Background: an optimization exercise with open tools, aiming at small area. Do not read the settings as production practice.
Only simulation tests tie the RTL to the original design; equivalence was not proved.
Not every run is shown, and edits may drop behaviour that the tests do not exercise.

<file path="config.mk">
export PLATFORM = sky130hd
export DESIGN_NAME = BreakoutControl
export DESIGN_NICKNAME = BreakoutControl
export VERILOG_FILES = /design/flow/design.v
export SDC_FILE = /design/flow/constraint.sdc
export NUM_CORES = 4
export LEC_CHECK = 0
export CAP_MARGIN = 20
export CORE_MARGIN = 2
export CORE_UTILIZATION = 40
export SLEW_MARGIN = 20
</file>
<file path="constraint.sdc">
create_clock -name core_clock -period 10.0 [get_ports {clk_50}]
set_input_delay 2.0000 -clock core_clock [delete_from_list [all_inputs] [get_ports {clk_50}]]
set_output_delay 2.0000 -clock core_clock [all_outputs]
set_load 0.01 [all_outputs]
</file>
<file path="design.v">
module Block(clk, en, rst, start, ballx, bally, x, y, hitx, topbotcol, LRcol);
input clk, en, rst, start;
input [9:0] ballx, bally, x, y;
output reg hitx, topbotcol, LRcol;
reg [3:0] S, NS;
parameter
Start = 4'd0,
init = 4'd1,
display = 4'd2,
hit = 4'd3,
tb = 4'd4,
lr = 4'd5;
always@(posedge clk or negedge rst)
begin
    if(rst == 1'b0)
        S <= Start;
    else if(en)
        S <= NS;
end
always@(*)
case(S)
    Start:
        NS = init;
    init:
        NS = display;
    display:
        if((ballx > x && ballx < x + 40 && bally == y) || (ballx > x && ballx < x + 40 && bally == y + 20))
            NS = tb;
        else if((bally > y && bally < y + 20 && (ballx == x || ballx == x + 1)) || (bally > y && bally < y + 20 && (ballx == x + 40 || ballx == x + 39)))
            NS = lr;
		  else
			   NS = display;
	 lr:
		NS = hit;
	 tb:
	   NS = hit;
    hit:
        NS = hit;
    default:
        NS = S;
endcase
always@(posedge clk or negedge rst)
begin
    if(rst == 1'b0)
    begin
        hitx <= 1'b0;
        topbotcol <= 1'b0;
        LRcol <= 1'b0;
    end
    else if(en)
    begin
        case(S)
            init:
				begin
                hitx <= 1'b0;
                topbotcol <= 1'b0;
                LRcol <= 1'b0;
				end
            display:
				begin
					 begin
                    hitx <= 1'b0;
					 end
				end
				tb:
				begin
                   topbotcol <= 1'b1;
                   hitx <= 1'b1;
				end
				lr:
				begin
                   LRcol <= 1'b1;
                   hitx <= 1'b1;
				end
            hit:
				begin
                topbotcol <= 1'b0;
                LRcol <= 1'b0;
                hitx <= 1'd1;
				end
        endcase
    end
end
endmodule
module Ballmove(rst, clk, clk60, start, topbotcol, LRcol, topbotcol2, LRcol2, topbotcol3, LRcol3, topbotcol4, LRcol4, topbotcol5, LRcol5, topbotcol6, LRcol6, topbotcol7, LRcol7, topbotcol8, LRcol8, topbotcol9, LRcol9, topbotcol10, LRcol10, topbotcol11, LRcol11, topbotcol12, LRcol12, topbotcol13, LRcol13, topbotcol14, LRcol14, topbotcol15, LRcol15, topbotcol16, LRcol16, ceilingcol, walcol, padcol, padAng, ballx, bally, L);
input rst, clk, clk60, start,topbotcol, LRcol, topbotcol2, LRcol2, topbotcol3, LRcol3, topbotcol4, LRcol4, topbotcol5, LRcol5, topbotcol6, LRcol6, topbotcol7, LRcol7, topbotcol8, LRcol8, topbotcol9, LRcol9, topbotcol10, LRcol10, topbotcol11, LRcol11, topbotcol12, LRcol12, topbotcol13, LRcol13, topbotcol14, LRcol14, topbotcol15, LRcol15, topbotcol16, LRcol16, padcol, ceilingcol, walcol;
input [2:0] padAng;
output reg [9:0] ballx, bally;
output reg L;
reg [3:0] S, NS;
reg [2:0] movex, movey;
reg UD;
reg [2:0] LR;
parameter
Start = 4'd0,
Startpos = 4'd1,
Startmove = 4'd2,
Move = 4'd3,
SwitchL = 4'd4,
SwitchR = 4'd8,
Switchy = 4'd5,
Padcol = 4'd6,
Done = 4'd7,
Startx = 10'd160,
Starty = 10'd100;
always@(posedge clk or negedge rst)
begin
    if(rst == 1'b0)
        S <= Start;
    else if(clk60)
        S <= NS;
end
always@(*)
begin
    case(S)
        Start:
            NS = Startpos;
        Startpos:
         if(start == 1'b0)
				NS = Startmove;
			else
				NS = Startpos;
		Startmove:
			NS = Move;
		Move:
			if(topbotcol == 1'b1 || topbotcol2 == 1'b1 || topbotcol3 == 1'b1 || topbotcol4 == 1'b1 || topbotcol5 == 1'b1 || topbotcol6 == 1'b1 || topbotcol7 == 1'b1 || topbotcol8 == 1'b1 || topbotcol9 == 1'b1 || topbotcol10 == 1'b1 || topbotcol11 == 1'b1 || topbotcol12 == 1'b1 || topbotcol13 == 1'b1 || topbotcol14 == 1'b1 || topbotcol15 == 1'b1 || topbotcol16 == 1'b1)
				NS = Switchy;
			else
			if(bally == 10'd1)
				NS = Switchy;
			else
			if(ballx == 10'd2)
				NS = SwitchL;
			else
			if(ballx == 10'd1)
				NS = SwitchL;
			else
			if(ballx == 10'd318)
				NS = SwitchR;
			else
			if(ballx == 10'd319)
				NS = SwitchR;
			else
			if(LRcol == 1'b1 || LRcol2 == 1'b1 || LRcol3 == 1'b1 || LRcol4 == 1'b1 || LRcol5 == 1'b1 || LRcol6 == 1'b1 || LRcol7 == 1'b1 || LRcol8 == 1'b1 || LRcol9 == 1'b1 || LRcol10 == 1'b1 || LRcol11 == 1'b1 || LRcol12 == 1'b1 || LRcol13 == 1'b1 || LRcol14 == 1'b1 || LRcol15 == 1'b1 || LRcol16 == 1'b1)
				NS = SwitchL;
			else
			if(padcol == 1'b1)
				NS = Padcol;
			else
			if(bally == 240)
				NS = Done;
			else
				NS = Move;
		Switchy:
			NS = Move;
		SwitchL:
			NS = Move;
		SwitchR:
			NS = Move;
		Padcol:
			NS = Move;
		Done:
			NS = Done;
		default:
			NS = S;
	endcase
end
always@(posedge clk or negedge rst)
begin
	if(rst == 1'b0)
	begin
		ballx <= 10'd160;
		bally <= 10'd100;
		UD <= 1'b0;
		LR <= 3'd0;
		L <= 1'b0;
		movex <= 3'd0;
		movey <= 3'd0;
	end
	else if(clk60)
	begin
		case(S)
			Start: 
			begin
				ballx <= 10'd160;
				bally <= 10'd100;
			end
			Startmove:
			begin
				movex <= 3'd0;
				movey <= 3'd1;
			end
			Move:
			begin
			if(UD == 1'b0 && LR == 3'd0)
			begin
				ballx <= ballx;
				bally <= bally + 1;
			end
			else if(UD == 1'b0 && LR == 3'd1)
			begin
				ballx <= ballx - 1;
				bally <= bally + 1;
			end
			else if(UD == 1'b0 && LR == 3'd2)
			begin
				ballx <= ballx - 2;
				bally <= bally + 1;
			end
			else if(UD == 1'b0 && LR == 3'd3)
			begin
				ballx <= ballx + 1;
				bally <= bally + 1;
			end
			else if(UD == 1'b0 && LR == 3'd4)
			begin
				ballx <= ballx + 2;
				bally <= bally + 1;
			end
			else if(UD == 1'b1 && LR == 3'd0)
			begin
				ballx <= ballx;
				bally <= bally - 1;
			end
			else if(UD == 1'b1 && LR == 3'd1)
			begin
				ballx <= ballx - 1;
				bally <= bally - 1;
			end
			else if(UD == 1'b1 && LR == 3'd2)
			begin
				ballx <= ballx - 2;
				bally <= bally - 1;
			end
			else if(UD == 1'b1 && LR == 3'd3)
			begin
				ballx <= ballx + 1;
				bally <= bally - 1;
			end
			else if(UD == 1'b1 && LR == 3'd4)
			begin
				ballx <= ballx + 2;
				bally <= bally - 1;
			end
			else
			begin
				bally <= ballx;
				bally <= bally;
			end
			end
			Switchy:
			begin
				if(UD == 1'b1)
				begin
					bally <= bally + 2;
					UD <= 1'b0;
				end
				else
				begin
					bally <= bally - 2;
					UD <= 1'b1;
				end
			end
			SwitchL:
			begin
				if(LR == 3'd1)
				begin
					ballx <= ballx + 2;
					LR <= 3'd3;
				end
				else if(LR == 3'd2)
				begin
					ballx <= ballx + 3;
					LR <= 3'd4;
				end
				else
				begin
					LR <= LR;
				end
			end
			SwitchR:
			begin
				if(LR == 3'd3)
				begin
					ballx <= ballx - 2;
					LR <= 3'd1;
				end
				else if(LR == 3'd4)
				begin
					ballx <= ballx - 3;
					LR <= 3'd2;
				end
				else
				begin
					LR <= LR;
				end
			end
			Padcol:
			begin
				bally <= bally - 1;
				UD <= 1'b1;
				case(padAng)
					3'd0:
					begin
						LR <= 3'd2;
					end
					3'd1:
					begin
						LR <= 3'd1;
					end
					3'd2:
					begin
						LR <= 3'd0;
					end
					3'd3:
					begin
						LR <= 3'd3;
					end
					3'd4:
					begin
						LR <= 3'd4;
					end
				endcase
			end
			Done:
			begin
				L <= 1'b1;
			end
		endcase
	end
end
endmodule
module Paddlemove(rst, clk, clk60, L, R, start, ballx, bally, padx, pady, Padcol, PadAng);
input rst, clk, clk60, L, R, start;
input [9:0] ballx, bally;
output reg Padcol;
output reg [2:0] PadAng;
output reg [9:0] padx, pady;
reg [3:0] S,NS;
parameter
PadW = 8'd80,
PadH = 5'd20,
PadStartX = 10'd100,
PadStartY = 10'd200,
ScreenW = 10'd320,
ScreenH = 10'd240,
Start = 4'd0,
Wait = 4'd1,
MoveL = 4'd2,
MoveR = 4'd3;
always@(posedge clk or negedge rst)
begin
    if(rst == 1'b0)
        S <= Start;
    else if(clk60)
        S <= NS;
end
always@(*)
    case(S)
        Start:
            if(start == 1'b0)
                NS = Wait;
            else
                NS = Start;
        Wait:
            if(L == 1'b0)
                NS = MoveL;
            else
            if(R == 1'b0)
                NS = MoveR;
            else
            if(L^~R == 1'b0)
                NS = Wait;
            else
                NS = Wait;
        MoveL:
            if(L == 1'b0)
                NS = MoveL;
            else
                NS = Wait;
        MoveR:
            if(R == 1'b0)
                NS = MoveR;
            else
                NS = Wait;
        default:
            NS = S;
    endcase
always@(posedge clk or negedge rst)
begin
    if(rst == 1'b0)
    begin
        padx <= PadStartX;
        pady <= PadStartY;
        Padcol <= 1'b0;
        PadAng <= 3'd0;
    end
    else if(clk60)
    begin
        case(S)
            Wait:
				begin
                if(ballx > padx && ballx < padx + 17 && bally == pady)
					 begin
                    Padcol <= 1'b1;
                    PadAng <= 3'd0;
					 end
                else
                if(ballx > padx + 16 && ballx < padx + 33 && bally == pady)
					 begin
                    Padcol <= 1'b1;
                    PadAng <= 3'd1;
					 end
                else
                if(ballx > padx + 32 && ballx < padx + 49 && bally == pady)
					 begin
                    Padcol <= 1'b1;
                    PadAng <= 3'd2;
					 end
                else
                if(ballx > padx + 48 && ballx < padx + 65 && bally == pady)
					 begin
                    Padcol <= 1'b1;
                    PadAng <= 3'd3;
					 end
                else
                if(ballx > padx + 64 && ballx < padx + 80 && bally == pady)
					 begin
                    Padcol <= 1'b1;
                    PadAng <= 3'd4;
					 end
                else
					 begin
                    padx <= padx;
                    Padcol <= 1'b0;
					 end
            end
            MoveL:
				begin
                if(ballx > padx && ballx < padx + 17 && bally == pady)
					 begin
                    Padcol <= 1'b1;
                    PadAng <= 3'd0;
					 end
                else
                if(ballx > padx + 16 && ballx < padx + 33 && bally == pady)
					 begin
                    Padcol <= 1'b1;
                    PadAng <= 3'd1;
					 end
                else
                if(ballx > padx + 32 && ballx < padx + 49 && bally == pady)
					 begin
                    Padcol <= 1'b1;
                    PadAng <= 3'd2;
					 end
                else
                if(ballx > padx + 48 && ballx < padx + 65 && bally == pady)
					 begin
                    Padcol <= 1'b1;
                    PadAng <= 3'd3;
					 end
                else
                if(ballx > padx + 64 && ballx < padx + 80 && bally == pady)
					 begin
                    Padcol <= 1'b1;
                    PadAng <= 3'd4;
					 end
                else
                if(padx == 10'd0)
					 begin
                    padx <= padx;
					 end
                else
					 begin
                    padx <= padx - 1;
                    Padcol <= 1'b0;
					 end
				end
            MoveR:
				begin
                if(ballx > padx && ballx < padx + 17 && bally == pady)
					 begin
                    Padcol <= 1'b1;
                    PadAng <= 3'd0;
					 end
                else
                if(ballx > padx + 16 && ballx < padx + 33 && bally == pady)
					 begin
                    Padcol <= 1'b1;
                    PadAng <= 3'd1;
					 end
                else
                if(ballx > padx + 32 && ballx < padx + 49 && bally == pady)
					 begin
                    Padcol <= 1'b1;
                    PadAng <= 3'd2;
					 end
                else
                if(ballx > padx + 48 && ballx < padx + 65 && bally == pady)
					 begin
                    Padcol <= 1'b1;
                    PadAng <= 3'd3;
					 end
                else
                if(ballx > padx + 64 && ballx < padx + 80 && bally == pady)
					 begin
                    Padcol <= 1'b1;
                    PadAng <= 3'd4;
					 end
                else
                if(padx == 10'd240)
					 begin
                    padx <= padx;
					 end
                else
					 begin
                    padx <= padx + 1;
                    Padcol <= 1'b0;
					 end
				end
            endcase
		end
	end
endmodule
module Display(clk, rst, x, y, ballx, bally, paddlex, paddley, block1x, block1y, block2x, block2y, block3x, block3y, block4x, block4y, block5x, block5y, block6x, block6y, block7x, block7y, block8x, block8y, block9x, block9y, block10x, block10y, block11x, block11y, block12x, block12y, block13x, block13y, block14x, block14y, block15x, block15y, block16x, block16y, hit1, hit2, hit3, hit4, hit5, hit6, hit7, hit8, hit9, hit10, hit11, hit12, hit13, hit14, hit15, hit16, start, done, L, W, color);
input clk, rst, start, hit1, hit2, hit3, hit4, hit5, hit6, hit7, hit8, hit9, hit10, hit11, hit12, hit13, hit14, hit15, hit16, done, W, L;
input [9:0] x, y, ballx, bally, paddlex, paddley, block1x, block1y, block2x, block2y, block3x, block3y, block4x, block4y, block5x, block5y, block6x, block6y, block7x, block7y, block8x, block8y, block9x, block9y, block10x, block10y, block11x, block11y, block12x, block12y, block13x, block13y, block14x, block14y, block15x, block15y, block16x, block16y;
output reg [2:0] color;
reg [8:0] shift;
reg [7:0] S, NS;
parameter
Start = 8'd0,
xypos = 8'd1,
black = 8'd2,
colour = 8'd3,
white = 8'd4,
Begin = 8'd5,
Win = 8'd6,
Loss = 8'd7;
always@(posedge clk or negedge rst)
begin
	if(rst == 1'b0)
		S<= Start;
	else 
		S<= NS;
end
always@(*)
begin
case(S)
	Start:
		if(start == 1'b0)
			NS = xypos;
		else
			NS = Start;
	xypos:
		if((x > paddlex && x < paddlex + 80 && y < paddley + 10 && y > paddley) || (x > ballx - 2 && x < ballx + 2 && y > bally - 2 && y < bally + 2) && L == 1'b0 && W == 1'b0)
			NS = black;
		else if(x > block1x && x < block1x + 40 && y > block1y && y < block1y + 20 && hit1 == 1'b0 && L == 1'b0 && W == 1'b0)
			NS = colour;
		else if(x > block2x && x < block2x + 40 && y > block2y && y < block2y + 20 && hit2 == 1'b0 && L == 1'b0 && W == 1'b0)
			NS = colour;
		else if(x > block3x && x < block3x + 40 && y > block3y && y < block3y + 20 && hit3 == 1'b0 && L == 1'b0 && W == 1'b0)
			NS = colour;
		else if(x > block4x && x < block4x + 40 && y > block4y && y < block4y + 20 && hit4 == 1'b0 && L == 1'b0 && W == 1'b0)
			NS = colour;
		else if(x > block5x && x < block5x + 40 && y > block5y && y < block5y + 20 && hit5 == 1'b0 && L == 1'b0 && W == 1'b0)
			NS = colour;
		else if(x > block6x && x < block6x + 40 && y > block6y && y < block6y + 20 && hit6 == 1'b0 && L == 1'b0 && W == 1'b0)
			NS = colour;
		else if(x > block7x && x < block7x + 40 && y > block7y && y < block7y + 20 && hit7 == 1'b0 && L == 1'b0 && W == 1'b0)
			NS = colour;
		else if(x > block8x && x < block8x + 40 && y > block8y && y < block8y + 20 && hit8 == 1'b0 && L == 1'b0 && W == 1'b0)
			NS = colour;
		else if(x > block9x && x < block9x + 40 && y > block9y && y < block9y + 20 && hit9 == 1'b0 && L == 1'b0 && W == 1'b0)
			NS = colour;
		else if(x > block10x && x < block10x + 40 && y > block10y && y < block10y + 20 && hit10 == 1'b0 && L == 1'b0 && W == 1'b0)
			NS = colour;
		else if(x > block11x && x < block11x + 40 && y > block11y && y < block11y + 20 && hit11 == 1'b0 && L == 1'b0 && W == 1'b0)
			NS = colour;
		else if(x > block12x && x < block12x + 40 && y > block12y && y < block12y + 20 && hit12 == 1'b0 && L == 1'b0 && W == 1'b0)
			NS = colour;
		else if(x > block13x && x < block13x + 40 && y > block13y && y < block13y + 20 && hit13 == 1'b0 && L == 1'b0 && W == 1'b0)
			NS = colour;
		else if(x > block14x && x < block14x + 40 && y > block14y && y < block14y + 20 && hit14 == 1'b0 && L == 1'b0 && W == 1'b0)
			NS = colour;
		else if(x > block15x && x < block15x + 40 && y > block15y && y < block15y + 20 && hit15 == 1'b0 && L == 1'b0 && W == 1'b0)
			NS = colour;
		else if(x > block16x && x < block16x + 40 && y > block16y && y < block16y + 20 && hit16 == 1'b0 && L == 1'b0 && W == 1'b0)
			NS = colour;
		else if(L == 1'b1)
			NS = Loss;
		else if(W == 1'b1)
			NS = Win;
		else 
			NS = white;
	black:
		NS = xypos;
	colour:
		NS = xypos;
	white:
		NS = xypos;
	Win:
		NS = xypos;
	Loss:
		NS = xypos;
	default:
		NS = S;
endcase
end
always@(posedge clk or negedge rst)
begin
	if(rst == 1'b0)
	begin
		color <= 3'b111;
	end
	else
	begin
		case (S)
			Start:
			begin
			color <= 3'b000;
			end
			black:
			begin
			color <= 3'b001;
			end
			colour:
			begin
			color <= 3'b010;
			end
			white:
			begin
			color <= 3'b011;
			end
			Win:
			begin
			color <= 3'b100;
			end
			Loss:
			begin
			color <= 3'b101;
			end
			default:
			begin
			color <= 3'b111;
			end
		endcase
	end
end
endmodule
module BreakoutControl(clk_50, strt, rst, L, R, tick, color, pix_x, pix_y, ball_x, ball_y, pad_x, bricks, win, lose);
input clk_50;
input strt, rst, L, R;
input tick;
output [2:0] color;
output [8:0] pix_x;
output [7:0] pix_y;
output [9:0] ball_x;
output [9:0] ball_y;
output [9:0] pad_x;
output [15:0] bricks;
output win, lose;
parameter 
Start = 4'd0,
Play = 4'd1,
Win = 4'd2,
Lose = 4'd3,
block1x = 10'd1,
block1y = 10'd50,
block2x = 10'd41,
block2y = 10'd50,
block3x = 10'd81,
block3y = 10'd50,
block4x = 10'd121,
block4y = 10'd50,
block5x = 10'd161,
block5y = 10'd50,
block6x = 10'd201,
block6y = 10'd50,
block7x = 10'd241,
block7y = 10'd50,
block8x = 10'd281,
block8y = 10'd50,
block9x = 10'd1,
block9y = 10'd19,
block10x = 10'd41,
block10y = 10'd19,
block11x = 10'd81,
block11y = 10'd19,
block12x = 10'd121,
block12y = 10'd19,
block13x = 10'd161,
block13y = 10'd19,
block14x = 10'd201,
block14y = 10'd19,
block15x = 10'd241,
block15y = 10'd19,
block16x = 10'd281,
block16y = 10'd19;
wire [2:0] color;
reg [3:0] S,NS;
reg W, done, start_state, ph25; 
reg [9:0] x, y;
wire [9:0] ballx, bally, padx, pady;
wire [2:0] PadAng;
wire padcol, topbotcol, LRcol, topbotcol2, LRcol2, topbotcol3, LRcol3, topbotcol4, LRcol4, topbotcol5, LRcol5, topbotcol6, LRcol6, topbotcol7, LRcol7, topbotcol8, LRcol8, topbotcol9, LRcol9, topbotcol10, LRcol10, topbotcol11, LRcol11, topbotcol12, LRcol12, topbotcol13, LRcol13, topbotcol14, LRcol14, topbotcol15, LRcol15, topbotcol16, LRcol16, ceilingcol, walcol, Lo;
wire Hit1, Hit2, Hit3, Hit4, Hit5, Hit6, Hit7, Hit8, Hit9, Hit10, Hit11, Hit12, Hit13, Hit14, Hit15, Hit16;
wire clk60;
assign clk60 = tick;
Paddlemove pad(rst, clk_50, clk60, L, R, strt, ballx, bally, padx, pady, padcol, PadAng);
Block blk1(clk_50, clk60, rst, strt, ballx, bally, block1x, block1y, Hit1, topbotcol, LRcol);
Block blk2(clk_50, clk60, rst, strt, ballx, bally, block2x, block2y, Hit2, topbotcol2, LRcol2);
Block blk3(clk_50, clk60, rst, strt, ballx, bally, block3x, block3y, Hit3, topbotcol3, LRcol3);
Block blk4(clk_50, clk60, rst, strt, ballx, bally, block4x, block4y, Hit4, topbotcol4, LRcol4);
Block blk5(clk_50, clk60, rst, strt, ballx, bally, block5x, block5y, Hit5, topbotcol5, LRcol5);
Block blk6(clk_50, clk60, rst, strt, ballx, bally, block6x, block6y, Hit6, topbotcol6, LRcol6);
Block blk7(clk_50, clk60, rst, strt, ballx, bally, block7x, block7y, Hit7, topbotcol7, LRcol7);
Block blk8(clk_50, clk60, rst, strt, ballx, bally, block8x, block8y, Hit8, topbotcol8, LRcol8);
Block blk9(clk_50, clk60, rst, strt, ballx, bally, block9x, block9y, Hit9, topbotcol9, LRcol9);
Block blk10(clk_50, clk60, rst, strt, ballx, bally, block10x, block10y, Hit10, topbotcol10, LRcol10);
Block blk11(clk_50, clk60, rst, strt, ballx, bally, block11x, block11y, Hit11, topbotcol11, LRcol11);
Block blk12(clk_50, clk60, rst, strt, ballx, bally, block12x, block12y, Hit12, topbotcol12, LRcol12);
Block blk13(clk_50, clk60, rst, strt, ballx, bally, block13x, block13y, Hit13, topbotcol13, LRcol13);
Block blk14(clk_50, clk60, rst, strt, ballx, bally, block14x, block14y, Hit14, topbotcol14, LRcol14);
Block blk15(clk_50, clk60, rst, strt, ballx, bally, block15x, block15y, Hit15, topbotcol15, LRcol15);
Block blk16(clk_50, clk60, rst, strt, ballx, bally, block16x, block16y, Hit16, topbotcol16, LRcol16);
Ballmove ball(rst, clk_50, clk60, strt, topbotcol, LRcol, topbotcol2, LRcol2, topbotcol3, LRcol3, topbotcol4, LRcol4, topbotcol5, LRcol5, topbotcol6, LRcol6, topbotcol7, LRcol7, topbotcol8, LRcol8, topbotcol9, LRcol9, topbotcol10, LRcol10, topbotcol11, LRcol11, topbotcol12, LRcol12, topbotcol13, LRcol13, topbotcol14, LRcol14, topbotcol15, LRcol15, topbotcol16, LRcol16, ceilingcol, walcol, padcol, PadAng, ballx, bally, Lo);
Display dis(clk_50, rst, x, y, ballx, bally, padx, pady, block1x, block1y, block2x, block2y, block3x, block3y, block4x, block4y, block5x, block5y, block6x, block6y, block7x, block7y, block8x, block8y, block9x, block9y, block10x, block10y, block11x, block11y, block12x, block12y, block13x, block13y, block14x, block14y, block15x, block15y, block16x, block16y, Hit1, Hit2, Hit3, Hit4, Hit5, Hit6, Hit7, Hit8, Hit9, Hit10, Hit11, Hit12, Hit13, Hit14, Hit15, Hit16, strt, done, Lo, W, color);
assign pix_x = x[8:0];
assign pix_y = y[7:0];
assign ball_x = ballx;
assign ball_y = bally;
assign pad_x = padx;
assign bricks = {Hit16, Hit15, Hit14, Hit13, Hit12, Hit11, Hit10, Hit9, Hit8, Hit7, Hit6, Hit5, Hit4, Hit3, Hit2, Hit1};
assign win = W;
assign lose = Lo;
always @(posedge clk_50 or negedge rst) begin
	if (rst == 1'b0) begin
		ph25 <= 0;
	end else begin
		ph25 <= ~ph25;
	end
end
always @(posedge clk_50 or negedge rst) begin
	if (rst == 1'b0) begin
		x <= 0;
		y <= 0;
	end else if (ph25 == 1'b0) begin
		if (x == 10'd320) begin
			x <= 0;
			if (y == 10'd240) begin
				y <= 0;
			end else begin
				y <= y + 10'd1;
			end
		end else begin
			x <= x + 10'd1;
		end
	end
end
always@(posedge clk_50 or negedge rst)
begin
	if(rst == 1'b0)
		S<= Start;
	else 
		S<= NS;
end
always@(*)
begin
case(S)
	Start:
		if(strt == 1'b0)
			NS = Play;
		else 
			NS = Start;
	Play:
		if(Hit1 == 1'b1 && Hit2 == 1'b1 && Hit3 == 1'b1 && Hit4 == 1'b1 && Hit5 == 1'b1 && Hit6 == 1'b1 && Hit7 == 1'b1 && Hit8 == 1'b1 && Hit9 == 1'b1 && Hit10 == 1'b1 && Hit11 == 1'b1 && Hit12 == 1'b1 && Hit13 == 1'b1 && Hit14 == 1'b1 && Hit15 == 1'b1 && Hit16 == 1'b1)
			NS = Win;
		else 
			if(Lo == 1'b1)
				NS = Lose;
			else
			NS = Play;
	Win:
		NS = Win;
	Lose: 
		NS = Lose;
	default:
		NS = S;
endcase
end
always@(posedge clk_50 or negedge rst)
begin
	if(rst == 1'b0)
	begin 
		done <= 1'b0;
		W <= 1'b0;
		start_state <= 1'b1;
	end
	else 
	begin
		case (S)
			Start:
			begin
				done <= 1'b0;
				W <= 1'b0;
			end
			Win:
			begin
				W <= 1'b1;
			end
		endcase
	end
end
endmodule	
</file>
<file path="run.sh">
#!/bin/bash
# synth_recipe.tcl (not shown) runs the flow's synth.tcl, then flattens the netlist and writes it again
# the make line also repeats each setting of config.mk as NAME=value (left out here)
make -C /OpenROAD-flow-scripts/flow DESIGN_CONFIG=/design/flow/config.mk WORK_HOME=/design/flow/orfs CLKGATE_MAP_FILE= SYNTH_SCRIPT=/design/flow/synth_recipe.tcl finish
</file>
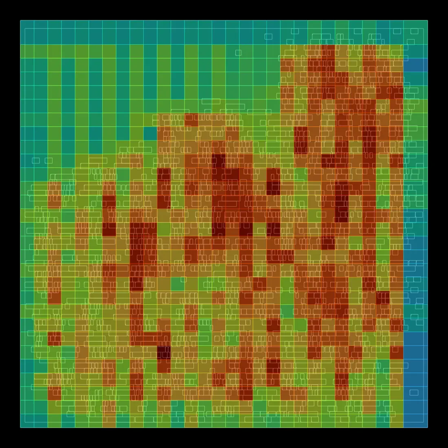
*Routing congestion map, run 1*
met1 GRT Util: 34.7%
wire length per cell: 21.4 microns

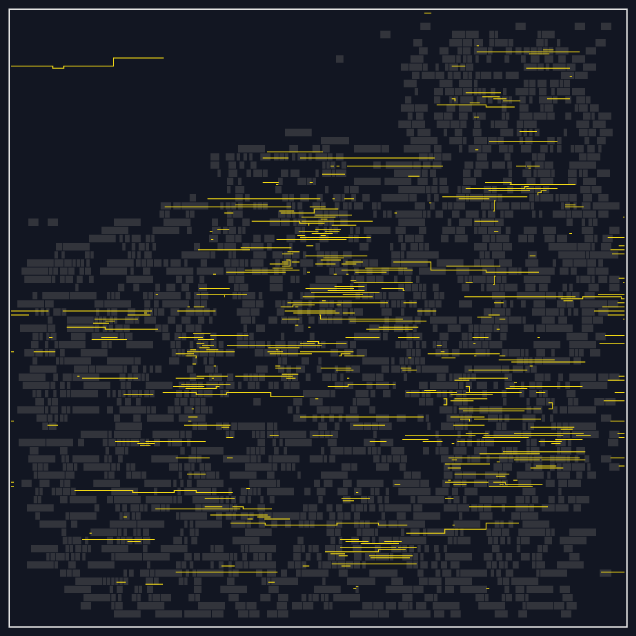
*M3 wires, run 1*
Scale: 3 px per micron.
main direction: horizontal
longest straight run: 44.6 microns
nets with wire on the layer: 234
share of all routed wire: 6.4%

==> impl_results.md, run 1 <==
* Status: timing/DRC/antenna clean
* 1st-iter DRT viols at 1,308
* Max_cap viols at 0
* Yosys cell types at 89
* Period utilization at 46.5%
* Fillcell total at 3,960
* Hold Path Class: flop to flop
* CTS tree: built
* Synth Area in Compound Gates at 24.5%
* Layout area overhead at 9.21%
* Initial antenna violation count at 0
* Hold path cells at 2
* Vias at 16,038
* Commonest non-fill, non-tap cells in the layout: nand2_1 (196), nor2_1 (175), dfrtp_1 (160)
* Crit-path leading delay family: simple AND/OR/NAND/NOR gates
* # Post-CTS Setup Buffers at 0
* Die Height at 205 microns
* Tap cells at 525
* Simple-gate share of the synthesized area at 22.9%
* Largest net degree at the start of global routing at 126
* Minimum clock period at 4.65 ns
* Pre-CTS setup slack at 5.24 ns
* Crit path launch type: flop
* Clock root cell: clkbuf_16
* CP required at 10.33 ns
* Vias in the first global route at 15,012
* FF-to-FF End: dis.S[1]
* Clock Network Area Fraction at 3.49%
* Post-Route Utilization at 44.4%
* Setup crit start: ball.ballx[1]
* Top sig layer: met4
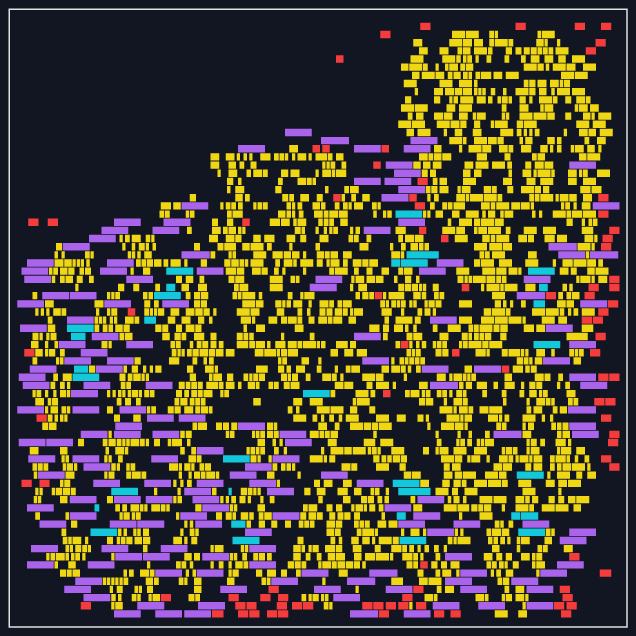
*Cell classes on the final placement, run 1*
Scale: 3 px per micron.
[cyan] clock drivers and dummy loads | cells: 32
[yellow] remaining logic cells | cells: 1,739
[red] remaining buffers and delay cells | cells: 91
[purple] sequential cells | cells: 171

[run 1: worst min-delay path, stage by stage, from the launching register on]
cell     delay [ns]
dfrtp_1        0.35
inv_1          0.06
nand2_1        0.06
[run 1: stage by stage]
stage,instance area (sq um)
3_3_place_gp,17100
2_1_floorplan,16200
6_report,17700
4_1_cts,17700
3_5_place_dp,17100
5_1_grt,17700
[run 1: Yosys cell counts, drive strengths merged (13+ instances only)]
cell type,count,area (sq um)
nand2,196,736
nor2,175,657
dfrtp,160,4000
o21ai,158,791
ha,157,1960
a21oi,133,666
xnor2,95,832
clkbuf,91,342
inv,89,334
nor3,61,305
nand3,57,285
buf,49,322
a31oi,36,225
nand4,36,225
nor4,35,219
a22oi,33,248
nand2b,33,206
nor2b,31,194
xor2,28,245
o22ai,23,144
a211oi,22,165
a21o,22,165
o21a,21,158
and3,19,119
o31ai,18,135
a2bb2oi,16,140
o211ai,16,125
or3,16,110
mux2i,13,130
o2111ai,13,114
[run 1: registers in the layout (all words and copies together), names as in the netlist, 4 cells and up]
register and cells:
y 10, x 10, pad.padx 10, ball.ballx 10
ball.S 4, ball.bally 10
### Routed metal per tile, run 1

Scale: 2 px per micron. The die is cut into 21 by 21 equal tiles; white is low, dark blue is high, scaled to the fullest tile. Values are wire area over tile area, all layers added.
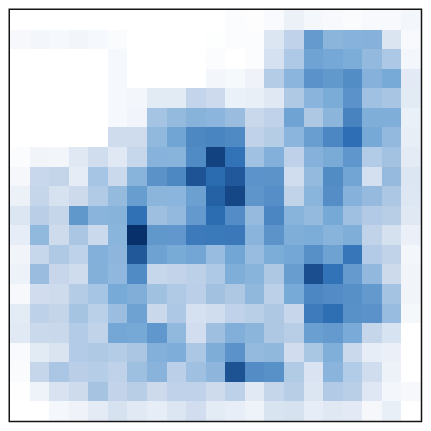

==> run 2: a larger rewrite; changed files in full <==
==> design.v <==
module BreakoutControl(clk_50, strt, rst, L, R, tick, color, pix_x, pix_y, ball_x, ball_y, pad_x, bricks, win, lose);
input clk_50;
input strt, rst, L, R;
input tick;
output reg [2:0] color;
output [8:0] pix_x;
output [7:0] pix_y;
output [9:0] ball_x;
output [9:0] ball_y;
output [9:0] pad_x;
output [15:0] bricks;
output win, lose;
reg ph25;
reg [8:0] x;    
reg [7:0] y;    
always @(posedge clk_50 or negedge rst)
	if (!rst) begin
		ph25 <= 1'b0;
		x <= 9'd0;
		y <= 8'd0;
	end else begin
		ph25 <= ~ph25;
		if (!ph25) begin
			if (x[8] & x[6]) begin             
				x <= 9'd0;
				y <= (&y[7:4]) ? 8'd0 : y + 8'd1;  
			end else
				x <= x + 9'd1;
		end
	end
localparam BS_START = 4'd0, BS_POS = 4'd1, BS_SMOVE = 4'd2, BS_MOVE = 4'd3,
           BS_SWY = 4'd4, BS_SWL = 4'd5, BS_SWR = 4'd6, BS_PAD = 4'd7, BS_DONE = 4'd8;
reg [3:0] bs;
reg [9:0] bx, by;
reg ud;            
reg [2:0] dx;      
reg lo;
reg [15:0] hit, pend;
reg tbp, lrp, tbc, lrc;
reg [1:0] ps;
reg [7:0] px;      
reg pcol;
reg [2:0] pang;
always @(posedge clk_50 or negedge rst)
	if (!rst) bs <= BS_START;
	else if (tick)
		case (bs)
			BS_START: bs <= BS_POS;
			BS_POS:   if (!strt) bs <= BS_SMOVE;
			BS_SMOVE: bs <= BS_MOVE;
			BS_MOVE:
				if (tbc || by == 10'd1) bs <= BS_SWY;
				else if (bx == 10'd2 || bx == 10'd1) bs <= BS_SWL;
				else if (bx == 10'd318 || bx == 10'd319) bs <= BS_SWR;
				else if (lrc) bs <= BS_SWL;
				else if (pcol) bs <= BS_PAD;
				else if (by == 10'd240) bs <= BS_DONE;
			BS_SWY, BS_SWL, BS_SWR, BS_PAD: bs <= BS_MOVE;
			default: bs <= bs;
		endcase
wire mv  = bs == BS_MOVE;
wire swl = bs == BS_SWL && dx[2];
wire swr = bs == BS_SWR && !dx[2] && dx != 3'd0;
wire [3:0] xd = mv ? {dx[2], dx} : swl ? 4'd1 - {dx[2], dx} : swr ? 4'hf - {dx[2], dx} : 4'd0;
wire [2:0] yd = mv ? (ud ? 3'b111 : 3'b001) : bs == BS_SWY ? (ud ? 3'b010 : 3'b110) : bs == BS_PAD ? 3'b111 : 3'b000;
always @(posedge clk_50 or negedge rst)
	if (!rst) begin
		bx <= 10'd160;
		by <= 10'd100;
		ud <= 1'b0;
		dx <= 3'd0;
		lo <= 1'b0;
	end else if (tick) begin
		bx <= bx + {{6{xd[3]}}, xd};
		by <= by + {{7{yd[2]}}, yd};
		if (bs == BS_SWY) ud <= ~ud;
		if (bs == BS_PAD) ud <= 1'b1;
		if (swl || swr) dx <= -dx;
		if (bs == BS_PAD) dx <= pang - 3'd2;
		if (bs == BS_DONE) lo <= 1'b1;
	end
wire [10:0] pe = {1'b0, bx} + {3'b111, ~px};         
wire coll = by == 10'd200 && !pe[10] && pe[9:0] <= 10'd78;
always @(posedge clk_50 or negedge rst)
	if (!rst) ps <= 2'd0;
	else if (tick)
		case (ps)
			2'd0: if (!strt) ps <= 2'd1;
			2'd1: if (!L) ps <= 2'd2; else if (!R) ps <= 2'd3;
			2'd2: if (L) ps <= 2'd1;
			2'd3: if (R) ps <= 2'd1;
		endcase
always @(posedge clk_50 or negedge rst)
	if (!rst) begin
		px <= 8'd100;
		pcol <= 1'b0;
		pang <= 3'd0;
	end else if (tick && ps != 2'd0) begin
		if (coll) begin
			pcol <= 1'b1;
			pang <= pe[6:4];
		end else if (ps == 2'd1)
			pcol <= 1'b0;
		else if (ps == 2'd2 && px != 8'd0) begin
			px <= px - 8'd1;
			pcol <= 1'b0;
		end else if (ps == 2'd3 && px != 8'd240) begin
			px <= px + 8'd1;
			pcol <= 1'b0;
		end
	end
wire row1tb = by == 10'd50 || by == 10'd70;
wire row1lr = by > 10'd50 && by < 10'd70;
wire row2tb = by == 10'd19 || by == 10'd39;
wire row2lr = by > 10'd19 && by < 10'd39;
reg [7:0] coltb, collr;
integer k;
always @(*)
	for (k = 0; k < 8; k = k + 1) begin
		coltb[k] = bx > 1 + 40 * k && bx < 41 + 40 * k;
		collr[k] = bx == 1 + 40 * k || bx == 2 + 40 * k || bx == 40 + 40 * k || bx == 41 + 40 * k;
	end
wire [15:0] tbdet = {coltb & {8{row2tb}}, coltb & {8{row1tb}}};
wire [15:0] lrdet = {collr & {8{row2lr}}, collr & {8{row1lr}}};
wire [15:0] live = ~hit & ~pend;
always @(posedge clk_50 or negedge rst)
	if (!rst) begin
		hit <= 16'd0;
		pend <= 16'd0;
		tbp <= 1'b0;
		lrp <= 1'b0;
		tbc <= 1'b0;
		lrc <= 1'b0;
	end else if (tick) begin
		hit <= hit | pend;
		pend <= (tbdet | lrdet) & live;
		tbp <= |(tbdet & live);
		lrp <= |(lrdet & live);
		tbc <= tbp;
		lrc <= lrp;
	end
reg [2:0] ds;      
reg wst, lst, W;
wire started = ds != 3'd0;
always @(posedge clk_50 or negedge rst)
	if (!rst) begin
		wst <= 1'b0;
		lst <= 1'b0;
		W <= 1'b0;
	end else begin
		if (started && !wst && !lst) begin
			if (&hit) wst <= 1'b1;
			else if (lo) lst <= 1'b1;
		end
		W <= wst;
	end
wire over = lo | W;
wire [10:0] qe = {2'b0, x} + {3'b111, ~px};          
wire padpix = !qe[10] && qe[9:0] <= 10'd78 && y > 8'd200 && y < 8'd210;
wire [10:0] bxd = {2'b0, x} + 11'd1 - {1'b0, bx};
wire [10:0] byd = {3'b0, y} + 11'd1 - {1'b0, by};
wire ballpix = bx[9:1] != 9'd0 && by[9:1] != 9'd0 && bxd <= 11'd2 && byd <= 11'd2;
reg [7:0] colx;
always @(*)
	for (k = 0; k < 8; k = k + 1)
		colx[k] = x > 1 + 40 * k && x < 41 + 40 * k;
wire r1 = y > 8'd50 && y < 8'd70;
wire r2 = y > 8'd19 && y < 8'd39;
wire blkpix = (r1 && |(colx & ~hit[7:0])) || (r2 && |(colx & ~hit[15:8]));
wire [2:0] cls = (padpix || (ballpix && !over)) ? 3'd1 :
                 (blkpix && !over) ? 3'd2 :
                 lo ? 3'd5 : W ? 3'd4 : 3'd3;
always @(posedge clk_50 or negedge rst)
	if (!rst) begin
		ds <= 3'd0;
		color <= 3'b111;
	end else begin
		color <= ds;
		case (ds)
			3'd0: if (!strt) ds <= 3'd7;
			3'd7: ds <= cls;
			3'd6: ds <= ds;
			default: ds <= 3'd7;
		endcase
	end
assign pix_x = x;
assign pix_y = y;
assign ball_x = bx;
assign ball_y = by;
assign pad_x = {2'b00, px};
assign bricks = hit;
assign win = W;
assign lose = lo;
endmodule
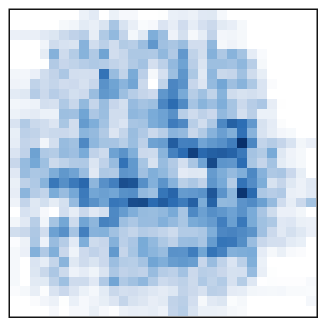
*Routed metal per tile, run 2*
Scale: 2 px per micron. The die is cut into 31 by 31 equal tiles; white is low, dark blue is high, scaled to the fullest tile. Values are wire area over tile area, all layers added.
densest ninth of the die: middle
nearly empty tiles: 15%
emptiest ninth of the die: top right
wire length per cell: 18.4 microns
final wirelength: 25,700 microns

==> run 2 against run 1 <==
- critical path type unchanged
- critical endpoint is now bx[9]
- critical path depth rose by 1
- still clean
- count of clock-buffer cells in the layout fell by 11
- global-route usage fell by 3.9 points
==> impl_results.md, run 2 <==
* Status: timing/DRC/antenna clean
* R2R setup slack at 5.76 ns
* Final instance area at 10,100 sq um
* Top Registers: hit: 16 flops, pend: 16 flops
* Placed Area at 9820 sq um
* Clock root cell: clkbuf_16
* 1st-iter DRT viols at 524
* CP most frequent cell: ha_1
* Crit-path leading delay family: compound AO/OA/AOI/OAI gates
* Hold Path Class: flop to flop
* Overflow after GRT at 0
* Minimum clock period at 4.24 ns
* Iteration count of the initial detailed-routing pass at 5
* DRT antenna net count at 0
* Initial antenna violation count at 0
* Fillcell total at 2,183
* Syn Inst Count at 1,070
* Largest net degree at the start of global routing at 61
* Layout area overhead at 13.8%
* FF-to-FF End: bx[9]
* Die Height at 153 microns
* Top post-synthesis cells by count: nor2_1 (103), dfrtp_1 (95), ha_1 (85), nand2_1 (75)
* # rows at 54
* Largest cells by area after synthesis: dfrtp_1 (27%), ha_1 (12%), nor2_1 (4.3%)
* Vias at 8,200
* Period utilization at 42.4%
* Die X at 153 microns
* Post-Route Utilization at 46.4%
* CP required at 10.23 ns
* Pre-CTS setup slack at 5.73 ns
* Io pins at 74
* Most common cell after layout, fill and taps aside: nor2_1
* Worst skew pair latency at 0.36 ns
* Mapped Area at 8900 sq um
* Max_cap viols at 0
* Cell taking the most area after synthesis: dfrtp_1
* Slowest CP cell: o32ai_1
* Yosys cell types at 83
* Crit path launch type: flop
* CTS tree: built
* Commonest non-fill, non-tap cells in the layout: nor2_1 (103), dfrtp_1 (95), ha_1 (85)
* Area share of the largest cell type after synthesis at 26.7%
* Vias in the first global route at 7,748
* Setup crit start: dx[1]
* Final Non-Filler Cells at 1,401
* Most frequent cell after synthesis: nor2_1
* # Post-CTS Setup Buffers at 0
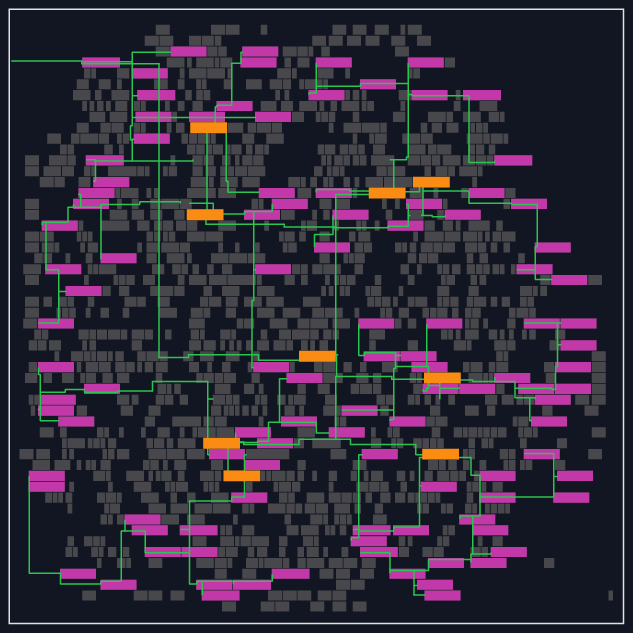
*Clock network drawn from the DEF, run 2*
Scale: 4 px per micron.
[green] clock wires | length: 1,630 microns
[orange] clock-net drivers | count: 9
[magenta] flip-flops | count: 106
flops lie: all over the die

-- run 2: logic make-up (layout without fill, tap and decap cells) --
group	after synthesis	after routing	synth area share (%)
fa+ha+maj	92	92	13.5
mux	13	13	1.59
xor+xnor	51	51	5.02
other cells	1	2	0.0421
simple gates	379	379	21.5
flops	106	106	29.9
compound gates	312	312	23.2
buf+inv	116	166	5.17
-- run 2: metal layers --
layer | part of all wire (%) | global-route usage, %
met4 | 1.5 | 5.07
met1 | 47 | 31.5
met3 | 5.0 | 3.60
met2 | 46 | 35.2
met5 | 0 | 0
-- run 2: cell type report --
type                       instances  area, sq um  area share, %
sequential                       106         2670           26.3
clock buffer                      10          229           2.26
timing repair buffer              78          756           7.46
clock inverter                     6         82.6          0.815
tap                              280          350           3.46
multi-input combinational        849         5780           57.0
inverter                          72          270           2.67
-- run 2: worst min-delay path by stage --
stage                     start  to  slack [ns]  cells after the start
final                       wst   W        0.43                      0
after global routing        wst   W        0.45                      0
after CTS                   wst   W        0.43                      0
after detailed placement    wst   W        0.41                      0
after global placement      wst   W        0.41                      0
after floorplan             wst   W        0.38                      0
### Cell classes on the final placement, run 2

Scale: 4 px per micron.
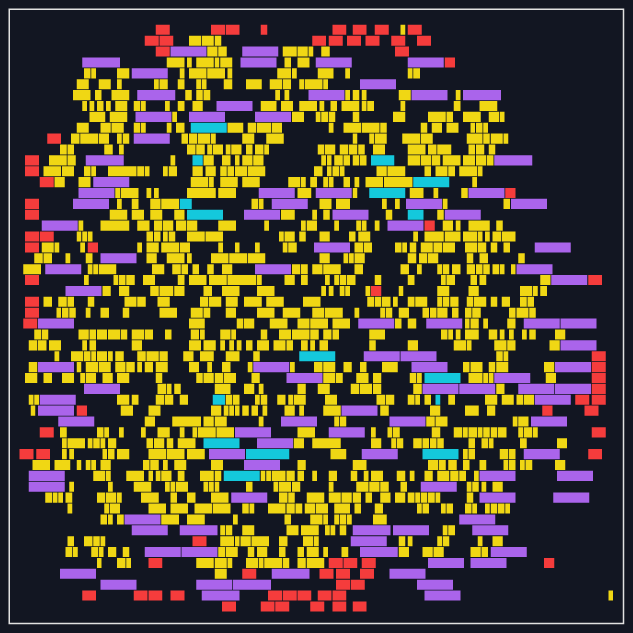

--- run 3 (changed files replaced; the others as in run 2) ---
==> design.v <==
module BreakoutControl(clk_50, strt, rst, L, R, tick, color, pix_x, pix_y, ball_x, ball_y, pad_x, bricks, win, lose);
input clk_50;
input strt, rst, L, R;
input tick;
output reg [2:0] color;
output [8:0] pix_x;
output [7:0] pix_y;
output [9:0] ball_x;
output [9:0] ball_y;
output [9:0] pad_x;
output [15:0] bricks;
output win, lose;
function [10:0] radd;
	input [10:0] a;
	input [10:0] b;
	input cin;
	integer i;
	reg c;
	begin
		c = cin;
		for (i = 0; i < 11; i = i + 1) begin
			radd[i] = a[i] ^ b[i] ^ c;
			c = (a[i] & b[i]) | (c & (a[i] | b[i]));
		end
	end
endfunction
function ge;
	input [10:0] v;
	input [10:0] c;
	integer i;
	reg r;
	begin
		r = 1'b1;
		for (i = 0; i < 11; i = i + 1)
			r = c[i] ? (v[i] & r) : (v[i] | r);
		ge = r;
	end
endfunction
reg ph25;
reg [8:0] x;    
reg [7:0] y;    
wire [10:0] xinc = radd({2'b0, x}, 11'd0, 1'b1);
wire [10:0] yinc = radd({3'b0, y}, 11'd0, 1'b1);
always @(posedge clk_50 or negedge rst)
	if (!rst) begin
		ph25 <= 1'b0;
		x <= 9'd0;
		y <= 8'd0;
	end else begin
		ph25 <= ~ph25;
		if (!ph25) begin
			if (x[8] & x[6]) begin             
				x <= 9'd0;
				y <= (&y[7:4]) ? 8'd0 : yinc[7:0];  
			end else
				x <= xinc[8:0];
		end
	end
localparam BS_START = 4'd0, BS_POS = 4'd1, BS_SMOVE = 4'd2, BS_MOVE = 4'd3,
           BS_SWY = 4'd4, BS_SWL = 4'd5, BS_SWR = 4'd6, BS_PAD = 4'd7, BS_DONE = 4'd8;
reg [3:0] bs;
reg [9:0] bx, by;
reg ud;            
reg [2:0] dx;      
reg lo;
reg [15:0] hit, pend;
reg tbp, lrp, tbc, lrc;
reg [1:0] ps;
reg [7:0] px;      
reg pcol;
reg [2:0] pang;
always @(posedge clk_50 or negedge rst)
	if (!rst) bs <= BS_START;
	else if (tick)
		case (bs)
			BS_START: bs <= BS_POS;
			BS_POS:   if (!strt) bs <= BS_SMOVE;
			BS_SMOVE: bs <= BS_MOVE;
			BS_MOVE:
				if (tbc || by == 10'd1) bs <= BS_SWY;
				else if (bx == 10'd2 || bx == 10'd1) bs <= BS_SWL;
				else if (bx == 10'd318 || bx == 10'd319) bs <= BS_SWR;
				else if (lrc) bs <= BS_SWL;
				else if (pcol) bs <= BS_PAD;
				else if (by == 10'd240) bs <= BS_DONE;
			BS_SWY, BS_SWL, BS_SWR, BS_PAD: bs <= BS_MOVE;
			default: bs <= bs;
		endcase
wire mv  = bs == BS_MOVE;
wire swl = bs == BS_SWL && dx[2];
wire swr = bs == BS_SWR && !dx[2] && dx != 3'd0;
wire [3:0] xd = mv ? {dx[2], dx} : swl ? {3'b001, ~dx[0]} : swr ? {2'b11, dx[0], ~dx[0]} : 4'd0;
wire [2:0] yd = mv ? (ud ? 3'b111 : 3'b001) : bs == BS_SWY ? (ud ? 3'b010 : 3'b110) : bs == BS_PAD ? 3'b111 : 3'b000;
wire [10:0] bxn = radd({1'b0, bx}, {{7{xd[3]}}, xd}, 1'b0);
wire [10:0] byn = radd({1'b0, by}, {{8{yd[2]}}, yd}, 1'b0);
always @(posedge clk_50 or negedge rst)
	if (!rst) begin
		bx <= 10'd160;
		by <= 10'd100;
		ud <= 1'b0;
		dx <= 3'd0;
		lo <= 1'b0;
	end else if (tick) begin
		bx <= bxn[9:0];
		by <= byn[9:0];
		if (bs == BS_SWY) ud <= ~ud;
		if (bs == BS_PAD) ud <= 1'b1;
		if (swl || swr) dx <= {~dx[2], dx[1] ^ dx[0], dx[0]};  
		if (bs == BS_PAD) dx <= pang - 3'd2;
		if (bs == BS_DONE) lo <= 1'b1;
	end
wire [10:0] pe = radd({1'b0, bx}, {3'b111, ~px}, 1'b0);    
wire coll = by == 10'd200 && !pe[10] && !ge(pe, 11'd79);
wire [10:0] pxn = radd({3'b0, px}, {3'b0, {7{~ps[0]}}, 1'b1}, 1'b0);  
always @(posedge clk_50 or negedge rst)
	if (!rst) ps <= 2'd0;
	else if (tick)
		case (ps)
			2'd0: if (!strt) ps <= 2'd1;
			2'd1: if (!L) ps <= 2'd2; else if (!R) ps <= 2'd3;
			2'd2: if (L) ps <= 2'd1;
			2'd3: if (R) ps <= 2'd1;
		endcase
always @(posedge clk_50 or negedge rst)
	if (!rst) begin
		px <= 8'd100;
		pcol <= 1'b0;
		pang <= 3'd0;
	end else if (tick && ps != 2'd0) begin
		if (coll) begin
			pcol <= 1'b1;
			pang <= pe[6:4];
		end else if (ps == 2'd1)
			pcol <= 1'b0;
		else if (ps == 2'd2 ? px != 8'd0 : px != 8'd240) begin
			px <= pxn[7:0];
			pcol <= 1'b0;
		end
	end
wire [10:0] bx11 = {1'b0, bx};
wire [10:0] by11 = {1'b0, by};
wire row1tb = by == 10'd50 || by == 10'd70;
wire row1lr = ge(by11, 51) && !ge(by11, 70);
wire row2tb = by == 10'd19 || by == 10'd39;
wire row2lr = ge(by11, 20) && !ge(by11, 39);
reg [7:0] coltb, collr;
integer k;
always @(*)
	for (k = 0; k < 8; k = k + 1) begin
		coltb[k] = ge(bx11, 2 + 40 * k) && !ge(bx11, 41 + 40 * k);
		collr[k] = bx == 1 + 40 * k || bx == 2 + 40 * k || bx == 40 + 40 * k || bx == 41 + 40 * k;
	end
wire [15:0] tbdet = {coltb & {8{row2tb}}, coltb & {8{row1tb}}};
wire [15:0] lrdet = {collr & {8{row2lr}}, collr & {8{row1lr}}};
wire [15:0] live = ~hit & ~pend;
always @(posedge clk_50 or negedge rst)
	if (!rst) begin
		hit <= 16'd0;
		pend <= 16'd0;
		tbp <= 1'b0;
		lrp <= 1'b0;
		tbc <= 1'b0;
		lrc <= 1'b0;
	end else if (tick) begin
		hit <= hit | pend;
		pend <= (tbdet | lrdet) & live;
		tbp <= |(tbdet & live);
		lrp <= |(lrdet & live);
		tbc <= tbp;
		lrc <= lrp;
	end
reg [2:0] ds;      
reg wst, lst, W;
wire started = ds != 3'd0;
always @(posedge clk_50 or negedge rst)
	if (!rst) begin
		wst <= 1'b0;
		lst <= 1'b0;
		W <= 1'b0;
	end else begin
		if (started && !wst && !lst) begin
			if (&hit) wst <= 1'b1;
			else if (lo) lst <= 1'b1;
		end
		W <= wst;
	end
wire over = lo | W;
wire [10:0] x11 = {2'b0, x};
wire [10:0] qe = radd(x11, {3'b111, ~px}, 1'b0);           
wire padpix = !qe[10] && !ge(qe, 11'd79) && ge({3'b0, y}, 201) && !ge({3'b0, y}, 210);
wire [10:0] bxd = radd(bx11, ~x11, 1'b1);                  
wire [10:0] byd = radd(by11, ~{3'b0, y}, 1'b1);            
wire ballpix = bx[9:1] != 9'd0 && by[9:1] != 9'd0 &&
               (bxd == 11'd0 || bxd == 11'd1 || bxd == 11'h7ff) &&
               (byd == 11'd0 || byd == 11'd1 || byd == 11'h7ff);
reg [7:0] colx;
always @(*)
	for (k = 0; k < 8; k = k + 1)
		colx[k] = ge(x11, 2 + 40 * k) && !ge(x11, 41 + 40 * k);
wire [10:0] y11 = {3'b0, y};
wire r1 = ge(y11, 51) && !ge(y11, 70);
wire r2 = ge(y11, 20) && !ge(y11, 39);
wire blkpix = (r1 && |(colx & ~hit[7:0])) || (r2 && |(colx & ~hit[15:8]));
wire [2:0] cls = (padpix || (ballpix && !over)) ? 3'd1 :
                 (blkpix && !over) ? 3'd2 :
                 lo ? 3'd5 : W ? 3'd4 : 3'd3;
always @(posedge clk_50 or negedge rst)
	if (!rst) begin
		ds <= 3'd0;
		color <= 3'b111;
	end else begin
		color <= ds;
		case (ds)
			3'd0: if (!strt) ds <= 3'd7;
			3'd7: ds <= cls;
			3'd6: ds <= ds;
			default: ds <= 3'd7;
		endcase
	end
assign pix_x = x;
assign pix_y = y;
assign ball_x = bx;
assign ball_y = by;
assign pad_x = {2'b00, px};
assign bricks = hit;
assign win = W;
assign lose = lo;
endmodule
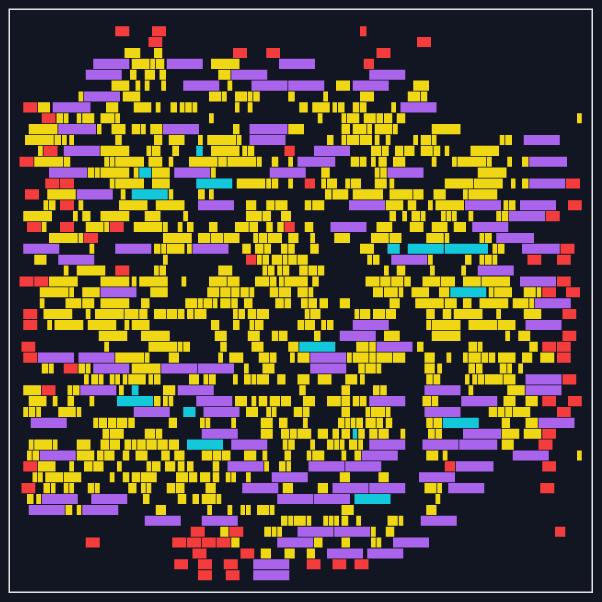
*Cell classes on the final placement, run 3*
Scale: 4 px per micron.
[cyan] clock drivers and dummy loads | cells: 16
[red] remaining buffers and delay cells | cells: 77
[yellow] remaining logic cells | cells: 718
[purple] sequential cells | cells: 106

==> run 3 against run 2 <==
- flip-flop and latch count is the same
- largest cell class unchanged
- register-to-register slack lost 1.1 ns
- critical path depth grew 4
- die area fell by 9.9%
- maximum frequency down 20%
- critical path type unchanged
- cell area down 9.5%
- count of clock-buffer cells in the layout stayed put
- critical endpoint is now ds[0]
- synthesized cell count fell by 19%
- worst setup slack worse by 1.1 ns
==> impl_results.md, run 3 <==
* DRT antenna net count at 0
* Initial antenna violation count at 0
* Setup crit start: bx[0]
* Fillcell total at 1,873
* Most frequent cell after synthesis: dfrtp_1
* Status: timing/DRC/antenna clean
* Hold path cells at 0
* Largest class: multi-input gates
* Non-clock inverter count at 93
* Layout area overhead at 14.7%
* Minimum clock period at 5.29 ns
* Clock root cell: clkbuf_16
* Max_cap viols at 0
* Crit path launch type: flop
* Post-synthesis adder-cell area fraction at 18.1%
* Period utilization at 52.9%
* Worst skew pair latency at 0.36 ns
* Cell taking the most area after synthesis: dfrtp_1
* Most common cell after layout, fill and taps aside: dfrtp_1
* Final instance area at 9170 sq um
* FF-to-FF End: ds[0]
* Crit-path leading delay family: adder cells
* Yosys cell types at 92
* CP required at 10.26 ns
* R2R setup slack at 4.71 ns
* Hold Startpoint: wst
* CTS tree: built
* Pre-CTS setup slack at 4.87 ns
* Tap cells at 265
* Largest family of logic cells by synthesized area: simple AND/OR/NAND/NOR gates
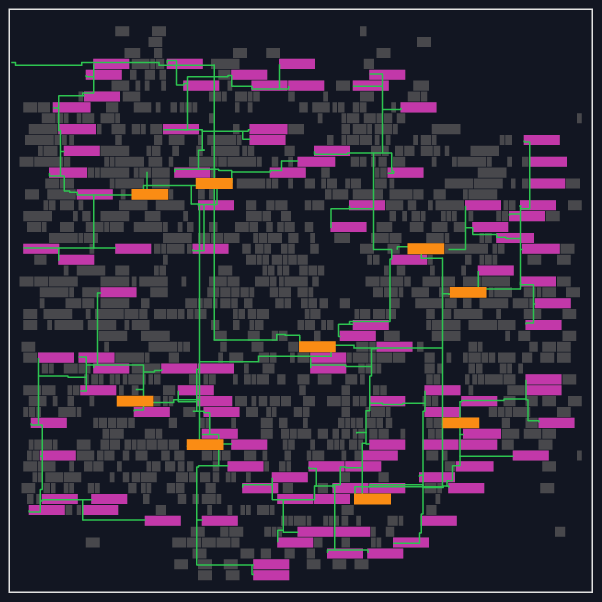
*Clock network drawn from the DEF, run 3*
Scale: 4 px per micron.
[green] clock wires | length: 1,530 microns
[orange] clock-net drivers | count: 9
[magenta] flip-flops | count: 106
routed clock nets: 10
flops lie: all over the die
Worst Clk Skew: 0.0122 ns

-- run 3: cell types whose count changed in the layout (fill, tap and decap cells not counted), moves of 8 or more --
cell | previous run | this run
a2111oi_0 | 8 | 0
a21o_1 | 37 | 12
a21oi_1 | 69 | 41
and3_1 | 13 | 5
fa_1 | 7 | 51
ha_1 | 85 | 34
inv_1 | 69 | 92
nor2_1 | 103 | 59
nor3_1 | 41 | 24
o21ai_0 | 62 | 34
o21bai_1 | 11 | 2
xnor2_1 | 35 | 6
xor2_1 | 16 | 3
-- run 3: logic make-up (layout without fill, tap and decap cells) --
| kind of cell | after synthesis | in the layout |
|---|---|---|
| other | 1 | 2 |
| adder cells (fa/ha/maj) | 85 | 85 |
| XOR/XNOR | 9 | 9 |
| flip-flops | 106 | 106 |
| AND/OR/NAND/NOR | 308 | 308 |
| multiplexers | 11 | 11 |
| buffers and inverters | 136 | 186 |
| AO/OA/AOI/OAI | 210 | 210 |
-- run 3: layer usage --
metal  GRT usage [%]  part of all wire (%)
met1            31.6                    46
met2            34.3                    46
met3            4.11                   6.9
met4            6.32                   1.9
met5               0                     0
==> run 3 -> run 4 <==
--- a/design.v
+++ b/design.v
@@ -65,3 +65,3 @@
 reg lo;
-reg [15:0] hit, pend;
+reg [15:0] hit;
 reg tbp, lrp, tbc, lrc;
@@ -88,7 +88,9 @@
 		endcase
-wire mv  = bs == BS_MOVE;
-wire swl = bs == BS_SWL && dx[2];
-wire swr = bs == BS_SWR && !dx[2] && dx != 3'd0;
+wire mv  = tick && bs == BS_MOVE;
+wire swy = tick && bs == BS_SWY;
+wire bpad = tick && bs == BS_PAD;
+wire swl = tick && bs == BS_SWL && dx[2];
+wire swr = tick && bs == BS_SWR && !dx[2] && dx != 3'd0;
 wire [3:0] xd = mv ? {dx[2], dx} : swl ? {3'b001, ~dx[0]} : swr ? {2'b11, dx[0], ~dx[0]} : 4'd0;
-wire [2:0] yd = mv ? (ud ? 3'b111 : 3'b001) : bs == BS_SWY ? (ud ? 3'b010 : 3'b110) : bs == BS_PAD ? 3'b111 : 3'b000;
+wire [2:0] yd = mv ? (ud ? 3'b111 : 3'b001) : swy ? (ud ? 3'b010 : 3'b110) : bpad ? 3'b111 : 3'b000;
 wire [10:0] bxn = radd({1'b0, bx}, {{7{xd[3]}}, xd}, 1'b0);
@@ -102,10 +104,10 @@
 		lo <= 1'b0;
-	end else if (tick) begin
+	end else begin
 		bx <= bxn[9:0];
 		by <= byn[9:0];
-		if (bs == BS_SWY) ud <= ~ud;
-		if (bs == BS_PAD) ud <= 1'b1;
+		if (swy) ud <= ~ud;
+		if (bpad) ud <= 1'b1;
 		if (swl || swr) dx <= {~dx[2], dx[1] ^ dx[0], dx[0]};  
-		if (bs == BS_PAD) dx <= pang - 3'd2;
-		if (bs == BS_DONE) lo <= 1'b1;
+		if (bpad) dx <= pang - 3'd2;
+		if (tick && bs == BS_DONE) lo <= 1'b1;
 	end
@@ -113,3 +115,4 @@
 wire coll = by == 10'd200 && !pe[10] && !ge(pe, 11'd79);
-wire [10:0] pxn = radd({3'b0, px}, {3'b0, {7{~ps[0]}}, 1'b1}, 1'b0);  
+wire pmv = tick && ps[1] && !coll && (ps[0] ? px != 8'd240 : px != 8'd0);
+wire [10:0] pxn = radd({3'b0, px}, {3'b0, {7{pmv & ~ps[0]}}, pmv}, 1'b0);  
 always @(posedge clk_50 or negedge rst)
@@ -125,3 +128,2 @@
 	if (!rst) begin
-		px <= 8'd100;
 		pcol <= 1'b0;
@@ -134,7 +136,12 @@
 			pcol <= 1'b0;
-		else if (ps == 2'd2 ? px != 8'd0 : px != 8'd240) begin
-			px <= pxn[7:0];
+		else if (pmv)
 			pcol <= 1'b0;
-		end
-	end
+	end
+always @(posedge clk_50 or negedge rst)
+	if (!rst)
+		px <= 8'd100;
+	else
+		px <= pxn[7:0];
+reg pv, prow, ptwo;
+reg [2:0] pk;
 wire [10:0] bx11 = {1'b0, bx};
@@ -145,12 +152,22 @@
 wire row2lr = ge(by11, 20) && !ge(by11, 39);
-reg [7:0] coltb, collr;
+wire rowtb = row1tb | row2tb;
+wire rowlr = row1lr | row2lr;
+wire row = row2tb | row2lr;            
+wire g41 = ge(bx11, 41), g81 = ge(bx11, 81), g121 = ge(bx11, 121), g161 = ge(bx11, 161),
+     g201 = ge(bx11, 201), g241 = ge(bx11, 241), g281 = ge(bx11, 281);
+wire [2:0] K = {g161, (g81 & ~g161) | g241, (g41 & ~g81) | (g121 & ~g161) | (g201 & ~g241) | g281};
+wire two = bx == 10'd41 || bx == 10'd81 || bx == 10'd121 || bx == 10'd161 || bx == 10'd201 || bx == 10'd241 || bx == 10'd281;
+wire e2 = bx == 10'd2 || bx == 10'd42 || bx == 10'd82 || bx == 10'd122 || bx == 10'd162 || bx == 10'd202 || bx == 10'd242 || bx == 10'd282;
+wire e40 = bx == 10'd40 || bx == 10'd80 || bx == 10'd120 || bx == 10'd160 || bx == 10'd200 || bx == 10'd240 || bx == 10'd280 || bx == 10'd320;
+wire tbd = rowtb && ge(bx11, 2) && !ge(bx11, 321) && !two;
+wire lrd = rowlr && (bx == 10'd1 || bx == 10'd321 || two || e2 || e40);
+reg [15:0] pdec;
 integer k;
 always @(*)
-	for (k = 0; k < 8; k = k + 1) begin
-		coltb[k] = ge(bx11, 2 + 40 * k) && !ge(bx11, 41 + 40 * k);
-		collr[k] = bx == 1 + 40 * k || bx == 2 + 40 * k || bx == 40 + 40 * k || bx == 41 + 40 * k;
-	end
-wire [15:0] tbdet = {coltb & {8{row2tb}}, coltb & {8{row1tb}}};
-wire [15:0] lrdet = {collr & {8{row2lr}}, collr & {8{row1lr}}};
-wire [15:0] live = ~hit & ~pend;
+	for (k = 0; k < 16; k = k + 1)
+		pdec[k] = pv && prow == k[3] && (pk == k[2:0] || (ptwo && pk == k[2:0] + 3'd1));
+wire [15:0] live = ~hit & ~pdec;
+wire [7:0] lrow = row ? live[15:8] : live[7:0];
+wire liveA = lrow[K];
+wire liveB = lrow[K - 3'd1];
 always @(posedge clk_50 or negedge rst)
@@ -158,3 +175,6 @@
 		hit <= 16'd0;
-		pend <= 16'd0;
+		pv <= 1'b0;
+		prow <= 1'b0;
+		ptwo <= 1'b0;
+		pk <= 3'd0;
 		tbp <= 1'b0;
@@ -164,6 +184,9 @@
 	end else if (tick) begin
-		hit <= hit | pend;
-		pend <= (tbdet | lrdet) & live;
-		tbp <= |(tbdet & live);
-		lrp <= |(lrdet & live);
+		hit <= hit | pdec;
+		pv <= tbd | lrd;
+		prow <= row;
+		pk <= K;
+		ptwo <= lrd & two;
+		tbp <= tbd & liveA;
+		lrp <= lrd & (liveA | (two & liveB));
 		tbc <= tbp;
--- a/config.mk
+++ b/config.mk
@@ -10,2 +10,3 @@
 export CORE_UTILIZATION = 40
+export CTS_BUF_LIST = sky130_fd_sc_hd__clkbuf_8
 export SLEW_MARGIN = 20
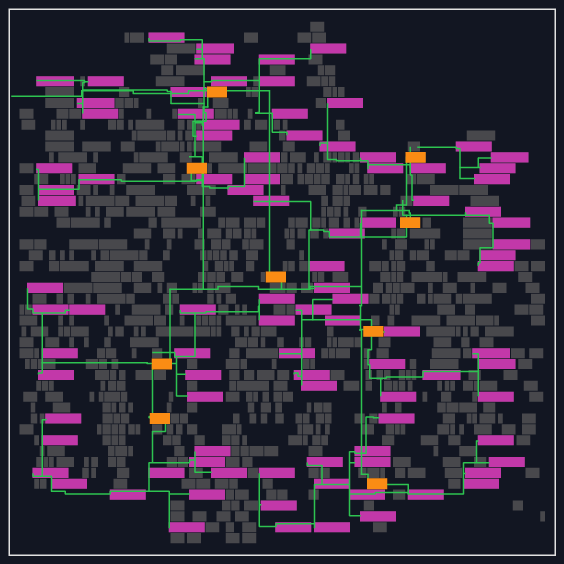
*Clock network drawn from the DEF, run 4*
Scale: 4 px per micron.
[orange] clock-net drivers | count: 9
[green] clock wires | length: 1,360 microns
[magenta] flip-flops | count: 96
routed clock nets: 10
flops lie: all over the die
worst skew pair latency: 0.39 ns
Worst Clk Skew: 0.0156 ns

==> run 4 against run 3 <==
- still clean
- clock skew up 0.0035 ns
- die area down 12%
- synthesized cell count fell by 18%
- utilization fell by 0.22 points
- global-route usage fell by 1.0 points
- first-iteration DRC count fell by 29%
- via count shrank 15%
- wire length shrank 19%
- synthesized area fell by 13%
- critical path depth increased by 7
- critical endpoint is now px[7]
==> impl_results.md, run 4 <==
* CTS tree: built
* DRT antenna net count at 0
* Routed wl met3 at 1010 microns
* Vias at 5,716
* Non-clock buffers at 73
* Max reg flops at 16
* Clock Buffer Count at 9
* # rows at 48
* FF-to-FF End: px[7]
* Non-clock inverter count at 68
* Io pins at 74
* Clock root cell: clkbuf_8
* Post-Route Utilization at 46.8%
* CP most frequent cell: fa_1
* Non-clock buffering overhead at 9.00%
* Hold path cells at 0
* # Post-CTS Setup Buffers at 0
* Crit path launch type: flop
* Overflow after GRT at 0
* Hold Path Sink: W
* Max_cap viols at 0
* Yosys cell types at 79
* Fillcell total at 1,667
* Largest class: multi-input gates
* Multi-input combinational area share at 52.1%
* Slowest CP cell: dfrtp_1
* 1st-iter DRT viols at 487
* Multi-input gates at 517
* Sequential portion of the cell area at 30.1%
* Top Registers: hit: 16 flops, bx: 10 flops, by: 10 flops
* Seq cells at 96
* Top sig layer: met4
* Vias in the first global route at 5,632
* Final wirelength at 18,500 microns
* Initial antenna violation count at 0
* Largest net degree at the start of global routing at 66
* Tap cells at 225
* Die Height at 136 microns
* Area share of the largest cell type after synthesis at 30.5%
* Met2 wire length at 8950 microns
* Period utilization at 73.6%
* R2R setup slack at 2.64 ns
* Hold Path Class: flop to flop
* Die X at 136 microns
* Clock Network Area Fraction at 2.17%
* Largest cells by area after synthesis: dfrtp_1 (30%), fa_1 (15%), ha_1 (5.9%)
* Wire length on met1 at 8280 microns
* Status: timing/DRC/antenna clean
* Setup crit start: bx[0]
* Most common cell after layout, fill and taps aside: dfrtp_1
* Iteration count of the initial detailed-routing pass at 6
* Commonest non-fill, non-tap cells in the layout: dfrtp_1 (85), clkdlybuf4s50_1 (70), inv_1 (68)
* Area of the multi-input gates at 4180 sq um
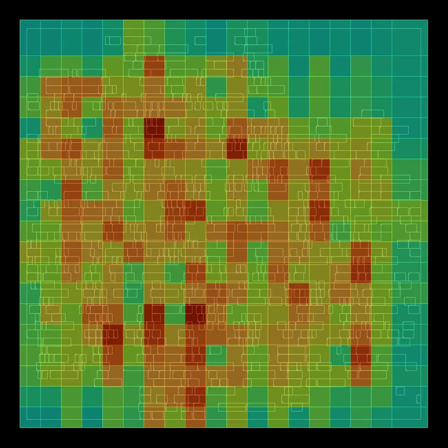
*Routing congestion map, run 4*
wire length per cell: 18.6 microns
met1 GRT Util: 29.2%
M2 GR Usage: 34.3%
GR Util met3: 2.76%
GRT busiest layer: met2

run 4: cell families after synthesis:
family | Yosys count | share of synthesized area (%)
other cells | 1 | 0.0537
compound gates | 165 | 16.4
xor+xnor | 10 | 1.25
flops | 96 | 34.6
simple gates | 237 | 18.4
fa+ha+maj | 84 | 20.5
buf+inv | 96 | 5.56
mux | 19 | 3.19
run 4: per-stage QoR:
step,area [sq um],worst slack (ns),hold slack (ns),std cells
3_3_place_gp,7860,2.82,0.391,979
3_5_place_dp,7860,2.60,0.398,979
4_1_cts,8030,2.61,0.422,995
6_report,8030,2.64,0.424,995
5_1_grt,8030,2.23,0.441,995
2_1_floorplan,6990,3.22,0.376,709
run 4: worst max-delay path: cells and delay by family (launching register included):
kind                       cells  cell delay [ns]
adders and majority gates     16             5.11
and+or+nand+nor                3             0.76
buffers and inverters          5             0.60
DFF                            1             0.55
xor gates and xnor gates       2             0.21
### Cell classes on the final placement, run 4

Scale: 4 px per micron.
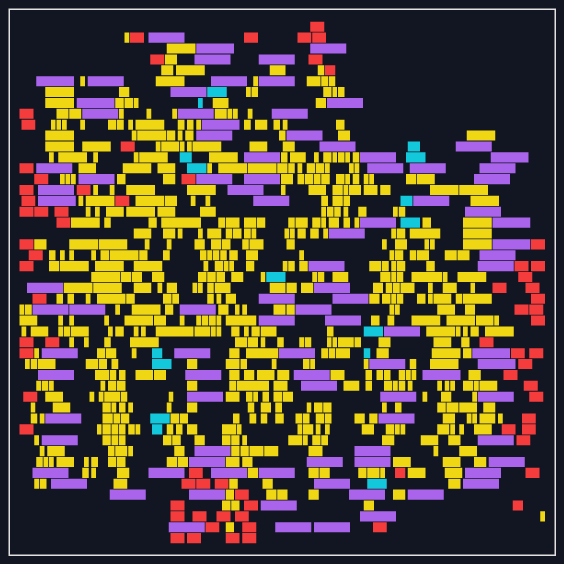

==> run 4 -> run 5 <==
--- a/config.mk
+++ b/config.mk
@@ -10,3 +10,2 @@
 export CORE_UTILIZATION = 40
-export CTS_BUF_LIST = sky130_fd_sc_hd__clkbuf_8
 export SLEW_MARGIN = 20
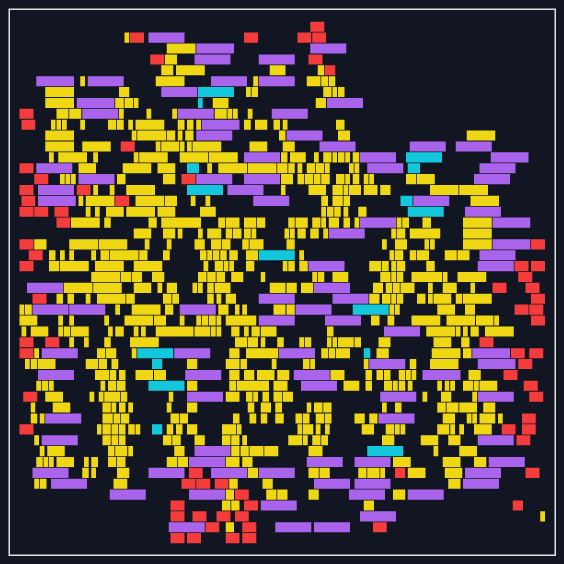
*Cell classes on the final placement, run 5*
Scale: 4 px per micron.
[purple] sequential cells | cells: 96
[yellow] remaining logic cells | cells: 585
[red] remaining buffers and delay cells | cells: 73
[cyan] clock drivers and dummy loads | cells: 16
sequential portion of the cell area: 29.7%
# rows: 48
core area: 17,200 sq um

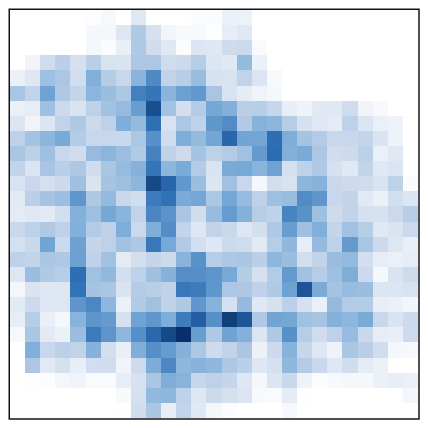
*Routed metal per tile, run 5*
Scale: 3 px per micron. The die is cut into 27 by 27 equal tiles; white is low, dark blue is high, scaled to the fullest tile. Values are wire area over tile area, all layers added.
fullest tile: 0.62
mean over tiles: 0.16
densest ninth of the die: middle
Total GRT Usage: 21.0%
final wirelength: 18,500 microns
vias: 5,711

==> run 5 against run 4 <==
- still clean on timing, DRC and antenna
- final cell count unchanged
- sequential share of layout area down 0.37 points
- maximum frequency down 0.18%
- critical path type unchanged
==> impl_results.md, run 5 <==
* Status: timing/DRC/antenna clean
* Vias in the first global route at 5,627
* Iteration count of the initial detailed-routing pass at 5
* Setup slack after layout at 2.63 ns
* Wire length per cell at 18.6 microns
* Yosys cell types at 79
* Simple-gate share of the synthesized area at 18.4%
* Worst hold slack at 0.417 ns
* Top post-synthesis cells by count: dfrtp_1 (85), inv_1 (67), nor2_1 (55), fa_1 (51), nand2_1 (51)
* Clock root cell: clkbuf_16
* Worst Clk Skew at 0.0107 ns
* Minimum clock period at 7.37 ns
* Hold Path Class: flop to flop
* Post-synthesis adder-cell area fraction at 20.5%
* DRT antenna net count at 0
* Layout area overhead at 16.5%
* 1st-iter DRT viols at 493
* Syn Inst Count at 708
* Placed Area at 7860 sq um
* Placed Cells at 979
* Pre-CTS setup slack at 2.60 ns
* Area share of the largest cell type after synthesis at 30.5%
* Initial antenna violation count at 0
* CP most frequent cell: fa_1
* Period utilization at 73.7%
* Crit path launch type: flop
* Most frequent cell after synthesis: dfrtp_1
* Top Registers: hit: 16 flops, bx: 10 flops, by: 10 flops
* Mapped Area at 6980 sq um
* Io pins at 74
* Die Height at 136 microns
* Slowest CP cell: dfrtp_1
* Max_cap viols at 0
* CP required at 10.22 ns
* Most common cell after layout, fill and taps aside: dfrtp_1
-- run 5: layout make-up --
type,instances,area [sq um]
fill,1650,9040
multi-input combinational,517,4180
sequential,96,2420
timing repair buffer,73,723
tap,225,282
inverter,68,255
clock buffer,10,229
clock inverter,6,46.3
-- run 5: final timing paths --
check,from,to,cells after the start
max,bx[0],px[7],26
min,wst,W,0
max reg2reg,bx[0],px[7],26
min reg2reg,wst,W,0
max in group asynchronous,rst,pang[2],2
min in group asynchronous,rst,y[5],1
-- run 5: routing by layer --
| metal | up-vias | share of wire (%) | track usage, % | wire length (microns) |
|---|---|---|---|---|
| li1 | 2648 | - | - | - |
| met1 | 2875 | 45 | 28.9 | 8330 |
| met2 | 167 | 49 | 34.4 | 9010 |
| met3 | 21 | 5.1 | 3.32 | 944 |
| met4 | 0 | 1.3 | 5.84 | 232 |
| met5 | - | 0 | 0 | 0 |
-- run 5: worst max-delay path: cells and delay by family, from the launching register on --
family | cells | cell delay, ns
xor+xnor | 2 | 0.21
fa+ha+maj | 16 | 5.14
buf+inv | 5 | 0.61
flops | 1 | 0.54
simple gates | 3 | 0.76
==> run 5 -> run 6 <==
==> flow/run.sh (new file) <==
#!/bin/bash
set -euo pipefail
export BUFFER_PORTS_ARGS="-buffer_cell sky130_fd_sc_hd__buf_1"
bash standard.sh > standard.log 2>&1
==> standard.sh (new file) <==
#!/bin/bash
# synth_recipe.tcl (not shown) runs the flow's synth.tcl, then flattens the netlist and writes it again
# the make line also repeats each setting of config.mk as NAME=value (left out here)
make -C /OpenROAD-flow-scripts/flow DESIGN_CONFIG=/design/flow/config.mk WORK_HOME=/design/flow/orfs CLKGATE_MAP_FILE= SYNTH_SCRIPT=/design/flow/synth_recipe.tcl "${@:-finish}"
removed: run.sh
==> run 6 against run 5 <==
- worst hold slack got worse by 0.0034 ns
- sequential share of layout area rose by 1.4 points
- largest cell class unchanged
- utilization fell by 2.2 points
- maximum frequency fell by 0.92%
- wire length fell by 3.1%
- still clean
==> impl_results.md, run 6 <==
* Status: timing/DRC/antenna clean
* FF-to-FF End: px[7]
* Largest class: multi-input gates
* Non-clock buffering overhead at 3.73%
* Clock Network Area Fraction at 4.24%
* Hold path cells at 0
* Overflow after GRT at 0
* Hold Startpoint: wst
* Area share of the largest cell type after synthesis at 30.5%
* Iteration count of the initial detailed-routing pass at 6
* Initial antenna violation count at 1
* Buffers plus inverters on the worst setup path at 5
* Worst Clk Skew at 0.00747 ns
* CTS tree: built
* R2R setup slack at 2.56 ns
* Most frequent cell after synthesis: dfrtp_1
* Worst reg2reg path depth at 26
* Layout area overhead at 11.1%
* Placed Area at 7420 sq um
* Vias in the first global route at 5,658
* Setup slack after layout at 2.56 ns
* Syn Inst Count at 708
* CP required at 10.21 ns
* Final Non-Filler Cells at 996
* Non-clock buffers at 73
* Area of the multi-input gates at 4180 sq um
* Vias at 5,684
* Crit-path leading delay family: adder cells
* # Post-CTS Setup Buffers at 0
* Storage element area at 2420 sq um
* Final instance area at 7750 sq um
* Clock Buffer Count at 10
* Top Registers: hit: 16 flops, bx: 10 flops, by: 10 flops
* Max_cap viols at 0
* Worst skew pair latency at 0.35 ns
* Die X at 136 microns
* Mapped Area at 6980 sq um
[run 6: cell counts after synthesis]
Identical to the previous run, type by type.
[run 6: how the worst max path moves through the flow]
stage                from    end  slack [ns]  depth (start not counted)
finish              bx[0]  px[7]        2.56                         26
global route        bx[0]  px[7]        2.04                         26
global placement    bx[0]  px[7]        2.81                         26
detailed placement  bx[0]  px[7]        2.57                         26
CTS                 bx[0]  px[7]        2.56                         26
floorplan           px[0]  px[7]        3.22                         27
[run 6: kinds of logic (layout without fill, tap and decap cells)]
logic type	count (synthesis)	after routing	share of synthesized area [%]
and+or+nand+nor	237	237	18.4
buffers and inverters	96	157	5.56
other	1	3	0.0537
adders and majority gates	84	84	20.5
xor gates and xnor gates	10	10	1.25
muxes	19	19	3.19
AOI/OAI and AO/OA	165	165	16.4
DFF	96	96	34.6
[run 6: per-layer routing]
layer  wire length, microns  global-route usage, %  vias to the layer above
met3                    943                   3.24                       23
met5                      0                      0                        -
met2                   8470                   32.9                      169
met4                    242                   6.08                        0
met1                   8290                   28.1                     2847
li1                       -                      -                     2645
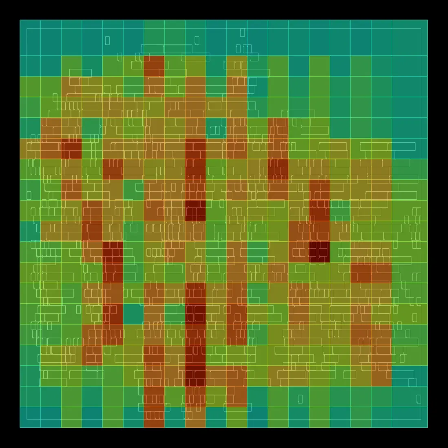
*Routing congestion map, run 6*
GR Util met3: 3.24%
wire length per cell: 18.0 microns
Total GRT Usage: 20.3%
met1 GRT Util: 28.1%
Post-Route Utilization: 45.1%

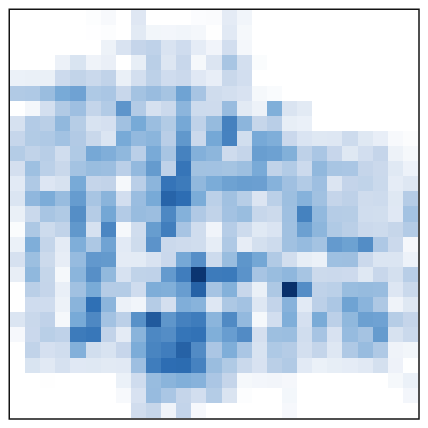
*Routed metal per tile, run 6*
Scale: 3 px per micron. The die is cut into 27 by 27 equal tiles; white is low, dark blue is high, scaled to the fullest tile. Values are wire area over tile area, all layers added.
fullest tile: 0.63
tiles over half the peak: 12%
nearly empty tiles: 23%
emptiest ninth of the die: top right

==> run 6 -> run 7 <==
==> flow/run.sh (replaced) <==
#!/bin/bash
set -euo pipefail
export BUFFER_PORTS_ARGS="-buffer_cell sky130_fd_sc_hd__buf_1"
export CTS_ARGS="-sink_clustering_enable -repair_clock_nets -dont_use_dummy_load -buf_list sky130_fd_sc_hd__clkbuf_8"
bash standard.sh > standard.log 2>&1
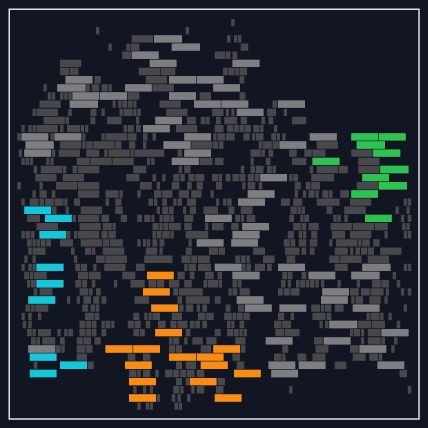
*Where the registers sit, run 7*
Scale: 3 px per micron. Other sequential cells in the stronger gray, the rest of the logic in the fainter gray.
[orange] hit | flops: 16 | where: bottom middle
[cyan] x | flops: 9
[green] by | flops: 10
not colored: 61

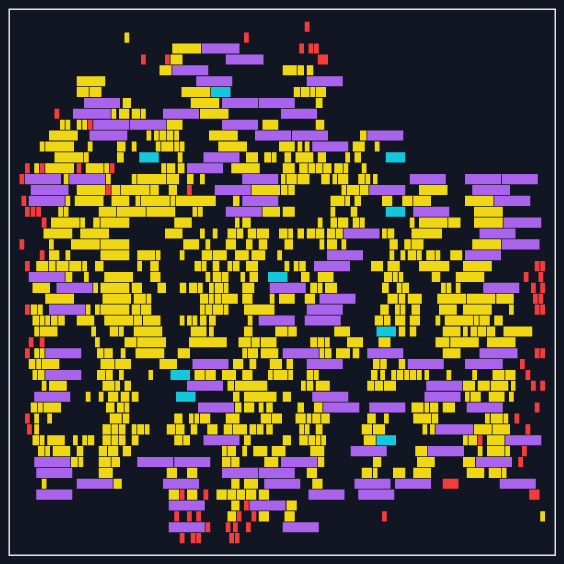
*Cell classes on the final placement, run 7*
Scale: 4 px per micron.
[yellow] remaining logic cells | cells: 585
[red] remaining buffers and delay cells | cells: 73
[purple] sequential cells | cells: 96
[cyan] clock-net drivers | cells: 9
final instance area: 7550 sq um
Post-Route Utilization: 44.0%
sequential portion of the cell area: 32.0%

==> run 7 against run 6 <==
- highest routed layer unchanged
- via count is essentially flat
- still clean on timing, DRC and antenna
- sequential share of layout area grew 0.85 points
- critical path type unchanged
==> impl_results.md, run 7 <==
* Post-synthesis adder-cell area fraction at 20.5%
* Layout area overhead at 8.14%
* Io pins at 74
* DRT antenna net count at 0
* Yosys cell types at 79
* Minimum clock period at 7.43 ns
* Status: timing/DRC/antenna clean
* Max_cap viols at 0
* Non-clock buffering overhead at 3.83%
* Cell taking the most area after synthesis: dfrtp_1
* # rows at 48
* Most common cell after layout, fill and taps aside: dfrtp_1
* Overflow after GRT at 0
* CP most frequent cell: fa_1
* Placed Area at 7420 sq um
* Clock Network Area Fraction at 1.64%
* Core area at 17,200 sq um
* Crit path launch type: flop
* Top post-synthesis cells by count: dfrtp_1 (85), inv_1 (67), nor2_1 (55), fa_1 (51), nand2_1 (51)
* CTS tree: built
* Vias at 5,685
* Worst Clk Skew at 0.0264 ns
* Area of the multi-input gates at 4180 sq um
* Period utilization at 74.3%
* Commonest non-fill, non-tap cells in the layout: dfrtp_1 (85), buf_1 (70), inv_1 (67)
* Vias in the first global route at 5,636
* Storage element area at 2420 sq um
* Syn Inst Count at 708
* Crit-path leading delay family: adder cells
* Max reg flops at 16
* Largest reg by FF count: hit
* Setup slack after layout at 2.57 ns
* Largest cells by area after synthesis: dfrtp_1 (30%), fa_1 (15%), ha_1 (5.9%)
* Hold Path Class: flop to flop
* Clock root cell: clkbuf_8
* Worst hold slack at 0.422 ns
* Multi-input gates at 517
* Synth Area in Compound Gates at 16.4%
* Placed Cells at 979
* Seq cells at 96
* Tap cells at 225
* Synth Area in XOR/XNOR at 1.25%
* Slowest CP cell: nor4_1
* # Post-CTS Setup Buffers at 0
run 7: cell counts after synthesis:
Identical to the previous run, type by type.
run 7: final timing paths:
check / start / to / slack (ns) / cells after the start
worst max-delay path: bx[0] / px[7] / 2.57 / 26
worst min-delay path: wst / W / 0.42 / 0
worst max register to register: bx[0] / px[7] / 2.57 / 26
worst min register to register: wst / W / 0.42 / 0
max in group asynchronous: rst / ps[0] / 7.49 / 2
min in group asynchronous: rst / y[0] / 1.50 / 1
run 7: layer usage:
metal	vias up	wire length [microns]	GRT usage (%)
li1	2634	-	-
met1	2846	8140	28.1
met2	178	8420	32.5
met3	27	1040	3.28
met4	0	330	7.18
met5	-	0	0
run 7: worst reg2reg max path: stages, from the launching register on:
cell	delay (ns)
dfrtp_1	0.55
ha_1	0.30
fa_1	0.38
fa_1	0.39
fa_1	0.40
fa_1	0.39
inv_1	0.08
fa_1	0.18
fa_1	0.16
inv_1	0.05
fa_1	0.36
inv_1	0.07
ha_1	0.13
ha_1	0.22
nand4b_1	0.09
nor4_1	0.11
nor4_1	0.57
inv_1	0.34
fa_1	0.49
fa_1	0.39
fa_1	0.39
fa_1	0.39
fa_1	0.37
inv_1	0.09
fa_1	0.18
xnor2_1	0.13
xnor2_1	0.08
==> run 7 -> run 8 <==
==> flow/run.sh (replaced) <==
#!/bin/bash
set -euo pipefail
export BUFFER_PORTS_ARGS="-buffer_cell sky130_fd_sc_hd__buf_1"
export CTS_ARGS="-sink_clustering_enable -repair_clock_nets -dont_use_dummy_load -buf_list sky130_fd_sc_hd__clkbuf_8 -sink_clustering_size 20 -sink_clustering_max_diameter 100"
bash standard.sh > standard.log 2>&1
==> run 8 against run 7 <==
- still clean
- worst setup slack is the same
- synthesized area did not move
- non-clock buffer count is the same
- worst hold slack unchanged
- wire length stayed put
- via count stayed put
- final cell count did not move
- critical path type unchanged
- largest cell class unchanged
==> impl_results.md, run 8 <==
* Total GRT Usage at 20.4%
* Status: timing/DRC/antenna clean
* Final Non-Filler Cells at 989
* Non-clock buffers at 73
* Syn Inst Count at 708
* Iteration count of the initial detailed-routing pass at 5
* Vias in the first global route at 5,636
* # rows at 48
* Placed Area at 7420 sq um
* CP required at 10.23 ns
* CTS tree: built
* Mapped Area at 6980 sq um
* Period utilization at 74.3%
* Largest class: multi-input gates
* Overflow after GRT at 0
* Final wirelength at 17,900 microns
* Hold Path Class: flop to flop
* Pre-CTS setup slack at 2.57 ns
* Sequential portion of the cell area at 32.0%
* Io pins at 74
* # Post-CTS Setup Buffers at 0
* Core area at 17,200 sq um
* Storage element area at 2420 sq um
* Tap cells at 225
* Worst hold slack at 0.422 ns
* Setup slack after layout at 2.57 ns
## run 8: worst paths after layout
kind,from,to,slack (ns),cells past startpoint
worst max register to register,bx[0],px[7],2.57,26
worst min-delay path,wst,W,0.42,0
worst min register to register,wst,W,0.42,0
worst max-delay path,bx[0],px[7],2.57,26
max in group asynchronous,rst,ps[0],7.49,2
min in group asynchronous,rst,y[0],1.50,1
## run 8: cells by family (layout without fill, tap and decap cells)
| family | after synthesis | in the layout | share of synthesized area [%] |
|---|---|---|---|
| buffers and inverters | 96 | 150 | 5.56 |
| adders and majority gates | 84 | 84 | 20.5 |
| and+or+nand+nor | 237 | 237 | 18.4 |
| other | 1 | 3 | 0.0537 |
| AOI/OAI and AO/OA | 165 | 165 | 16.4 |
| DFF | 96 | 96 | 34.6 |
| muxes | 19 | 19 | 3.19 |
| xor gates and xnor gates | 10 | 10 | 1.25 |
## run 8: layer usage
| layer | up-vias | global-route usage [%] | wire length [microns] |
|---|---|---|---|
| li1 | 2634 | - | - |
| met1 | 2846 | 28.1 | 8140 |
| met2 | 178 | 32.5 | 8420 |
| met3 | 27 | 3.28 | 1040 |
| met4 | 0 | 7.18 | 330 |
| met5 | - | 0 | 0 |
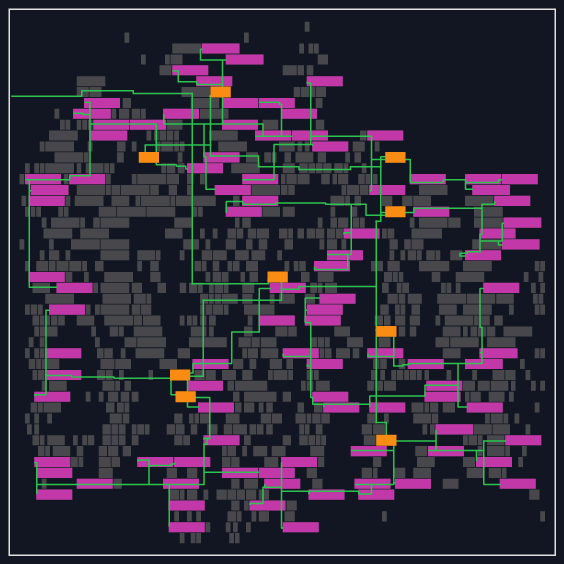
*Clock network drawn from the DEF, run 8*
Scale: 4 px per micron.
[magenta] flip-flops | count: 96
[orange] clock-net drivers | count: 9
[green] clock wires | length: 1,380 microns
flops lie: all over the die
routed clock nets: 10
Worst Clk Skew: 0.0264 ns

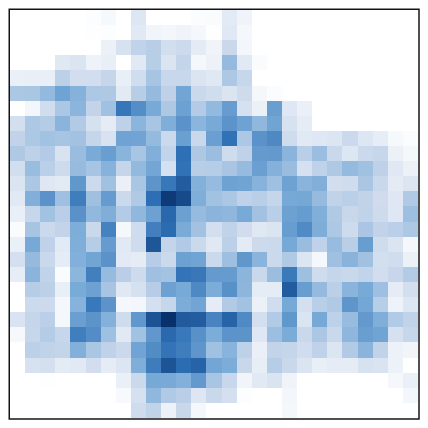
*Routed metal per tile, run 8*
Scale: 3 px per micron. The die is cut into 27 by 27 equal tiles; white is low, dark blue is high, scaled to the fullest tile. Values are wire area over tile area, all layers added.
fullest tile: 0.60
mean over tiles: 0.15
tiles over half the peak: 16%
densest ninth of the die: middle
emptiest ninth of the die: top right

==> run 8 -> run 9 <==
--- a/design.v
+++ b/design.v
@@ -59,3 +59,4 @@
 localparam BS_START = 4'd0, BS_POS = 4'd1, BS_SMOVE = 4'd2, BS_MOVE = 4'd3,
-           BS_SWY = 4'd4, BS_SWL = 4'd5, BS_SWR = 4'd6, BS_PAD = 4'd7, BS_DONE = 4'd8;
+           BS_SWY = 4'd4, BS_SWL = 4'd5, BS_SWR = 4'd6, BS_PAD = 4'd7, BS_DONE = 4'd8,
+           BS_LOST = 4'd9;    
 reg [3:0] bs;
@@ -64,3 +65,2 @@
 reg [2:0] dx;      
-reg lo;
 reg [15:0] hit;
@@ -86,4 +86,6 @@
 			BS_SWY, BS_SWL, BS_SWR, BS_PAD: bs <= BS_MOVE;
+			BS_DONE: bs <= BS_LOST;
 			default: bs <= bs;
 		endcase
+wire lo = bs == BS_LOST;
 wire mv  = tick && bs == BS_MOVE;
@@ -103,3 +105,2 @@
 		dx <= 3'd0;
-		lo <= 1'b0;
 	end else begin
@@ -111,6 +112,5 @@
 		if (bpad) dx <= pang - 3'd2;
-		if (tick && bs == BS_DONE) lo <= 1'b1;
-	end
-wire [10:0] pe = radd({1'b0, bx}, {3'b111, ~px}, 1'b0);    
-wire coll = by == 10'd200 && !pe[10] && !ge(pe, 11'd79);
+	end
+wire [10:0] pe = radd({2'b0, bx[8:0]}, {2'b11, 1'b1, ~px}, 1'b0);
+wire coll = by == 10'd200 && !bx[9] && !pe[9] && !ge({2'b0, pe[8:0]}, 11'd79);
 wire pmv = tick && ps[1] && !coll && (ps[0] ? px != 8'd240 : px != 8'd0);
@@ -144,3 +144,3 @@
 		px <= pxn[7:0];
-reg pv, prow, ptwo;
+reg prow, ptwo;
 reg [2:0] pk;
@@ -167,3 +167,3 @@
 	for (k = 0; k < 16; k = k + 1)
-		pdec[k] = pv && prow == k[3] && (pk == k[2:0] || (ptwo && pk == k[2:0] + 3'd1));
+		pdec[k] = (tbp | lrp) && prow == k[3] && (pk == k[2:0] || (ptwo && pk == k[2:0] + 3'd1));
 wire [15:0] live = ~hit & ~pdec;
@@ -175,3 +175,2 @@
 		hit <= 16'd0;
-		pv <= 1'b0;
 		prow <= 1'b0;
@@ -185,3 +184,2 @@
 		hit <= hit | pdec;
-		pv <= tbd | lrd;
 		prow <= row;
@@ -195,3 +193,4 @@
 reg [2:0] ds;      
-reg wst, lst, W;
+reg [1:0] gs;      
+wire W = gs == 2'd3;
 wire started = ds != 3'd0;
@@ -199,11 +198,9 @@
 	if (!rst) begin
-		wst <= 1'b0;
-		lst <= 1'b0;
-		W <= 1'b0;
-	end else begin
-		if (started && !wst && !lst) begin
-			if (&hit) wst <= 1'b1;
-			else if (lo) lst <= 1'b1;
-		end
-		W <= wst;
+		gs <= 2'd0;
+	end else begin
+		if (started && gs == 2'd0) begin
+			if (&hit) gs <= 2'd1;
+			else if (lo) gs <= 2'd2;
+		end else if (gs == 2'd1)
+			gs <= 2'd3;
 	end
==> flow/run.sh (replaced) <==
#!/bin/bash
set -euo pipefail
export BUFFER_PORTS_ARGS="-buffer_cell sky130_fd_sc_hd__buf_1"
export CTS_ARGS="-sink_clustering_enable -repair_clock_nets -dont_use_dummy_load -buf_list sky130_fd_sc_hd__clkbuf_8 -sink_clustering_size 30 -sink_clustering_max_diameter 400"
bash standard.sh > standard.log 2>&1
==> run 9 against run 8 <==
- synthesized area down 3.3%
- wire length down 3.3%
- largest cell class unchanged
- critical path depth down 2
- highest routed layer unchanged
- via count down 3.0%
- critical endpoint unchanged
- still clean
- utilization up 0.38 points
- global-route usage down 0.097 points
- maximum frequency up 8.3%
==> impl_results.md, run 9 <==
* Synth Area in Compound Gates at 17.0%
* Hold Path Class: flop to flop
* Final instance area at 7330 sq um
* Die Height at 134 microns
* Worst hold slack at 0.436 ns
* Die X at 134 microns
* Placed Cells at 953
* Setup slack after layout at 3.15 ns
* Largest reg by FF count: hit
* Largest family of logic cells by synthesized area: adder cells
* Commonest non-fill, non-tap cells in the layout: dfrtp_1 (82), buf_1 (70), inv_1 (69)
* Layout area overhead at 8.49%
* Largest net degree at the start of global routing at 53
* Crit-path leading delay family: adder cells
* Most frequent cell after synthesis: dfrtp_1
* Setup crit start: bx[0]
* Clock root cell: clkbuf_8
* Last element of the critical path: px[7]
* Placed Area at 7200 sq um
* Stages on worst setup path at 24
* Period utilization at 68.5%
* Simple-gate share of the synthesized area at 16.8%
* Worst reg2reg path depth at 24
* Syn Inst Count at 685
* CP most frequent cell: fa_1
* Status: timing/DRC/antenna clean
* Top Registers: hit: 16 flops, bx: 10 flops, by: 10 flops
* Largest cells by area after synthesis: dfrtp_1 (30%), fa_1 (15%), ha_1 (5.9%)
* Hold Path Sink: color[0]
* CP required at 10.25 ns
* Core area at 16,500 sq um
* Final wirelength at 17,300 microns
* CTS tree: built
* Yosys cell types at 72
* Synth Area in XOR/XNOR at 1.83%
* Area share of the largest cell type after synthesis at 30.4%
* Post-synthesis adder-cell area fraction at 21.0%
* Iteration count of the initial detailed-routing pass at 6
* Slowest CP cell: dfrtp_1
* Mapped Area at 6750 sq um
* Minimum clock period at 6.85 ns
* Crit path launch type: flop
* Max reg flops at 16
* Hold path cells at 0
* Cell taking the most area after synthesis: dfrtp_1
[run 9: cell types whose count changed after synthesis, sizes merged, moves of 5 or more]
cell	delta
nand3	-9
clkbuf	-5
nor2b	-5
o211ai	-5
nand4	-7
o31ai	+8
nor2	-17
nand2	+10
[run 9: per-layer routing]
layer / up-vias / track usage [%] / part of all wire (%)
li1: 2557 / - / -
met2: 209 / 32.4 / 47
met3: 30 / 3.89 / 6.1
met5: - / 0 / 0
met4: 0 / 5.67 / 1.9
met1: 2718 / 28.3 / 45
[run 9: cell type report]
| cell class | count | area (sq um) |
|---|---|---|
| clock buffers | 9 | 124 |
| fillers | 1583 | 9200 |
| inverters | 69 | 259 |
| multi-input cells | 498 | 4040 |
| flip-flops and latches | 93 | 2340 |
| well taps | 220 | 275 |
| repair buffers | 73 | 285 |
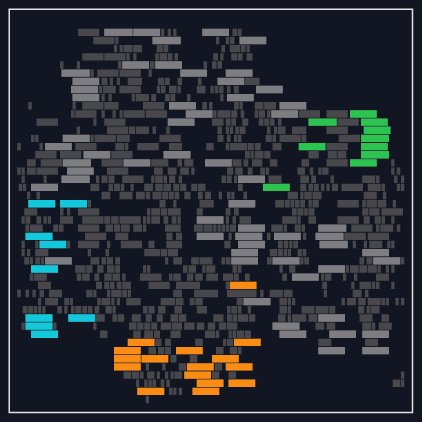
*Where the registers sit, run 9*
Scale: 3 px per micron. Other sequential cells in the stronger gray, the rest of the logic in the fainter gray.
[orange] hit | flops: 16 | where: bottom middle
[cyan] x | flops: 9
[green] by | flops: 10

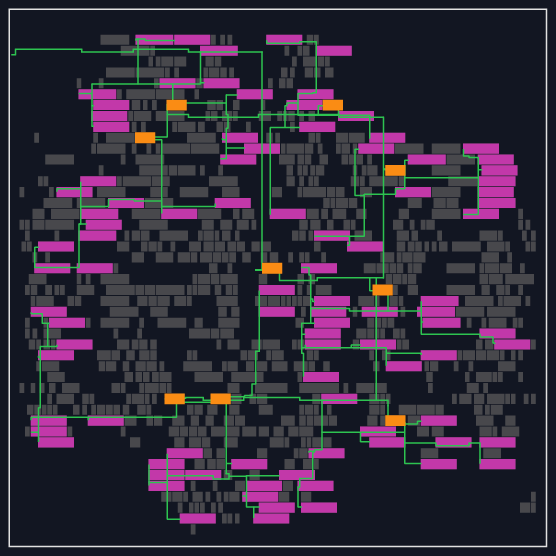
*Clock network drawn from the DEF, run 9*
Scale: 4 px per micron.
[magenta] flip-flops | count: 93
[orange] clock-net drivers | count: 9
[green] clock wires | length: 1,270 microns
flops lie: all over the die
routed clock nets: 10

==> run 9 -> run 10 <==
==> flow/run.sh (replaced) <==
#!/bin/bash
set -euo pipefail
export BUFFER_PORTS_ARGS="-buffer_cell sky130_fd_sc_hd__buf_1"
export CTS_ARGS="-sink_clustering_enable -repair_clock_nets -dont_use_dummy_load -buf_list sky130_fd_sc_hd__clkbuf_8"
bash standard.sh > standard.log 2>&1
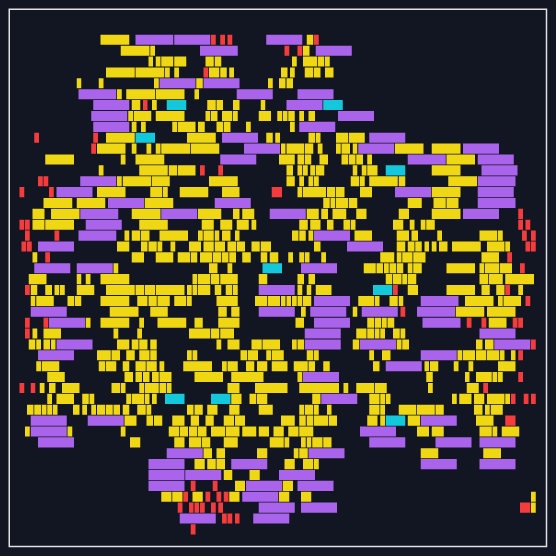
*Cell classes on the final placement, run 10*
Scale: 4 px per micron.
[cyan] clock-net drivers | cells: 9
[purple] sequential cells | cells: 93
[yellow] remaining logic cells | cells: 567
[red] remaining buffers and delay cells | cells: 73

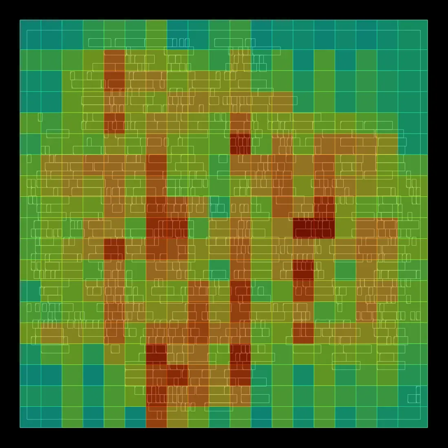
*Routing congestion map, run 10*
M2 GR Usage: 32.4%
met1 GRT Util: 28.3%
Post-Route Utilization: 44.3%
GR Util met3: 3.89%

==> run 10 against run 9 <==
- die area unchanged
- highest routed layer unchanged
- count of clock-buffer cells in the layout unchanged
- critical path type unchanged
- first-iteration DRC count unchanged
- global-route usage unchanged
- cell area unchanged
- worst hold slack unchanged
- final cell count unchanged
==> impl_results.md, run 10 <==
* Post-synthesis adder-cell area fraction at 21.0%
* Storage element area at 2340 sq um
* Last element of the critical path: px[7]
* R2R setup slack at 3.15 ns
* Clock root cell: clkbuf_8
* Tap cells at 220
* Syn Inst Count at 685
* Die X at 134 microns
* Largest family of logic cells by synthesized area: adder cells
* Final instance area at 7330 sq um
* Stages on worst setup path at 24
* Routed wl met3 at 1060 microns
* DRT antenna net count at 0
* Status: timing/DRC/antenna clean
* Setup crit start: bx[0]
* Non-clock inverter count at 69
* Minimum clock period at 6.85 ns
* Initial antenna violation count at 0
* Seq cells at 93
* # rows at 47
* Pre-CTS setup slack at 3.18 ns
* Simple-gate share of the synthesized area at 16.8%
* Worst skew pair latency at 0.39 ns
* Overflow after GRT at 0
* Non-clock buffering overhead at 3.89%
* Met2 wire length at 8230 microns
* Synth Area in Compound Gates at 17.0%
* Final Non-Filler Cells at 962
* Placed Area at 7200 sq um
* Io pins at 74
-- run 10: cell counts after synthesis --
Identical to the previous run, type by type.
-- run 10: kinds of logic after synthesis --
group / Yosys count
simple gates: 219
fa+ha+maj: 83
compound gates: 165
buf+inv: 95
mux: 17
flops: 93
xor+xnor: 12
other cells: 1
-- run 10: worst reg2reg max path, cell delays in order (launching register included) --
cell,delay [ns]
dfrtp_1,0.51
ha_1,0.27
fa_1,0.38
fa_1,0.40
fa_1,0.40
fa_1,0.36
inv_1,0.08
fa_1,0.18
fa_1,0.19
fa_1,0.41
nand2_1,0.08
nor3_1,0.04
nand3_1,0.12
nor3_1,0.07
nor3_1,0.41
inv_1,0.29
fa_1,0.48
fa_1,0.41
fa_1,0.40
fa_1,0.40
fa_1,0.38
inv_1,0.08
fa_1,0.18
xnor2_1,0.13
xnor2_1,0.08
### Routed metal per tile, run 10

Scale: 3 px per micron. The die is cut into 27 by 27 equal tiles; white is low, dark blue is high, scaled to the fullest tile. Values are wire area over tile area, all layers added.
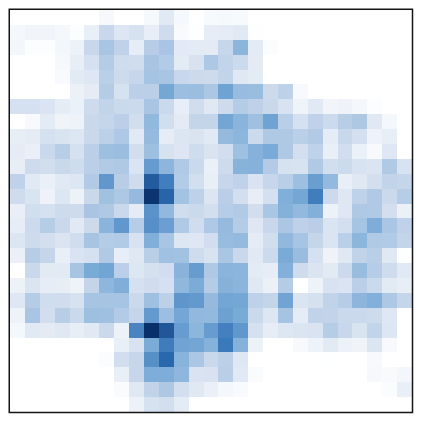

==> run 10 -> run 11 <==
==> run.sh (new file) <==
#!/bin/bash
# synth_recipe.tcl (not shown) runs the flow's synth.tcl, then flattens the netlist and writes it again
# the make line also repeats each setting of config.mk as NAME=value (left out here)
make -C /OpenROAD-flow-scripts/flow DESIGN_CONFIG=/design/flow/config.mk WORK_HOME=/design/flow/orfs CLKGATE_MAP_FILE= SYNTH_SCRIPT=/design/flow/synth_recipe.tcl finish
removed: flow/run.sh
removed: standard.sh
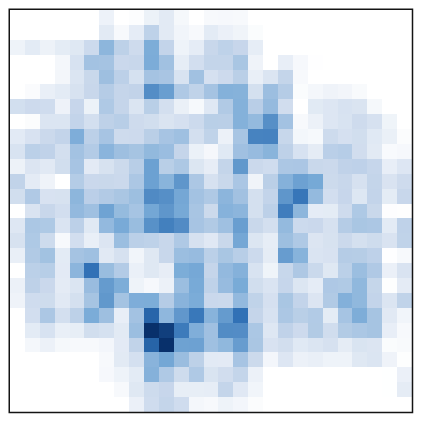
*Routed metal per tile, run 11*
Scale: 3 px per micron. The die is cut into 27 by 27 equal tiles; white is low, dark blue is high, scaled to the fullest tile. Values are wire area over tile area, all layers added.
tiles over half the peak: 6.4%
nearly empty tiles: 20%
emptiest ninth of the die: top right
wire length per cell: 18.3 microns
final wirelength: 17,800 microns
Total GRT Usage: 20.7%

==> run 11 against run 10 <==
- sequential share of layout area fell by 2.4 points
- first-iteration DRC count rose by 13%
- flip-flop and latch count is the same
- global-route usage increased by 0.47 points
- non-clock buffer count unchanged
- synthesized cell count unchanged
- via count decreased by 0.94%
- count of clock-buffer cells in the layout increased by 2
- still clean
==> impl_results.md, run 11 <==
* GRT busiest layer: met2
* Io pins at 74
* Slowest CP cell: dfrtp_1
* Worst Clk Skew at 0.00574 ns
* Status: timing/DRC/antenna clean
* Synth Area in Compound Gates at 17.0%
* Commonest non-fill, non-tap cells in the layout: dfrtp_1 (82), clkdlybuf4s50_1 (70), inv_1 (69)
* Post-synthesis adder-cell area fraction at 21.0%
* Storage element area at 2340 sq um
* Area of the multi-input gates at 4040 sq um
* Buffers plus inverters on the worst setup path at 3
* Initial antenna violation count at 0
* Post-Route Utilization at 47.9%
* Largest family of logic cells by synthesized area: adder cells
* Largest reg by FF count: hit
* Largest cells by area after synthesis: dfrtp_1 (30%), fa_1 (15%), ha_1 (5.9%)
* Simple-gate share of the synthesized area at 16.8%
* Crit path launch type: flop
* Vias at 5,462
* Largest net degree at the start of global routing at 75
* Clock root cell: clkbuf_16
* 1st-iter DRT viols at 526
* Mux share of post-synthesis cell area at 2.98%
* Fillcell total at 1,561
* Max reg flops at 16
* Core area at 16,500 sq um
* M2 GR Usage at 32.9%
* Layout area overhead at 17.3%
* Area share of the largest cell type after synthesis at 30.4%
* Die Height at 134 microns
* CP most frequent cell: fa_1
* Top sig layer: met4
* # rows at 47
* Mapped Area at 6750 sq um
* Top post-synthesis cells by count: dfrtp_1 (82), inv_1 (69), nand2_1 (62), fa_1 (51), nor2_1 (40)
* Worst skew pair latency at 0.35 ns
* Met1 GRT Util at 29.3%
* Hold Path Class: flop to flop
* GR Util met3 at 2.87%
* Routed wl met3 at 901 microns
* Most frequent cell after synthesis: dfrtp_1
* Met2 wire length at 8330 microns
* CTS tree: built
* Syn Inst Count at 685
* DRT antenna net count at 0
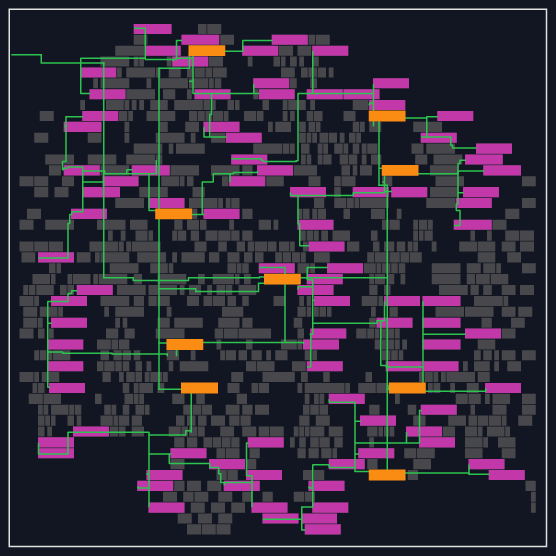
*Clock network drawn from the DEF, run 11*
Scale: 4 px per micron.
[green] clock wires | length: 1,370 microns
[magenta] flip-flops | count: 93
[orange] clock-net drivers | count: 9
routed clock nets: 10

run 11: final timing paths:
kind	from	endpoint	slack, ns	cells after the start
setup / recovery	bx[0]	px[7]	3.15	24
min in group asynchronous	rst	y[2]	1.52	1
max in group asynchronous	rst	bs[1]	7.25	2
hold reg to reg	ds[0]	color[0]	0.43	0
setup reg to reg	bx[0]	px[7]	3.15	24
hold / removal	ds[0]	color[0]	0.43	0
run 11: through the flow:
step / setup WS [ns] / cells / instance area (sq um)
2_1_floorplan: 3.69 / 686 / 6760
3_3_place_gp: 2.97 / 953 / 7640
3_5_place_dp: 2.81 / 953 / 7640
4_1_cts: 3.11 / 969 / 7920
5_1_grt: 2.74 / 969 / 7920
6_report: 3.15 / 969 / 7920
run 11: cell type report:
type	instances	area share, %
Clock buffer	11	3.07
Clock inverter	5	0.442
Inverter	69	3.27
Multi-Input combinational cell	498	51.0
Sequential cell	93	29.6
Tap cell	220	3.48
Timing Repair Buffer	73	9.13
run 11: kinds of logic after synthesis:
kind of cell | Yosys count
AOI/OAI and AO/OA | 165
xor gates and xnor gates | 12
adders and majority gates | 83
buffers and inverters | 95
DFF | 93
muxes | 17
other | 1
and+or+nand+nor | 219
==> run 11 -> run 12 <==
==> flow/run.sh (new file) <==
#!/bin/bash
# The standard layout (standard.sh) with three changes:
#  - after the standard synthesis, ABC maps the logic between the registers
#    again, for area; the registers and tie cells stay exactly as synthesised
#    (same cells, same instance names);
#  - every port gets the smallest buffer;
#  - the clock tree is built from clkbuf_8 without dummy loads.
# Each tool writes its full output to a log file here.
set -euo pipefail
here=$(pwd)
export BUFFER_PORTS_ARGS="-buffer_cell sky130_fd_sc_hd__buf_1"
export CTS_ARGS="-sink_clustering_enable -repair_clock_nets -dont_use_dummy_load -buf_list sky130_fd_sc_hd__clkbuf_8"

bash standard.sh synth > synth.log 2>&1

res=orfs/results/$FLOW_PLATFORM/BreakoutControl/base
pv() { make -s -C "$FLOW_HOME" DESIGN_CONFIG="$here/config.mk" WORK_HOME="$here/orfs" "print-$1" | sed "s/^$1: //"; }
lib=$(pv LIB_FILES)
du=""
for c in $(pv DONT_USE_CELLS); do du="$du -dont_use $c"; done
cp "$res/1_2_yosys.v" "$here/synth_standard.v"

# black-box models of the flip-flops and tie cells, so that they stay as they are
cat > stubs.ys <<EOS
read_liberty -lib -ignore_miss_func $lib
write_verilog -blackboxes $here/cells_bb.v
EOS
yosys -s stubs.ys > stubs.log 2>&1
awk '/^module /{keep=($2 ~ /^sky130_fd_sc_hd__(df|conb_1)/)} keep{print} /^endmodule/{keep=0}' cells_bb.v > keep_bb.v

# every other cell is read as its logic function, flattened and mapped again
cat > remap.ys <<EOS
read_verilog -lib $here/keep_bb.v
read_liberty -ignore_miss_func -ignore_redef $lib
read_verilog $here/synth_standard.v
hierarchy -top $FLOW_TOP
flatten
rename -hide w:*.*
delete t:\$scopeinfo
opt -purge
abc -liberty $lib $du -script $here/flow/remap.abc
opt_clean -purge
hilomap -singleton -hicell sky130_fd_sc_hd__conb_1 HI -locell sky130_fd_sc_hd__conb_1 LO
splitnets
opt_clean -purge
write_verilog -noattr -noexpr -nohex -nodec $here/synth_remap0.v
EOS
yosys -s remap.ys > remap.log 2>&1

python3 flow/fixnets.py synth_remap0.v synth_remap1.v > fixnets.log 2>&1

cat > finish.ys <<EOS
read_liberty -lib -ignore_miss_func $lib
read_verilog $here/synth_remap1.v
hierarchy -top $FLOW_TOP
opt_clean -purge
insbuf -buf sky130_fd_sc_hd__buf_4 A X
check -assert
tee -o $here/remap_stat.txt stat -liberty $lib
write_verilog -noattr -noexpr -nohex -nodec $here/synth_remap.v
EOS
yosys -s finish.ys > finish.log 2>&1

cp "$here/synth_remap.v" "$res/1_2_yosys.v"
rm -f "$res/1_synth.odb" "$res/1_synth.sdc"
bash standard.sh > layout.log 2>&1
==> flow/fixnets.py (new file) <==
#!/usr/bin/env python3
"""Join output ports to the nets that drive them in a flat gate netlist.

Yosys leaves assigns such as  assign {y[2], y[0]} = {_12_, _40_};  when a port
bit is driven through an internal net. For each assigned port bit whose net is
a private 1-bit net used by no other assigned port bit, the net is renamed to
the port bit everywhere and the assign is dropped. Assigns left over are
written one bit per line (insbuf then buffers them).
usage: fixnets.py in.v out.v
"""
import re
import sys

src = open(sys.argv[1]).read()

def bits(expr):
    expr = expr.strip()
    if expr.startswith('{'):
        expr = expr[1:-1]
    out = []
    for item in [t.strip() for t in expr.split(',')]:
        m = re.fullmatch(r'(\\?\S+?)\s*\[(\d+):(\d+)\]', item)
        if m:
            hi, lo = int(m.group(2)), int(m.group(3))
            step = -1 if hi >= lo else 1
            out += ['%s[%d]' % (m.group(1), i) for i in range(hi, lo + step, step)]
        else:
            out.append(item)
    return out

pairs = []
def grab(m):
    l, r = bits(m.group(1)), bits(m.group(2))
    assert len(l) == len(r), m.group(0)
    pairs.extend(zip(l, r))
    return ''
body = re.sub(r'^\s*assign\s+(.*?)\s*=\s*(.*?);\s*$', grab, src, flags=re.M)

use = {}
for l, r in pairs:
    use[r] = use.get(r, 0) + 1
rename = {}
left = []
for l, r in pairs:
    if re.fullmatch(r'_\d+_', r) and use[r] == 1 and re.fullmatch(r'\w+\[\d+\]', l):
        rename[r] = l
    else:
        left.append((l, r))

def sub(m):
    n = m.group(0)
    return rename.get(n, n)
body = re.sub(r'(?<![\w$\\])_\d+_(?![\w$])', sub, body)
# drop the declarations of the renamed nets (they now read "wire port[i];")
body = re.sub(r'^\s*wire\s+\w+\[\d+\]\s*;\s*\n', '', body, flags=re.M)
extra = ''.join('  assign %s = %s;\n' % (l, r) for l, r in left)
body = re.sub(r'^endmodule', extra + 'endmodule', body, count=1, flags=re.M)
open(sys.argv[2], 'w').write(body)
print('joined %d port bits, left %d assigns' % (len(rename), len(left)))
==> flow/remap.abc (new file) <==
strash
dc2
dch -f
map -a
topo
strash
dc2
dch -f
map -a
topo
==> standard.sh (new file) <==
#!/bin/bash
# synth_recipe.tcl (not shown) runs the flow's synth.tcl, then flattens the netlist and writes it again
# the make line also repeats each setting of config.mk as NAME=value (left out here)
make -C /OpenROAD-flow-scripts/flow DESIGN_CONFIG=/design/flow/config.mk WORK_HOME=/design/flow/orfs CLKGATE_MAP_FILE= SYNTH_SCRIPT=/design/flow/synth_recipe.tcl "${@:-finish}"
removed: run.sh
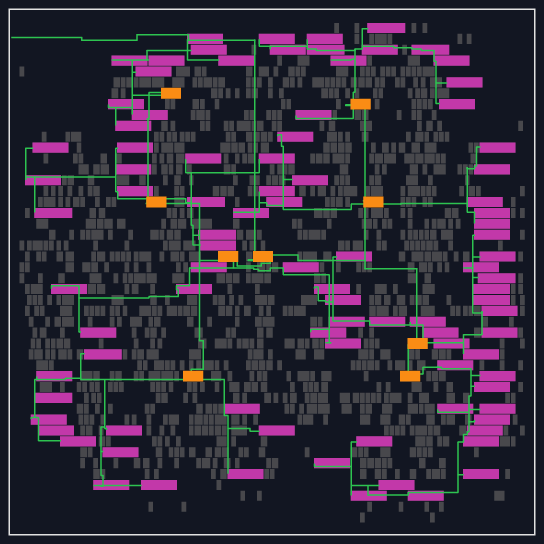
*Clock network drawn from the DEF, run 12*
Scale: 4 px per micron.
[orange] clock-net drivers | count: 9
[green] clock wires | length: 1,290 microns
[magenta] flip-flops | count: 93
flops lie: all over the die
routed clock nets: 10
Worst Clk Skew: 0.0313 ns

==> run 12 against run 11 <==
- highest routed layer unchanged
- synthesized area fell by 4.5%
- utilization fell by 2.9 points
- largest cell class unchanged
- synthesized cell count rose by 39%
- final cell count rose by 29%
- non-clock buffer count rose by 1
- count of clock-buffer cells in the layout fell by 2
- critical endpoint is now by[9]
- maximum frequency rose by 20%
- first-iteration DRC count fell by 12%
==> impl_results.md, run 12 <==
* Status: timing/DRC/antenna clean
* CP required at 10.26 ns
* Placed Cells at 1,241
* Largest reg by FF count: hit
* Hold Startpoint: ds[2]
* Final Non-Filler Cells at 1,250
* Io pins at 74
* DRT antenna net count at 0
* Final instance area at 7130 sq um
* Minimum clock period at 5.70 ns
* Vias in the first global route at 6,379
* Overflow after GRT at 0
* Top Registers: hit: 16 flops, bx: 10 flops, by: 10 flops
* Max reg flops at 16
* Hold Path Class: flop to flop
* Worst skew pair latency at 0.38 ns
* Buffers plus inverters on the worst setup path at 6
* Hold Path Sink: color[2]
* Worst reg2reg path depth at 27
* Initial antenna violation count at 0
* FF-to-FF End: px[7]
* Syn Inst Count at 952
* Total GRT Usage at 24.0%
* Vias at 6,853
* Pre-CTS setup slack at 3.99 ns
* Crit path launch type: input port
* Crit-path leading delay family: simple AND/OR/NAND/NOR gates
* Largest net degree at the start of global routing at 69
* Core area at 15,800 sq um
* Iteration count of the initial detailed-routing pass at 6
* Setup slack after layout at 4.30 ns
* # rows at 46
* Die X at 131 microns
* Wire length per cell at 15.8 microns
* Commonest non-fill, non-tap cells in the layout: nor2_1 (190), nand2_1 (183), clkinv_1 (133)
* Die Height at 131 microns
* Placed Area at 7010 sq um
* Fillcell total at 1,694
* Clock root cell: clkbuf_8
* Layout area overhead at 10.6%
* Period utilization at 57.0%
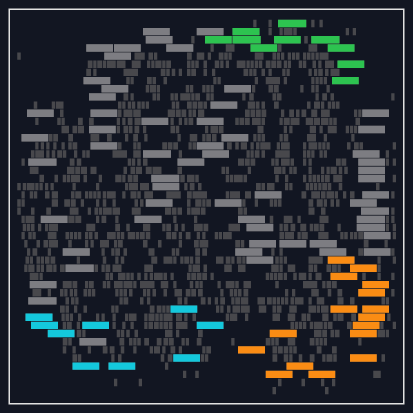
*Where the registers sit, run 12*
Scale: 3 px per micron. Other sequential cells in the stronger gray, the rest of the logic in the fainter gray.
[orange] hit | flops: 16 | where: bottom right
[cyan] x | flops: 9
[green] by | flops: 10
not colored: 58
sequential portion of the cell area: 32.8%
storage element area: 2340 sq um
Post-Route Utilization: 45.0%

## run 12: area by class of cell
type / instances / area (sq um) / share of cell area [%]
Tap cell: 216 / 270 / 3.79
Multi-Input combinational cell: 725 / 3600 / 50.5
Clock buffer: 9 / 124 / 1.74
Inverter: 133 / 499 / 7.00
Sequential cell: 93 / 2340 / 32.8
Timing Repair Buffer: 74 / 293 / 4.11
## run 12: metal layers
metal,vias up,global-route usage [%],share of wire (%)
met5,-,0,0
met1,3173,32.6,47
li1,3392,-,-
met4,0,9.32,2.4
met3,37,4.03,5.7
met2,251,38.3,45
## run 12: worst max-delay path by stage
stage | startpoint | to | slack [ns] | cells past startpoint
floorplan | tick | by[9] | 4.93 | 22
global placement | tick | by[9] | 4.08 | 24
detailed placement | tick | by[9] | 3.99 | 24
CTS | tick | by[9] | 4.37 | 24
global route | tick | by[9] | 3.61 | 24
finish | tick | by[9] | 4.30 | 24

==> gallery <==
Cell classes on the final placement.
Scale: 4 px per micron.
shot_01.png
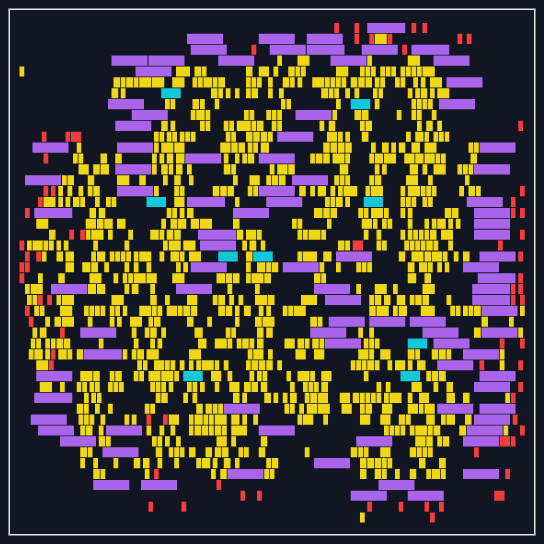
shot_02.png
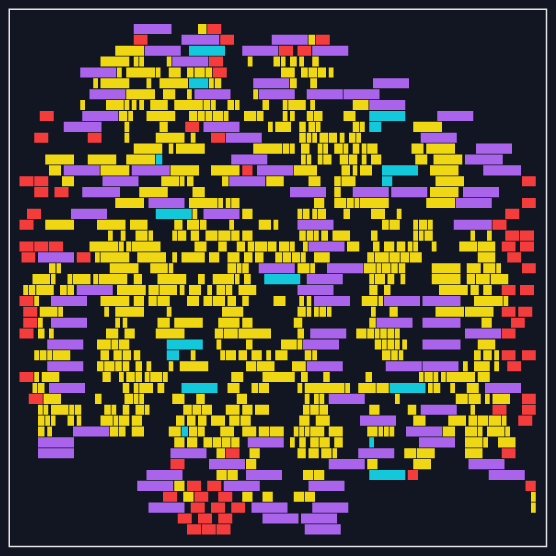
shot_03.png
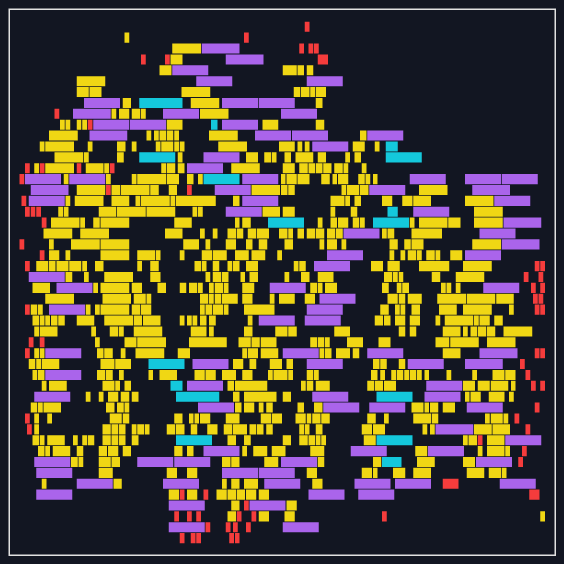
shot_01.png comes from run 12.
shot_02.png comes from run 11.
shot_03.png comes from run 6.
- most cells: shot_01.png


==> gallery <==
Where the registers sit.
Plate I
Scale: 3 px per micron. Other sequential cells in the stronger gray, the rest of the logic in the fainter gray.
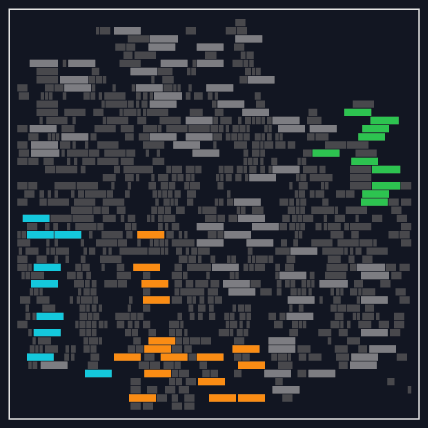
Plate II
Scale: 2 px per micron. Other sequential cells in the stronger gray, the rest of the logic in the fainter gray.
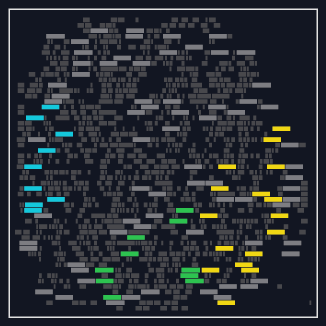
Plate III
Scale: 2 px per micron. Other sequential cells in the stronger gray, the rest of the logic in the fainter gray.
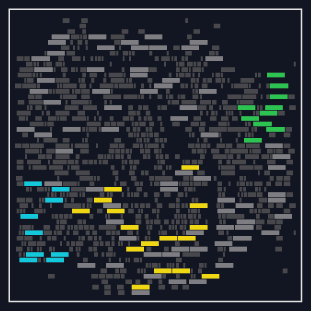
| from | picture |
|---|---|
| run 3 | Plate III |
| run 2 | Plate II |
| run 4 | Plate I |
Of these, most cells: Plate II
Of these, fewest cells: Plate I

==> re-timing with driven ports <==
The flow's constraints put no driver on any port. The routed layouts listed below were extracted and timed again, unchanged, in two steps. Step 1 (the two cells are an assumption about what drives the block):
set clk [get_ports {clk_50}]
set_driving_cell -lib_cell sky130_fd_sc_hd__clkbuf_16 $clk
set_driving_cell -lib_cell sky130_fd_sc_hd__buf_2 [delete_from_list [all_inputs] $clk]
Step 2 times the ports against the registers' clock, not the clock port: input delays grow and output delays shrink by t, the midpoint of the rising clock arrivals with the driver on. a / b / c = no drivers / after step 1 / after step 2; a / b = the first two.
run	t, ns	setup WS [ns]	worst data-port slew with drivers (ns)	pins driven straight from the clock port
run 1	0.518	5.350 / 5.350 / 5.350	0.05	1
run 2	0.409	5.758 / 5.758 / 5.758	0.03	1
run 3	0.404	4.708 / 4.708 / 4.708	0.03	1
run 4	0.422	2.644 / 2.644 / 2.644	0.04	1
run 5	0.390	2.631 / 2.631 / 2.631	0.04	1
run 6	0.388	2.562 / 2.562 / 2.562	0.03	1
run 7	0.412	2.574 / 2.574 / 2.574	0.03	1
run 8	0.412	2.574 / 2.574 / 2.574	0.03	1
run 9	0.408	3.145 / 3.145 / 3.145	0.05	1
run 10	0.408	3.145 / 3.145 / 3.145	0.05	1
run 11	0.395	3.146 / 3.146 / 2.793	0.03	1
run 12	0.406	4.304 / 4.317 / 3.911	0.03	1
After both steps setup and hold are still met in every run listed. For run 12, which loses most, drivers alone change the setup slack by +0.013 ns; drivers and shift together by -0.393 ns.
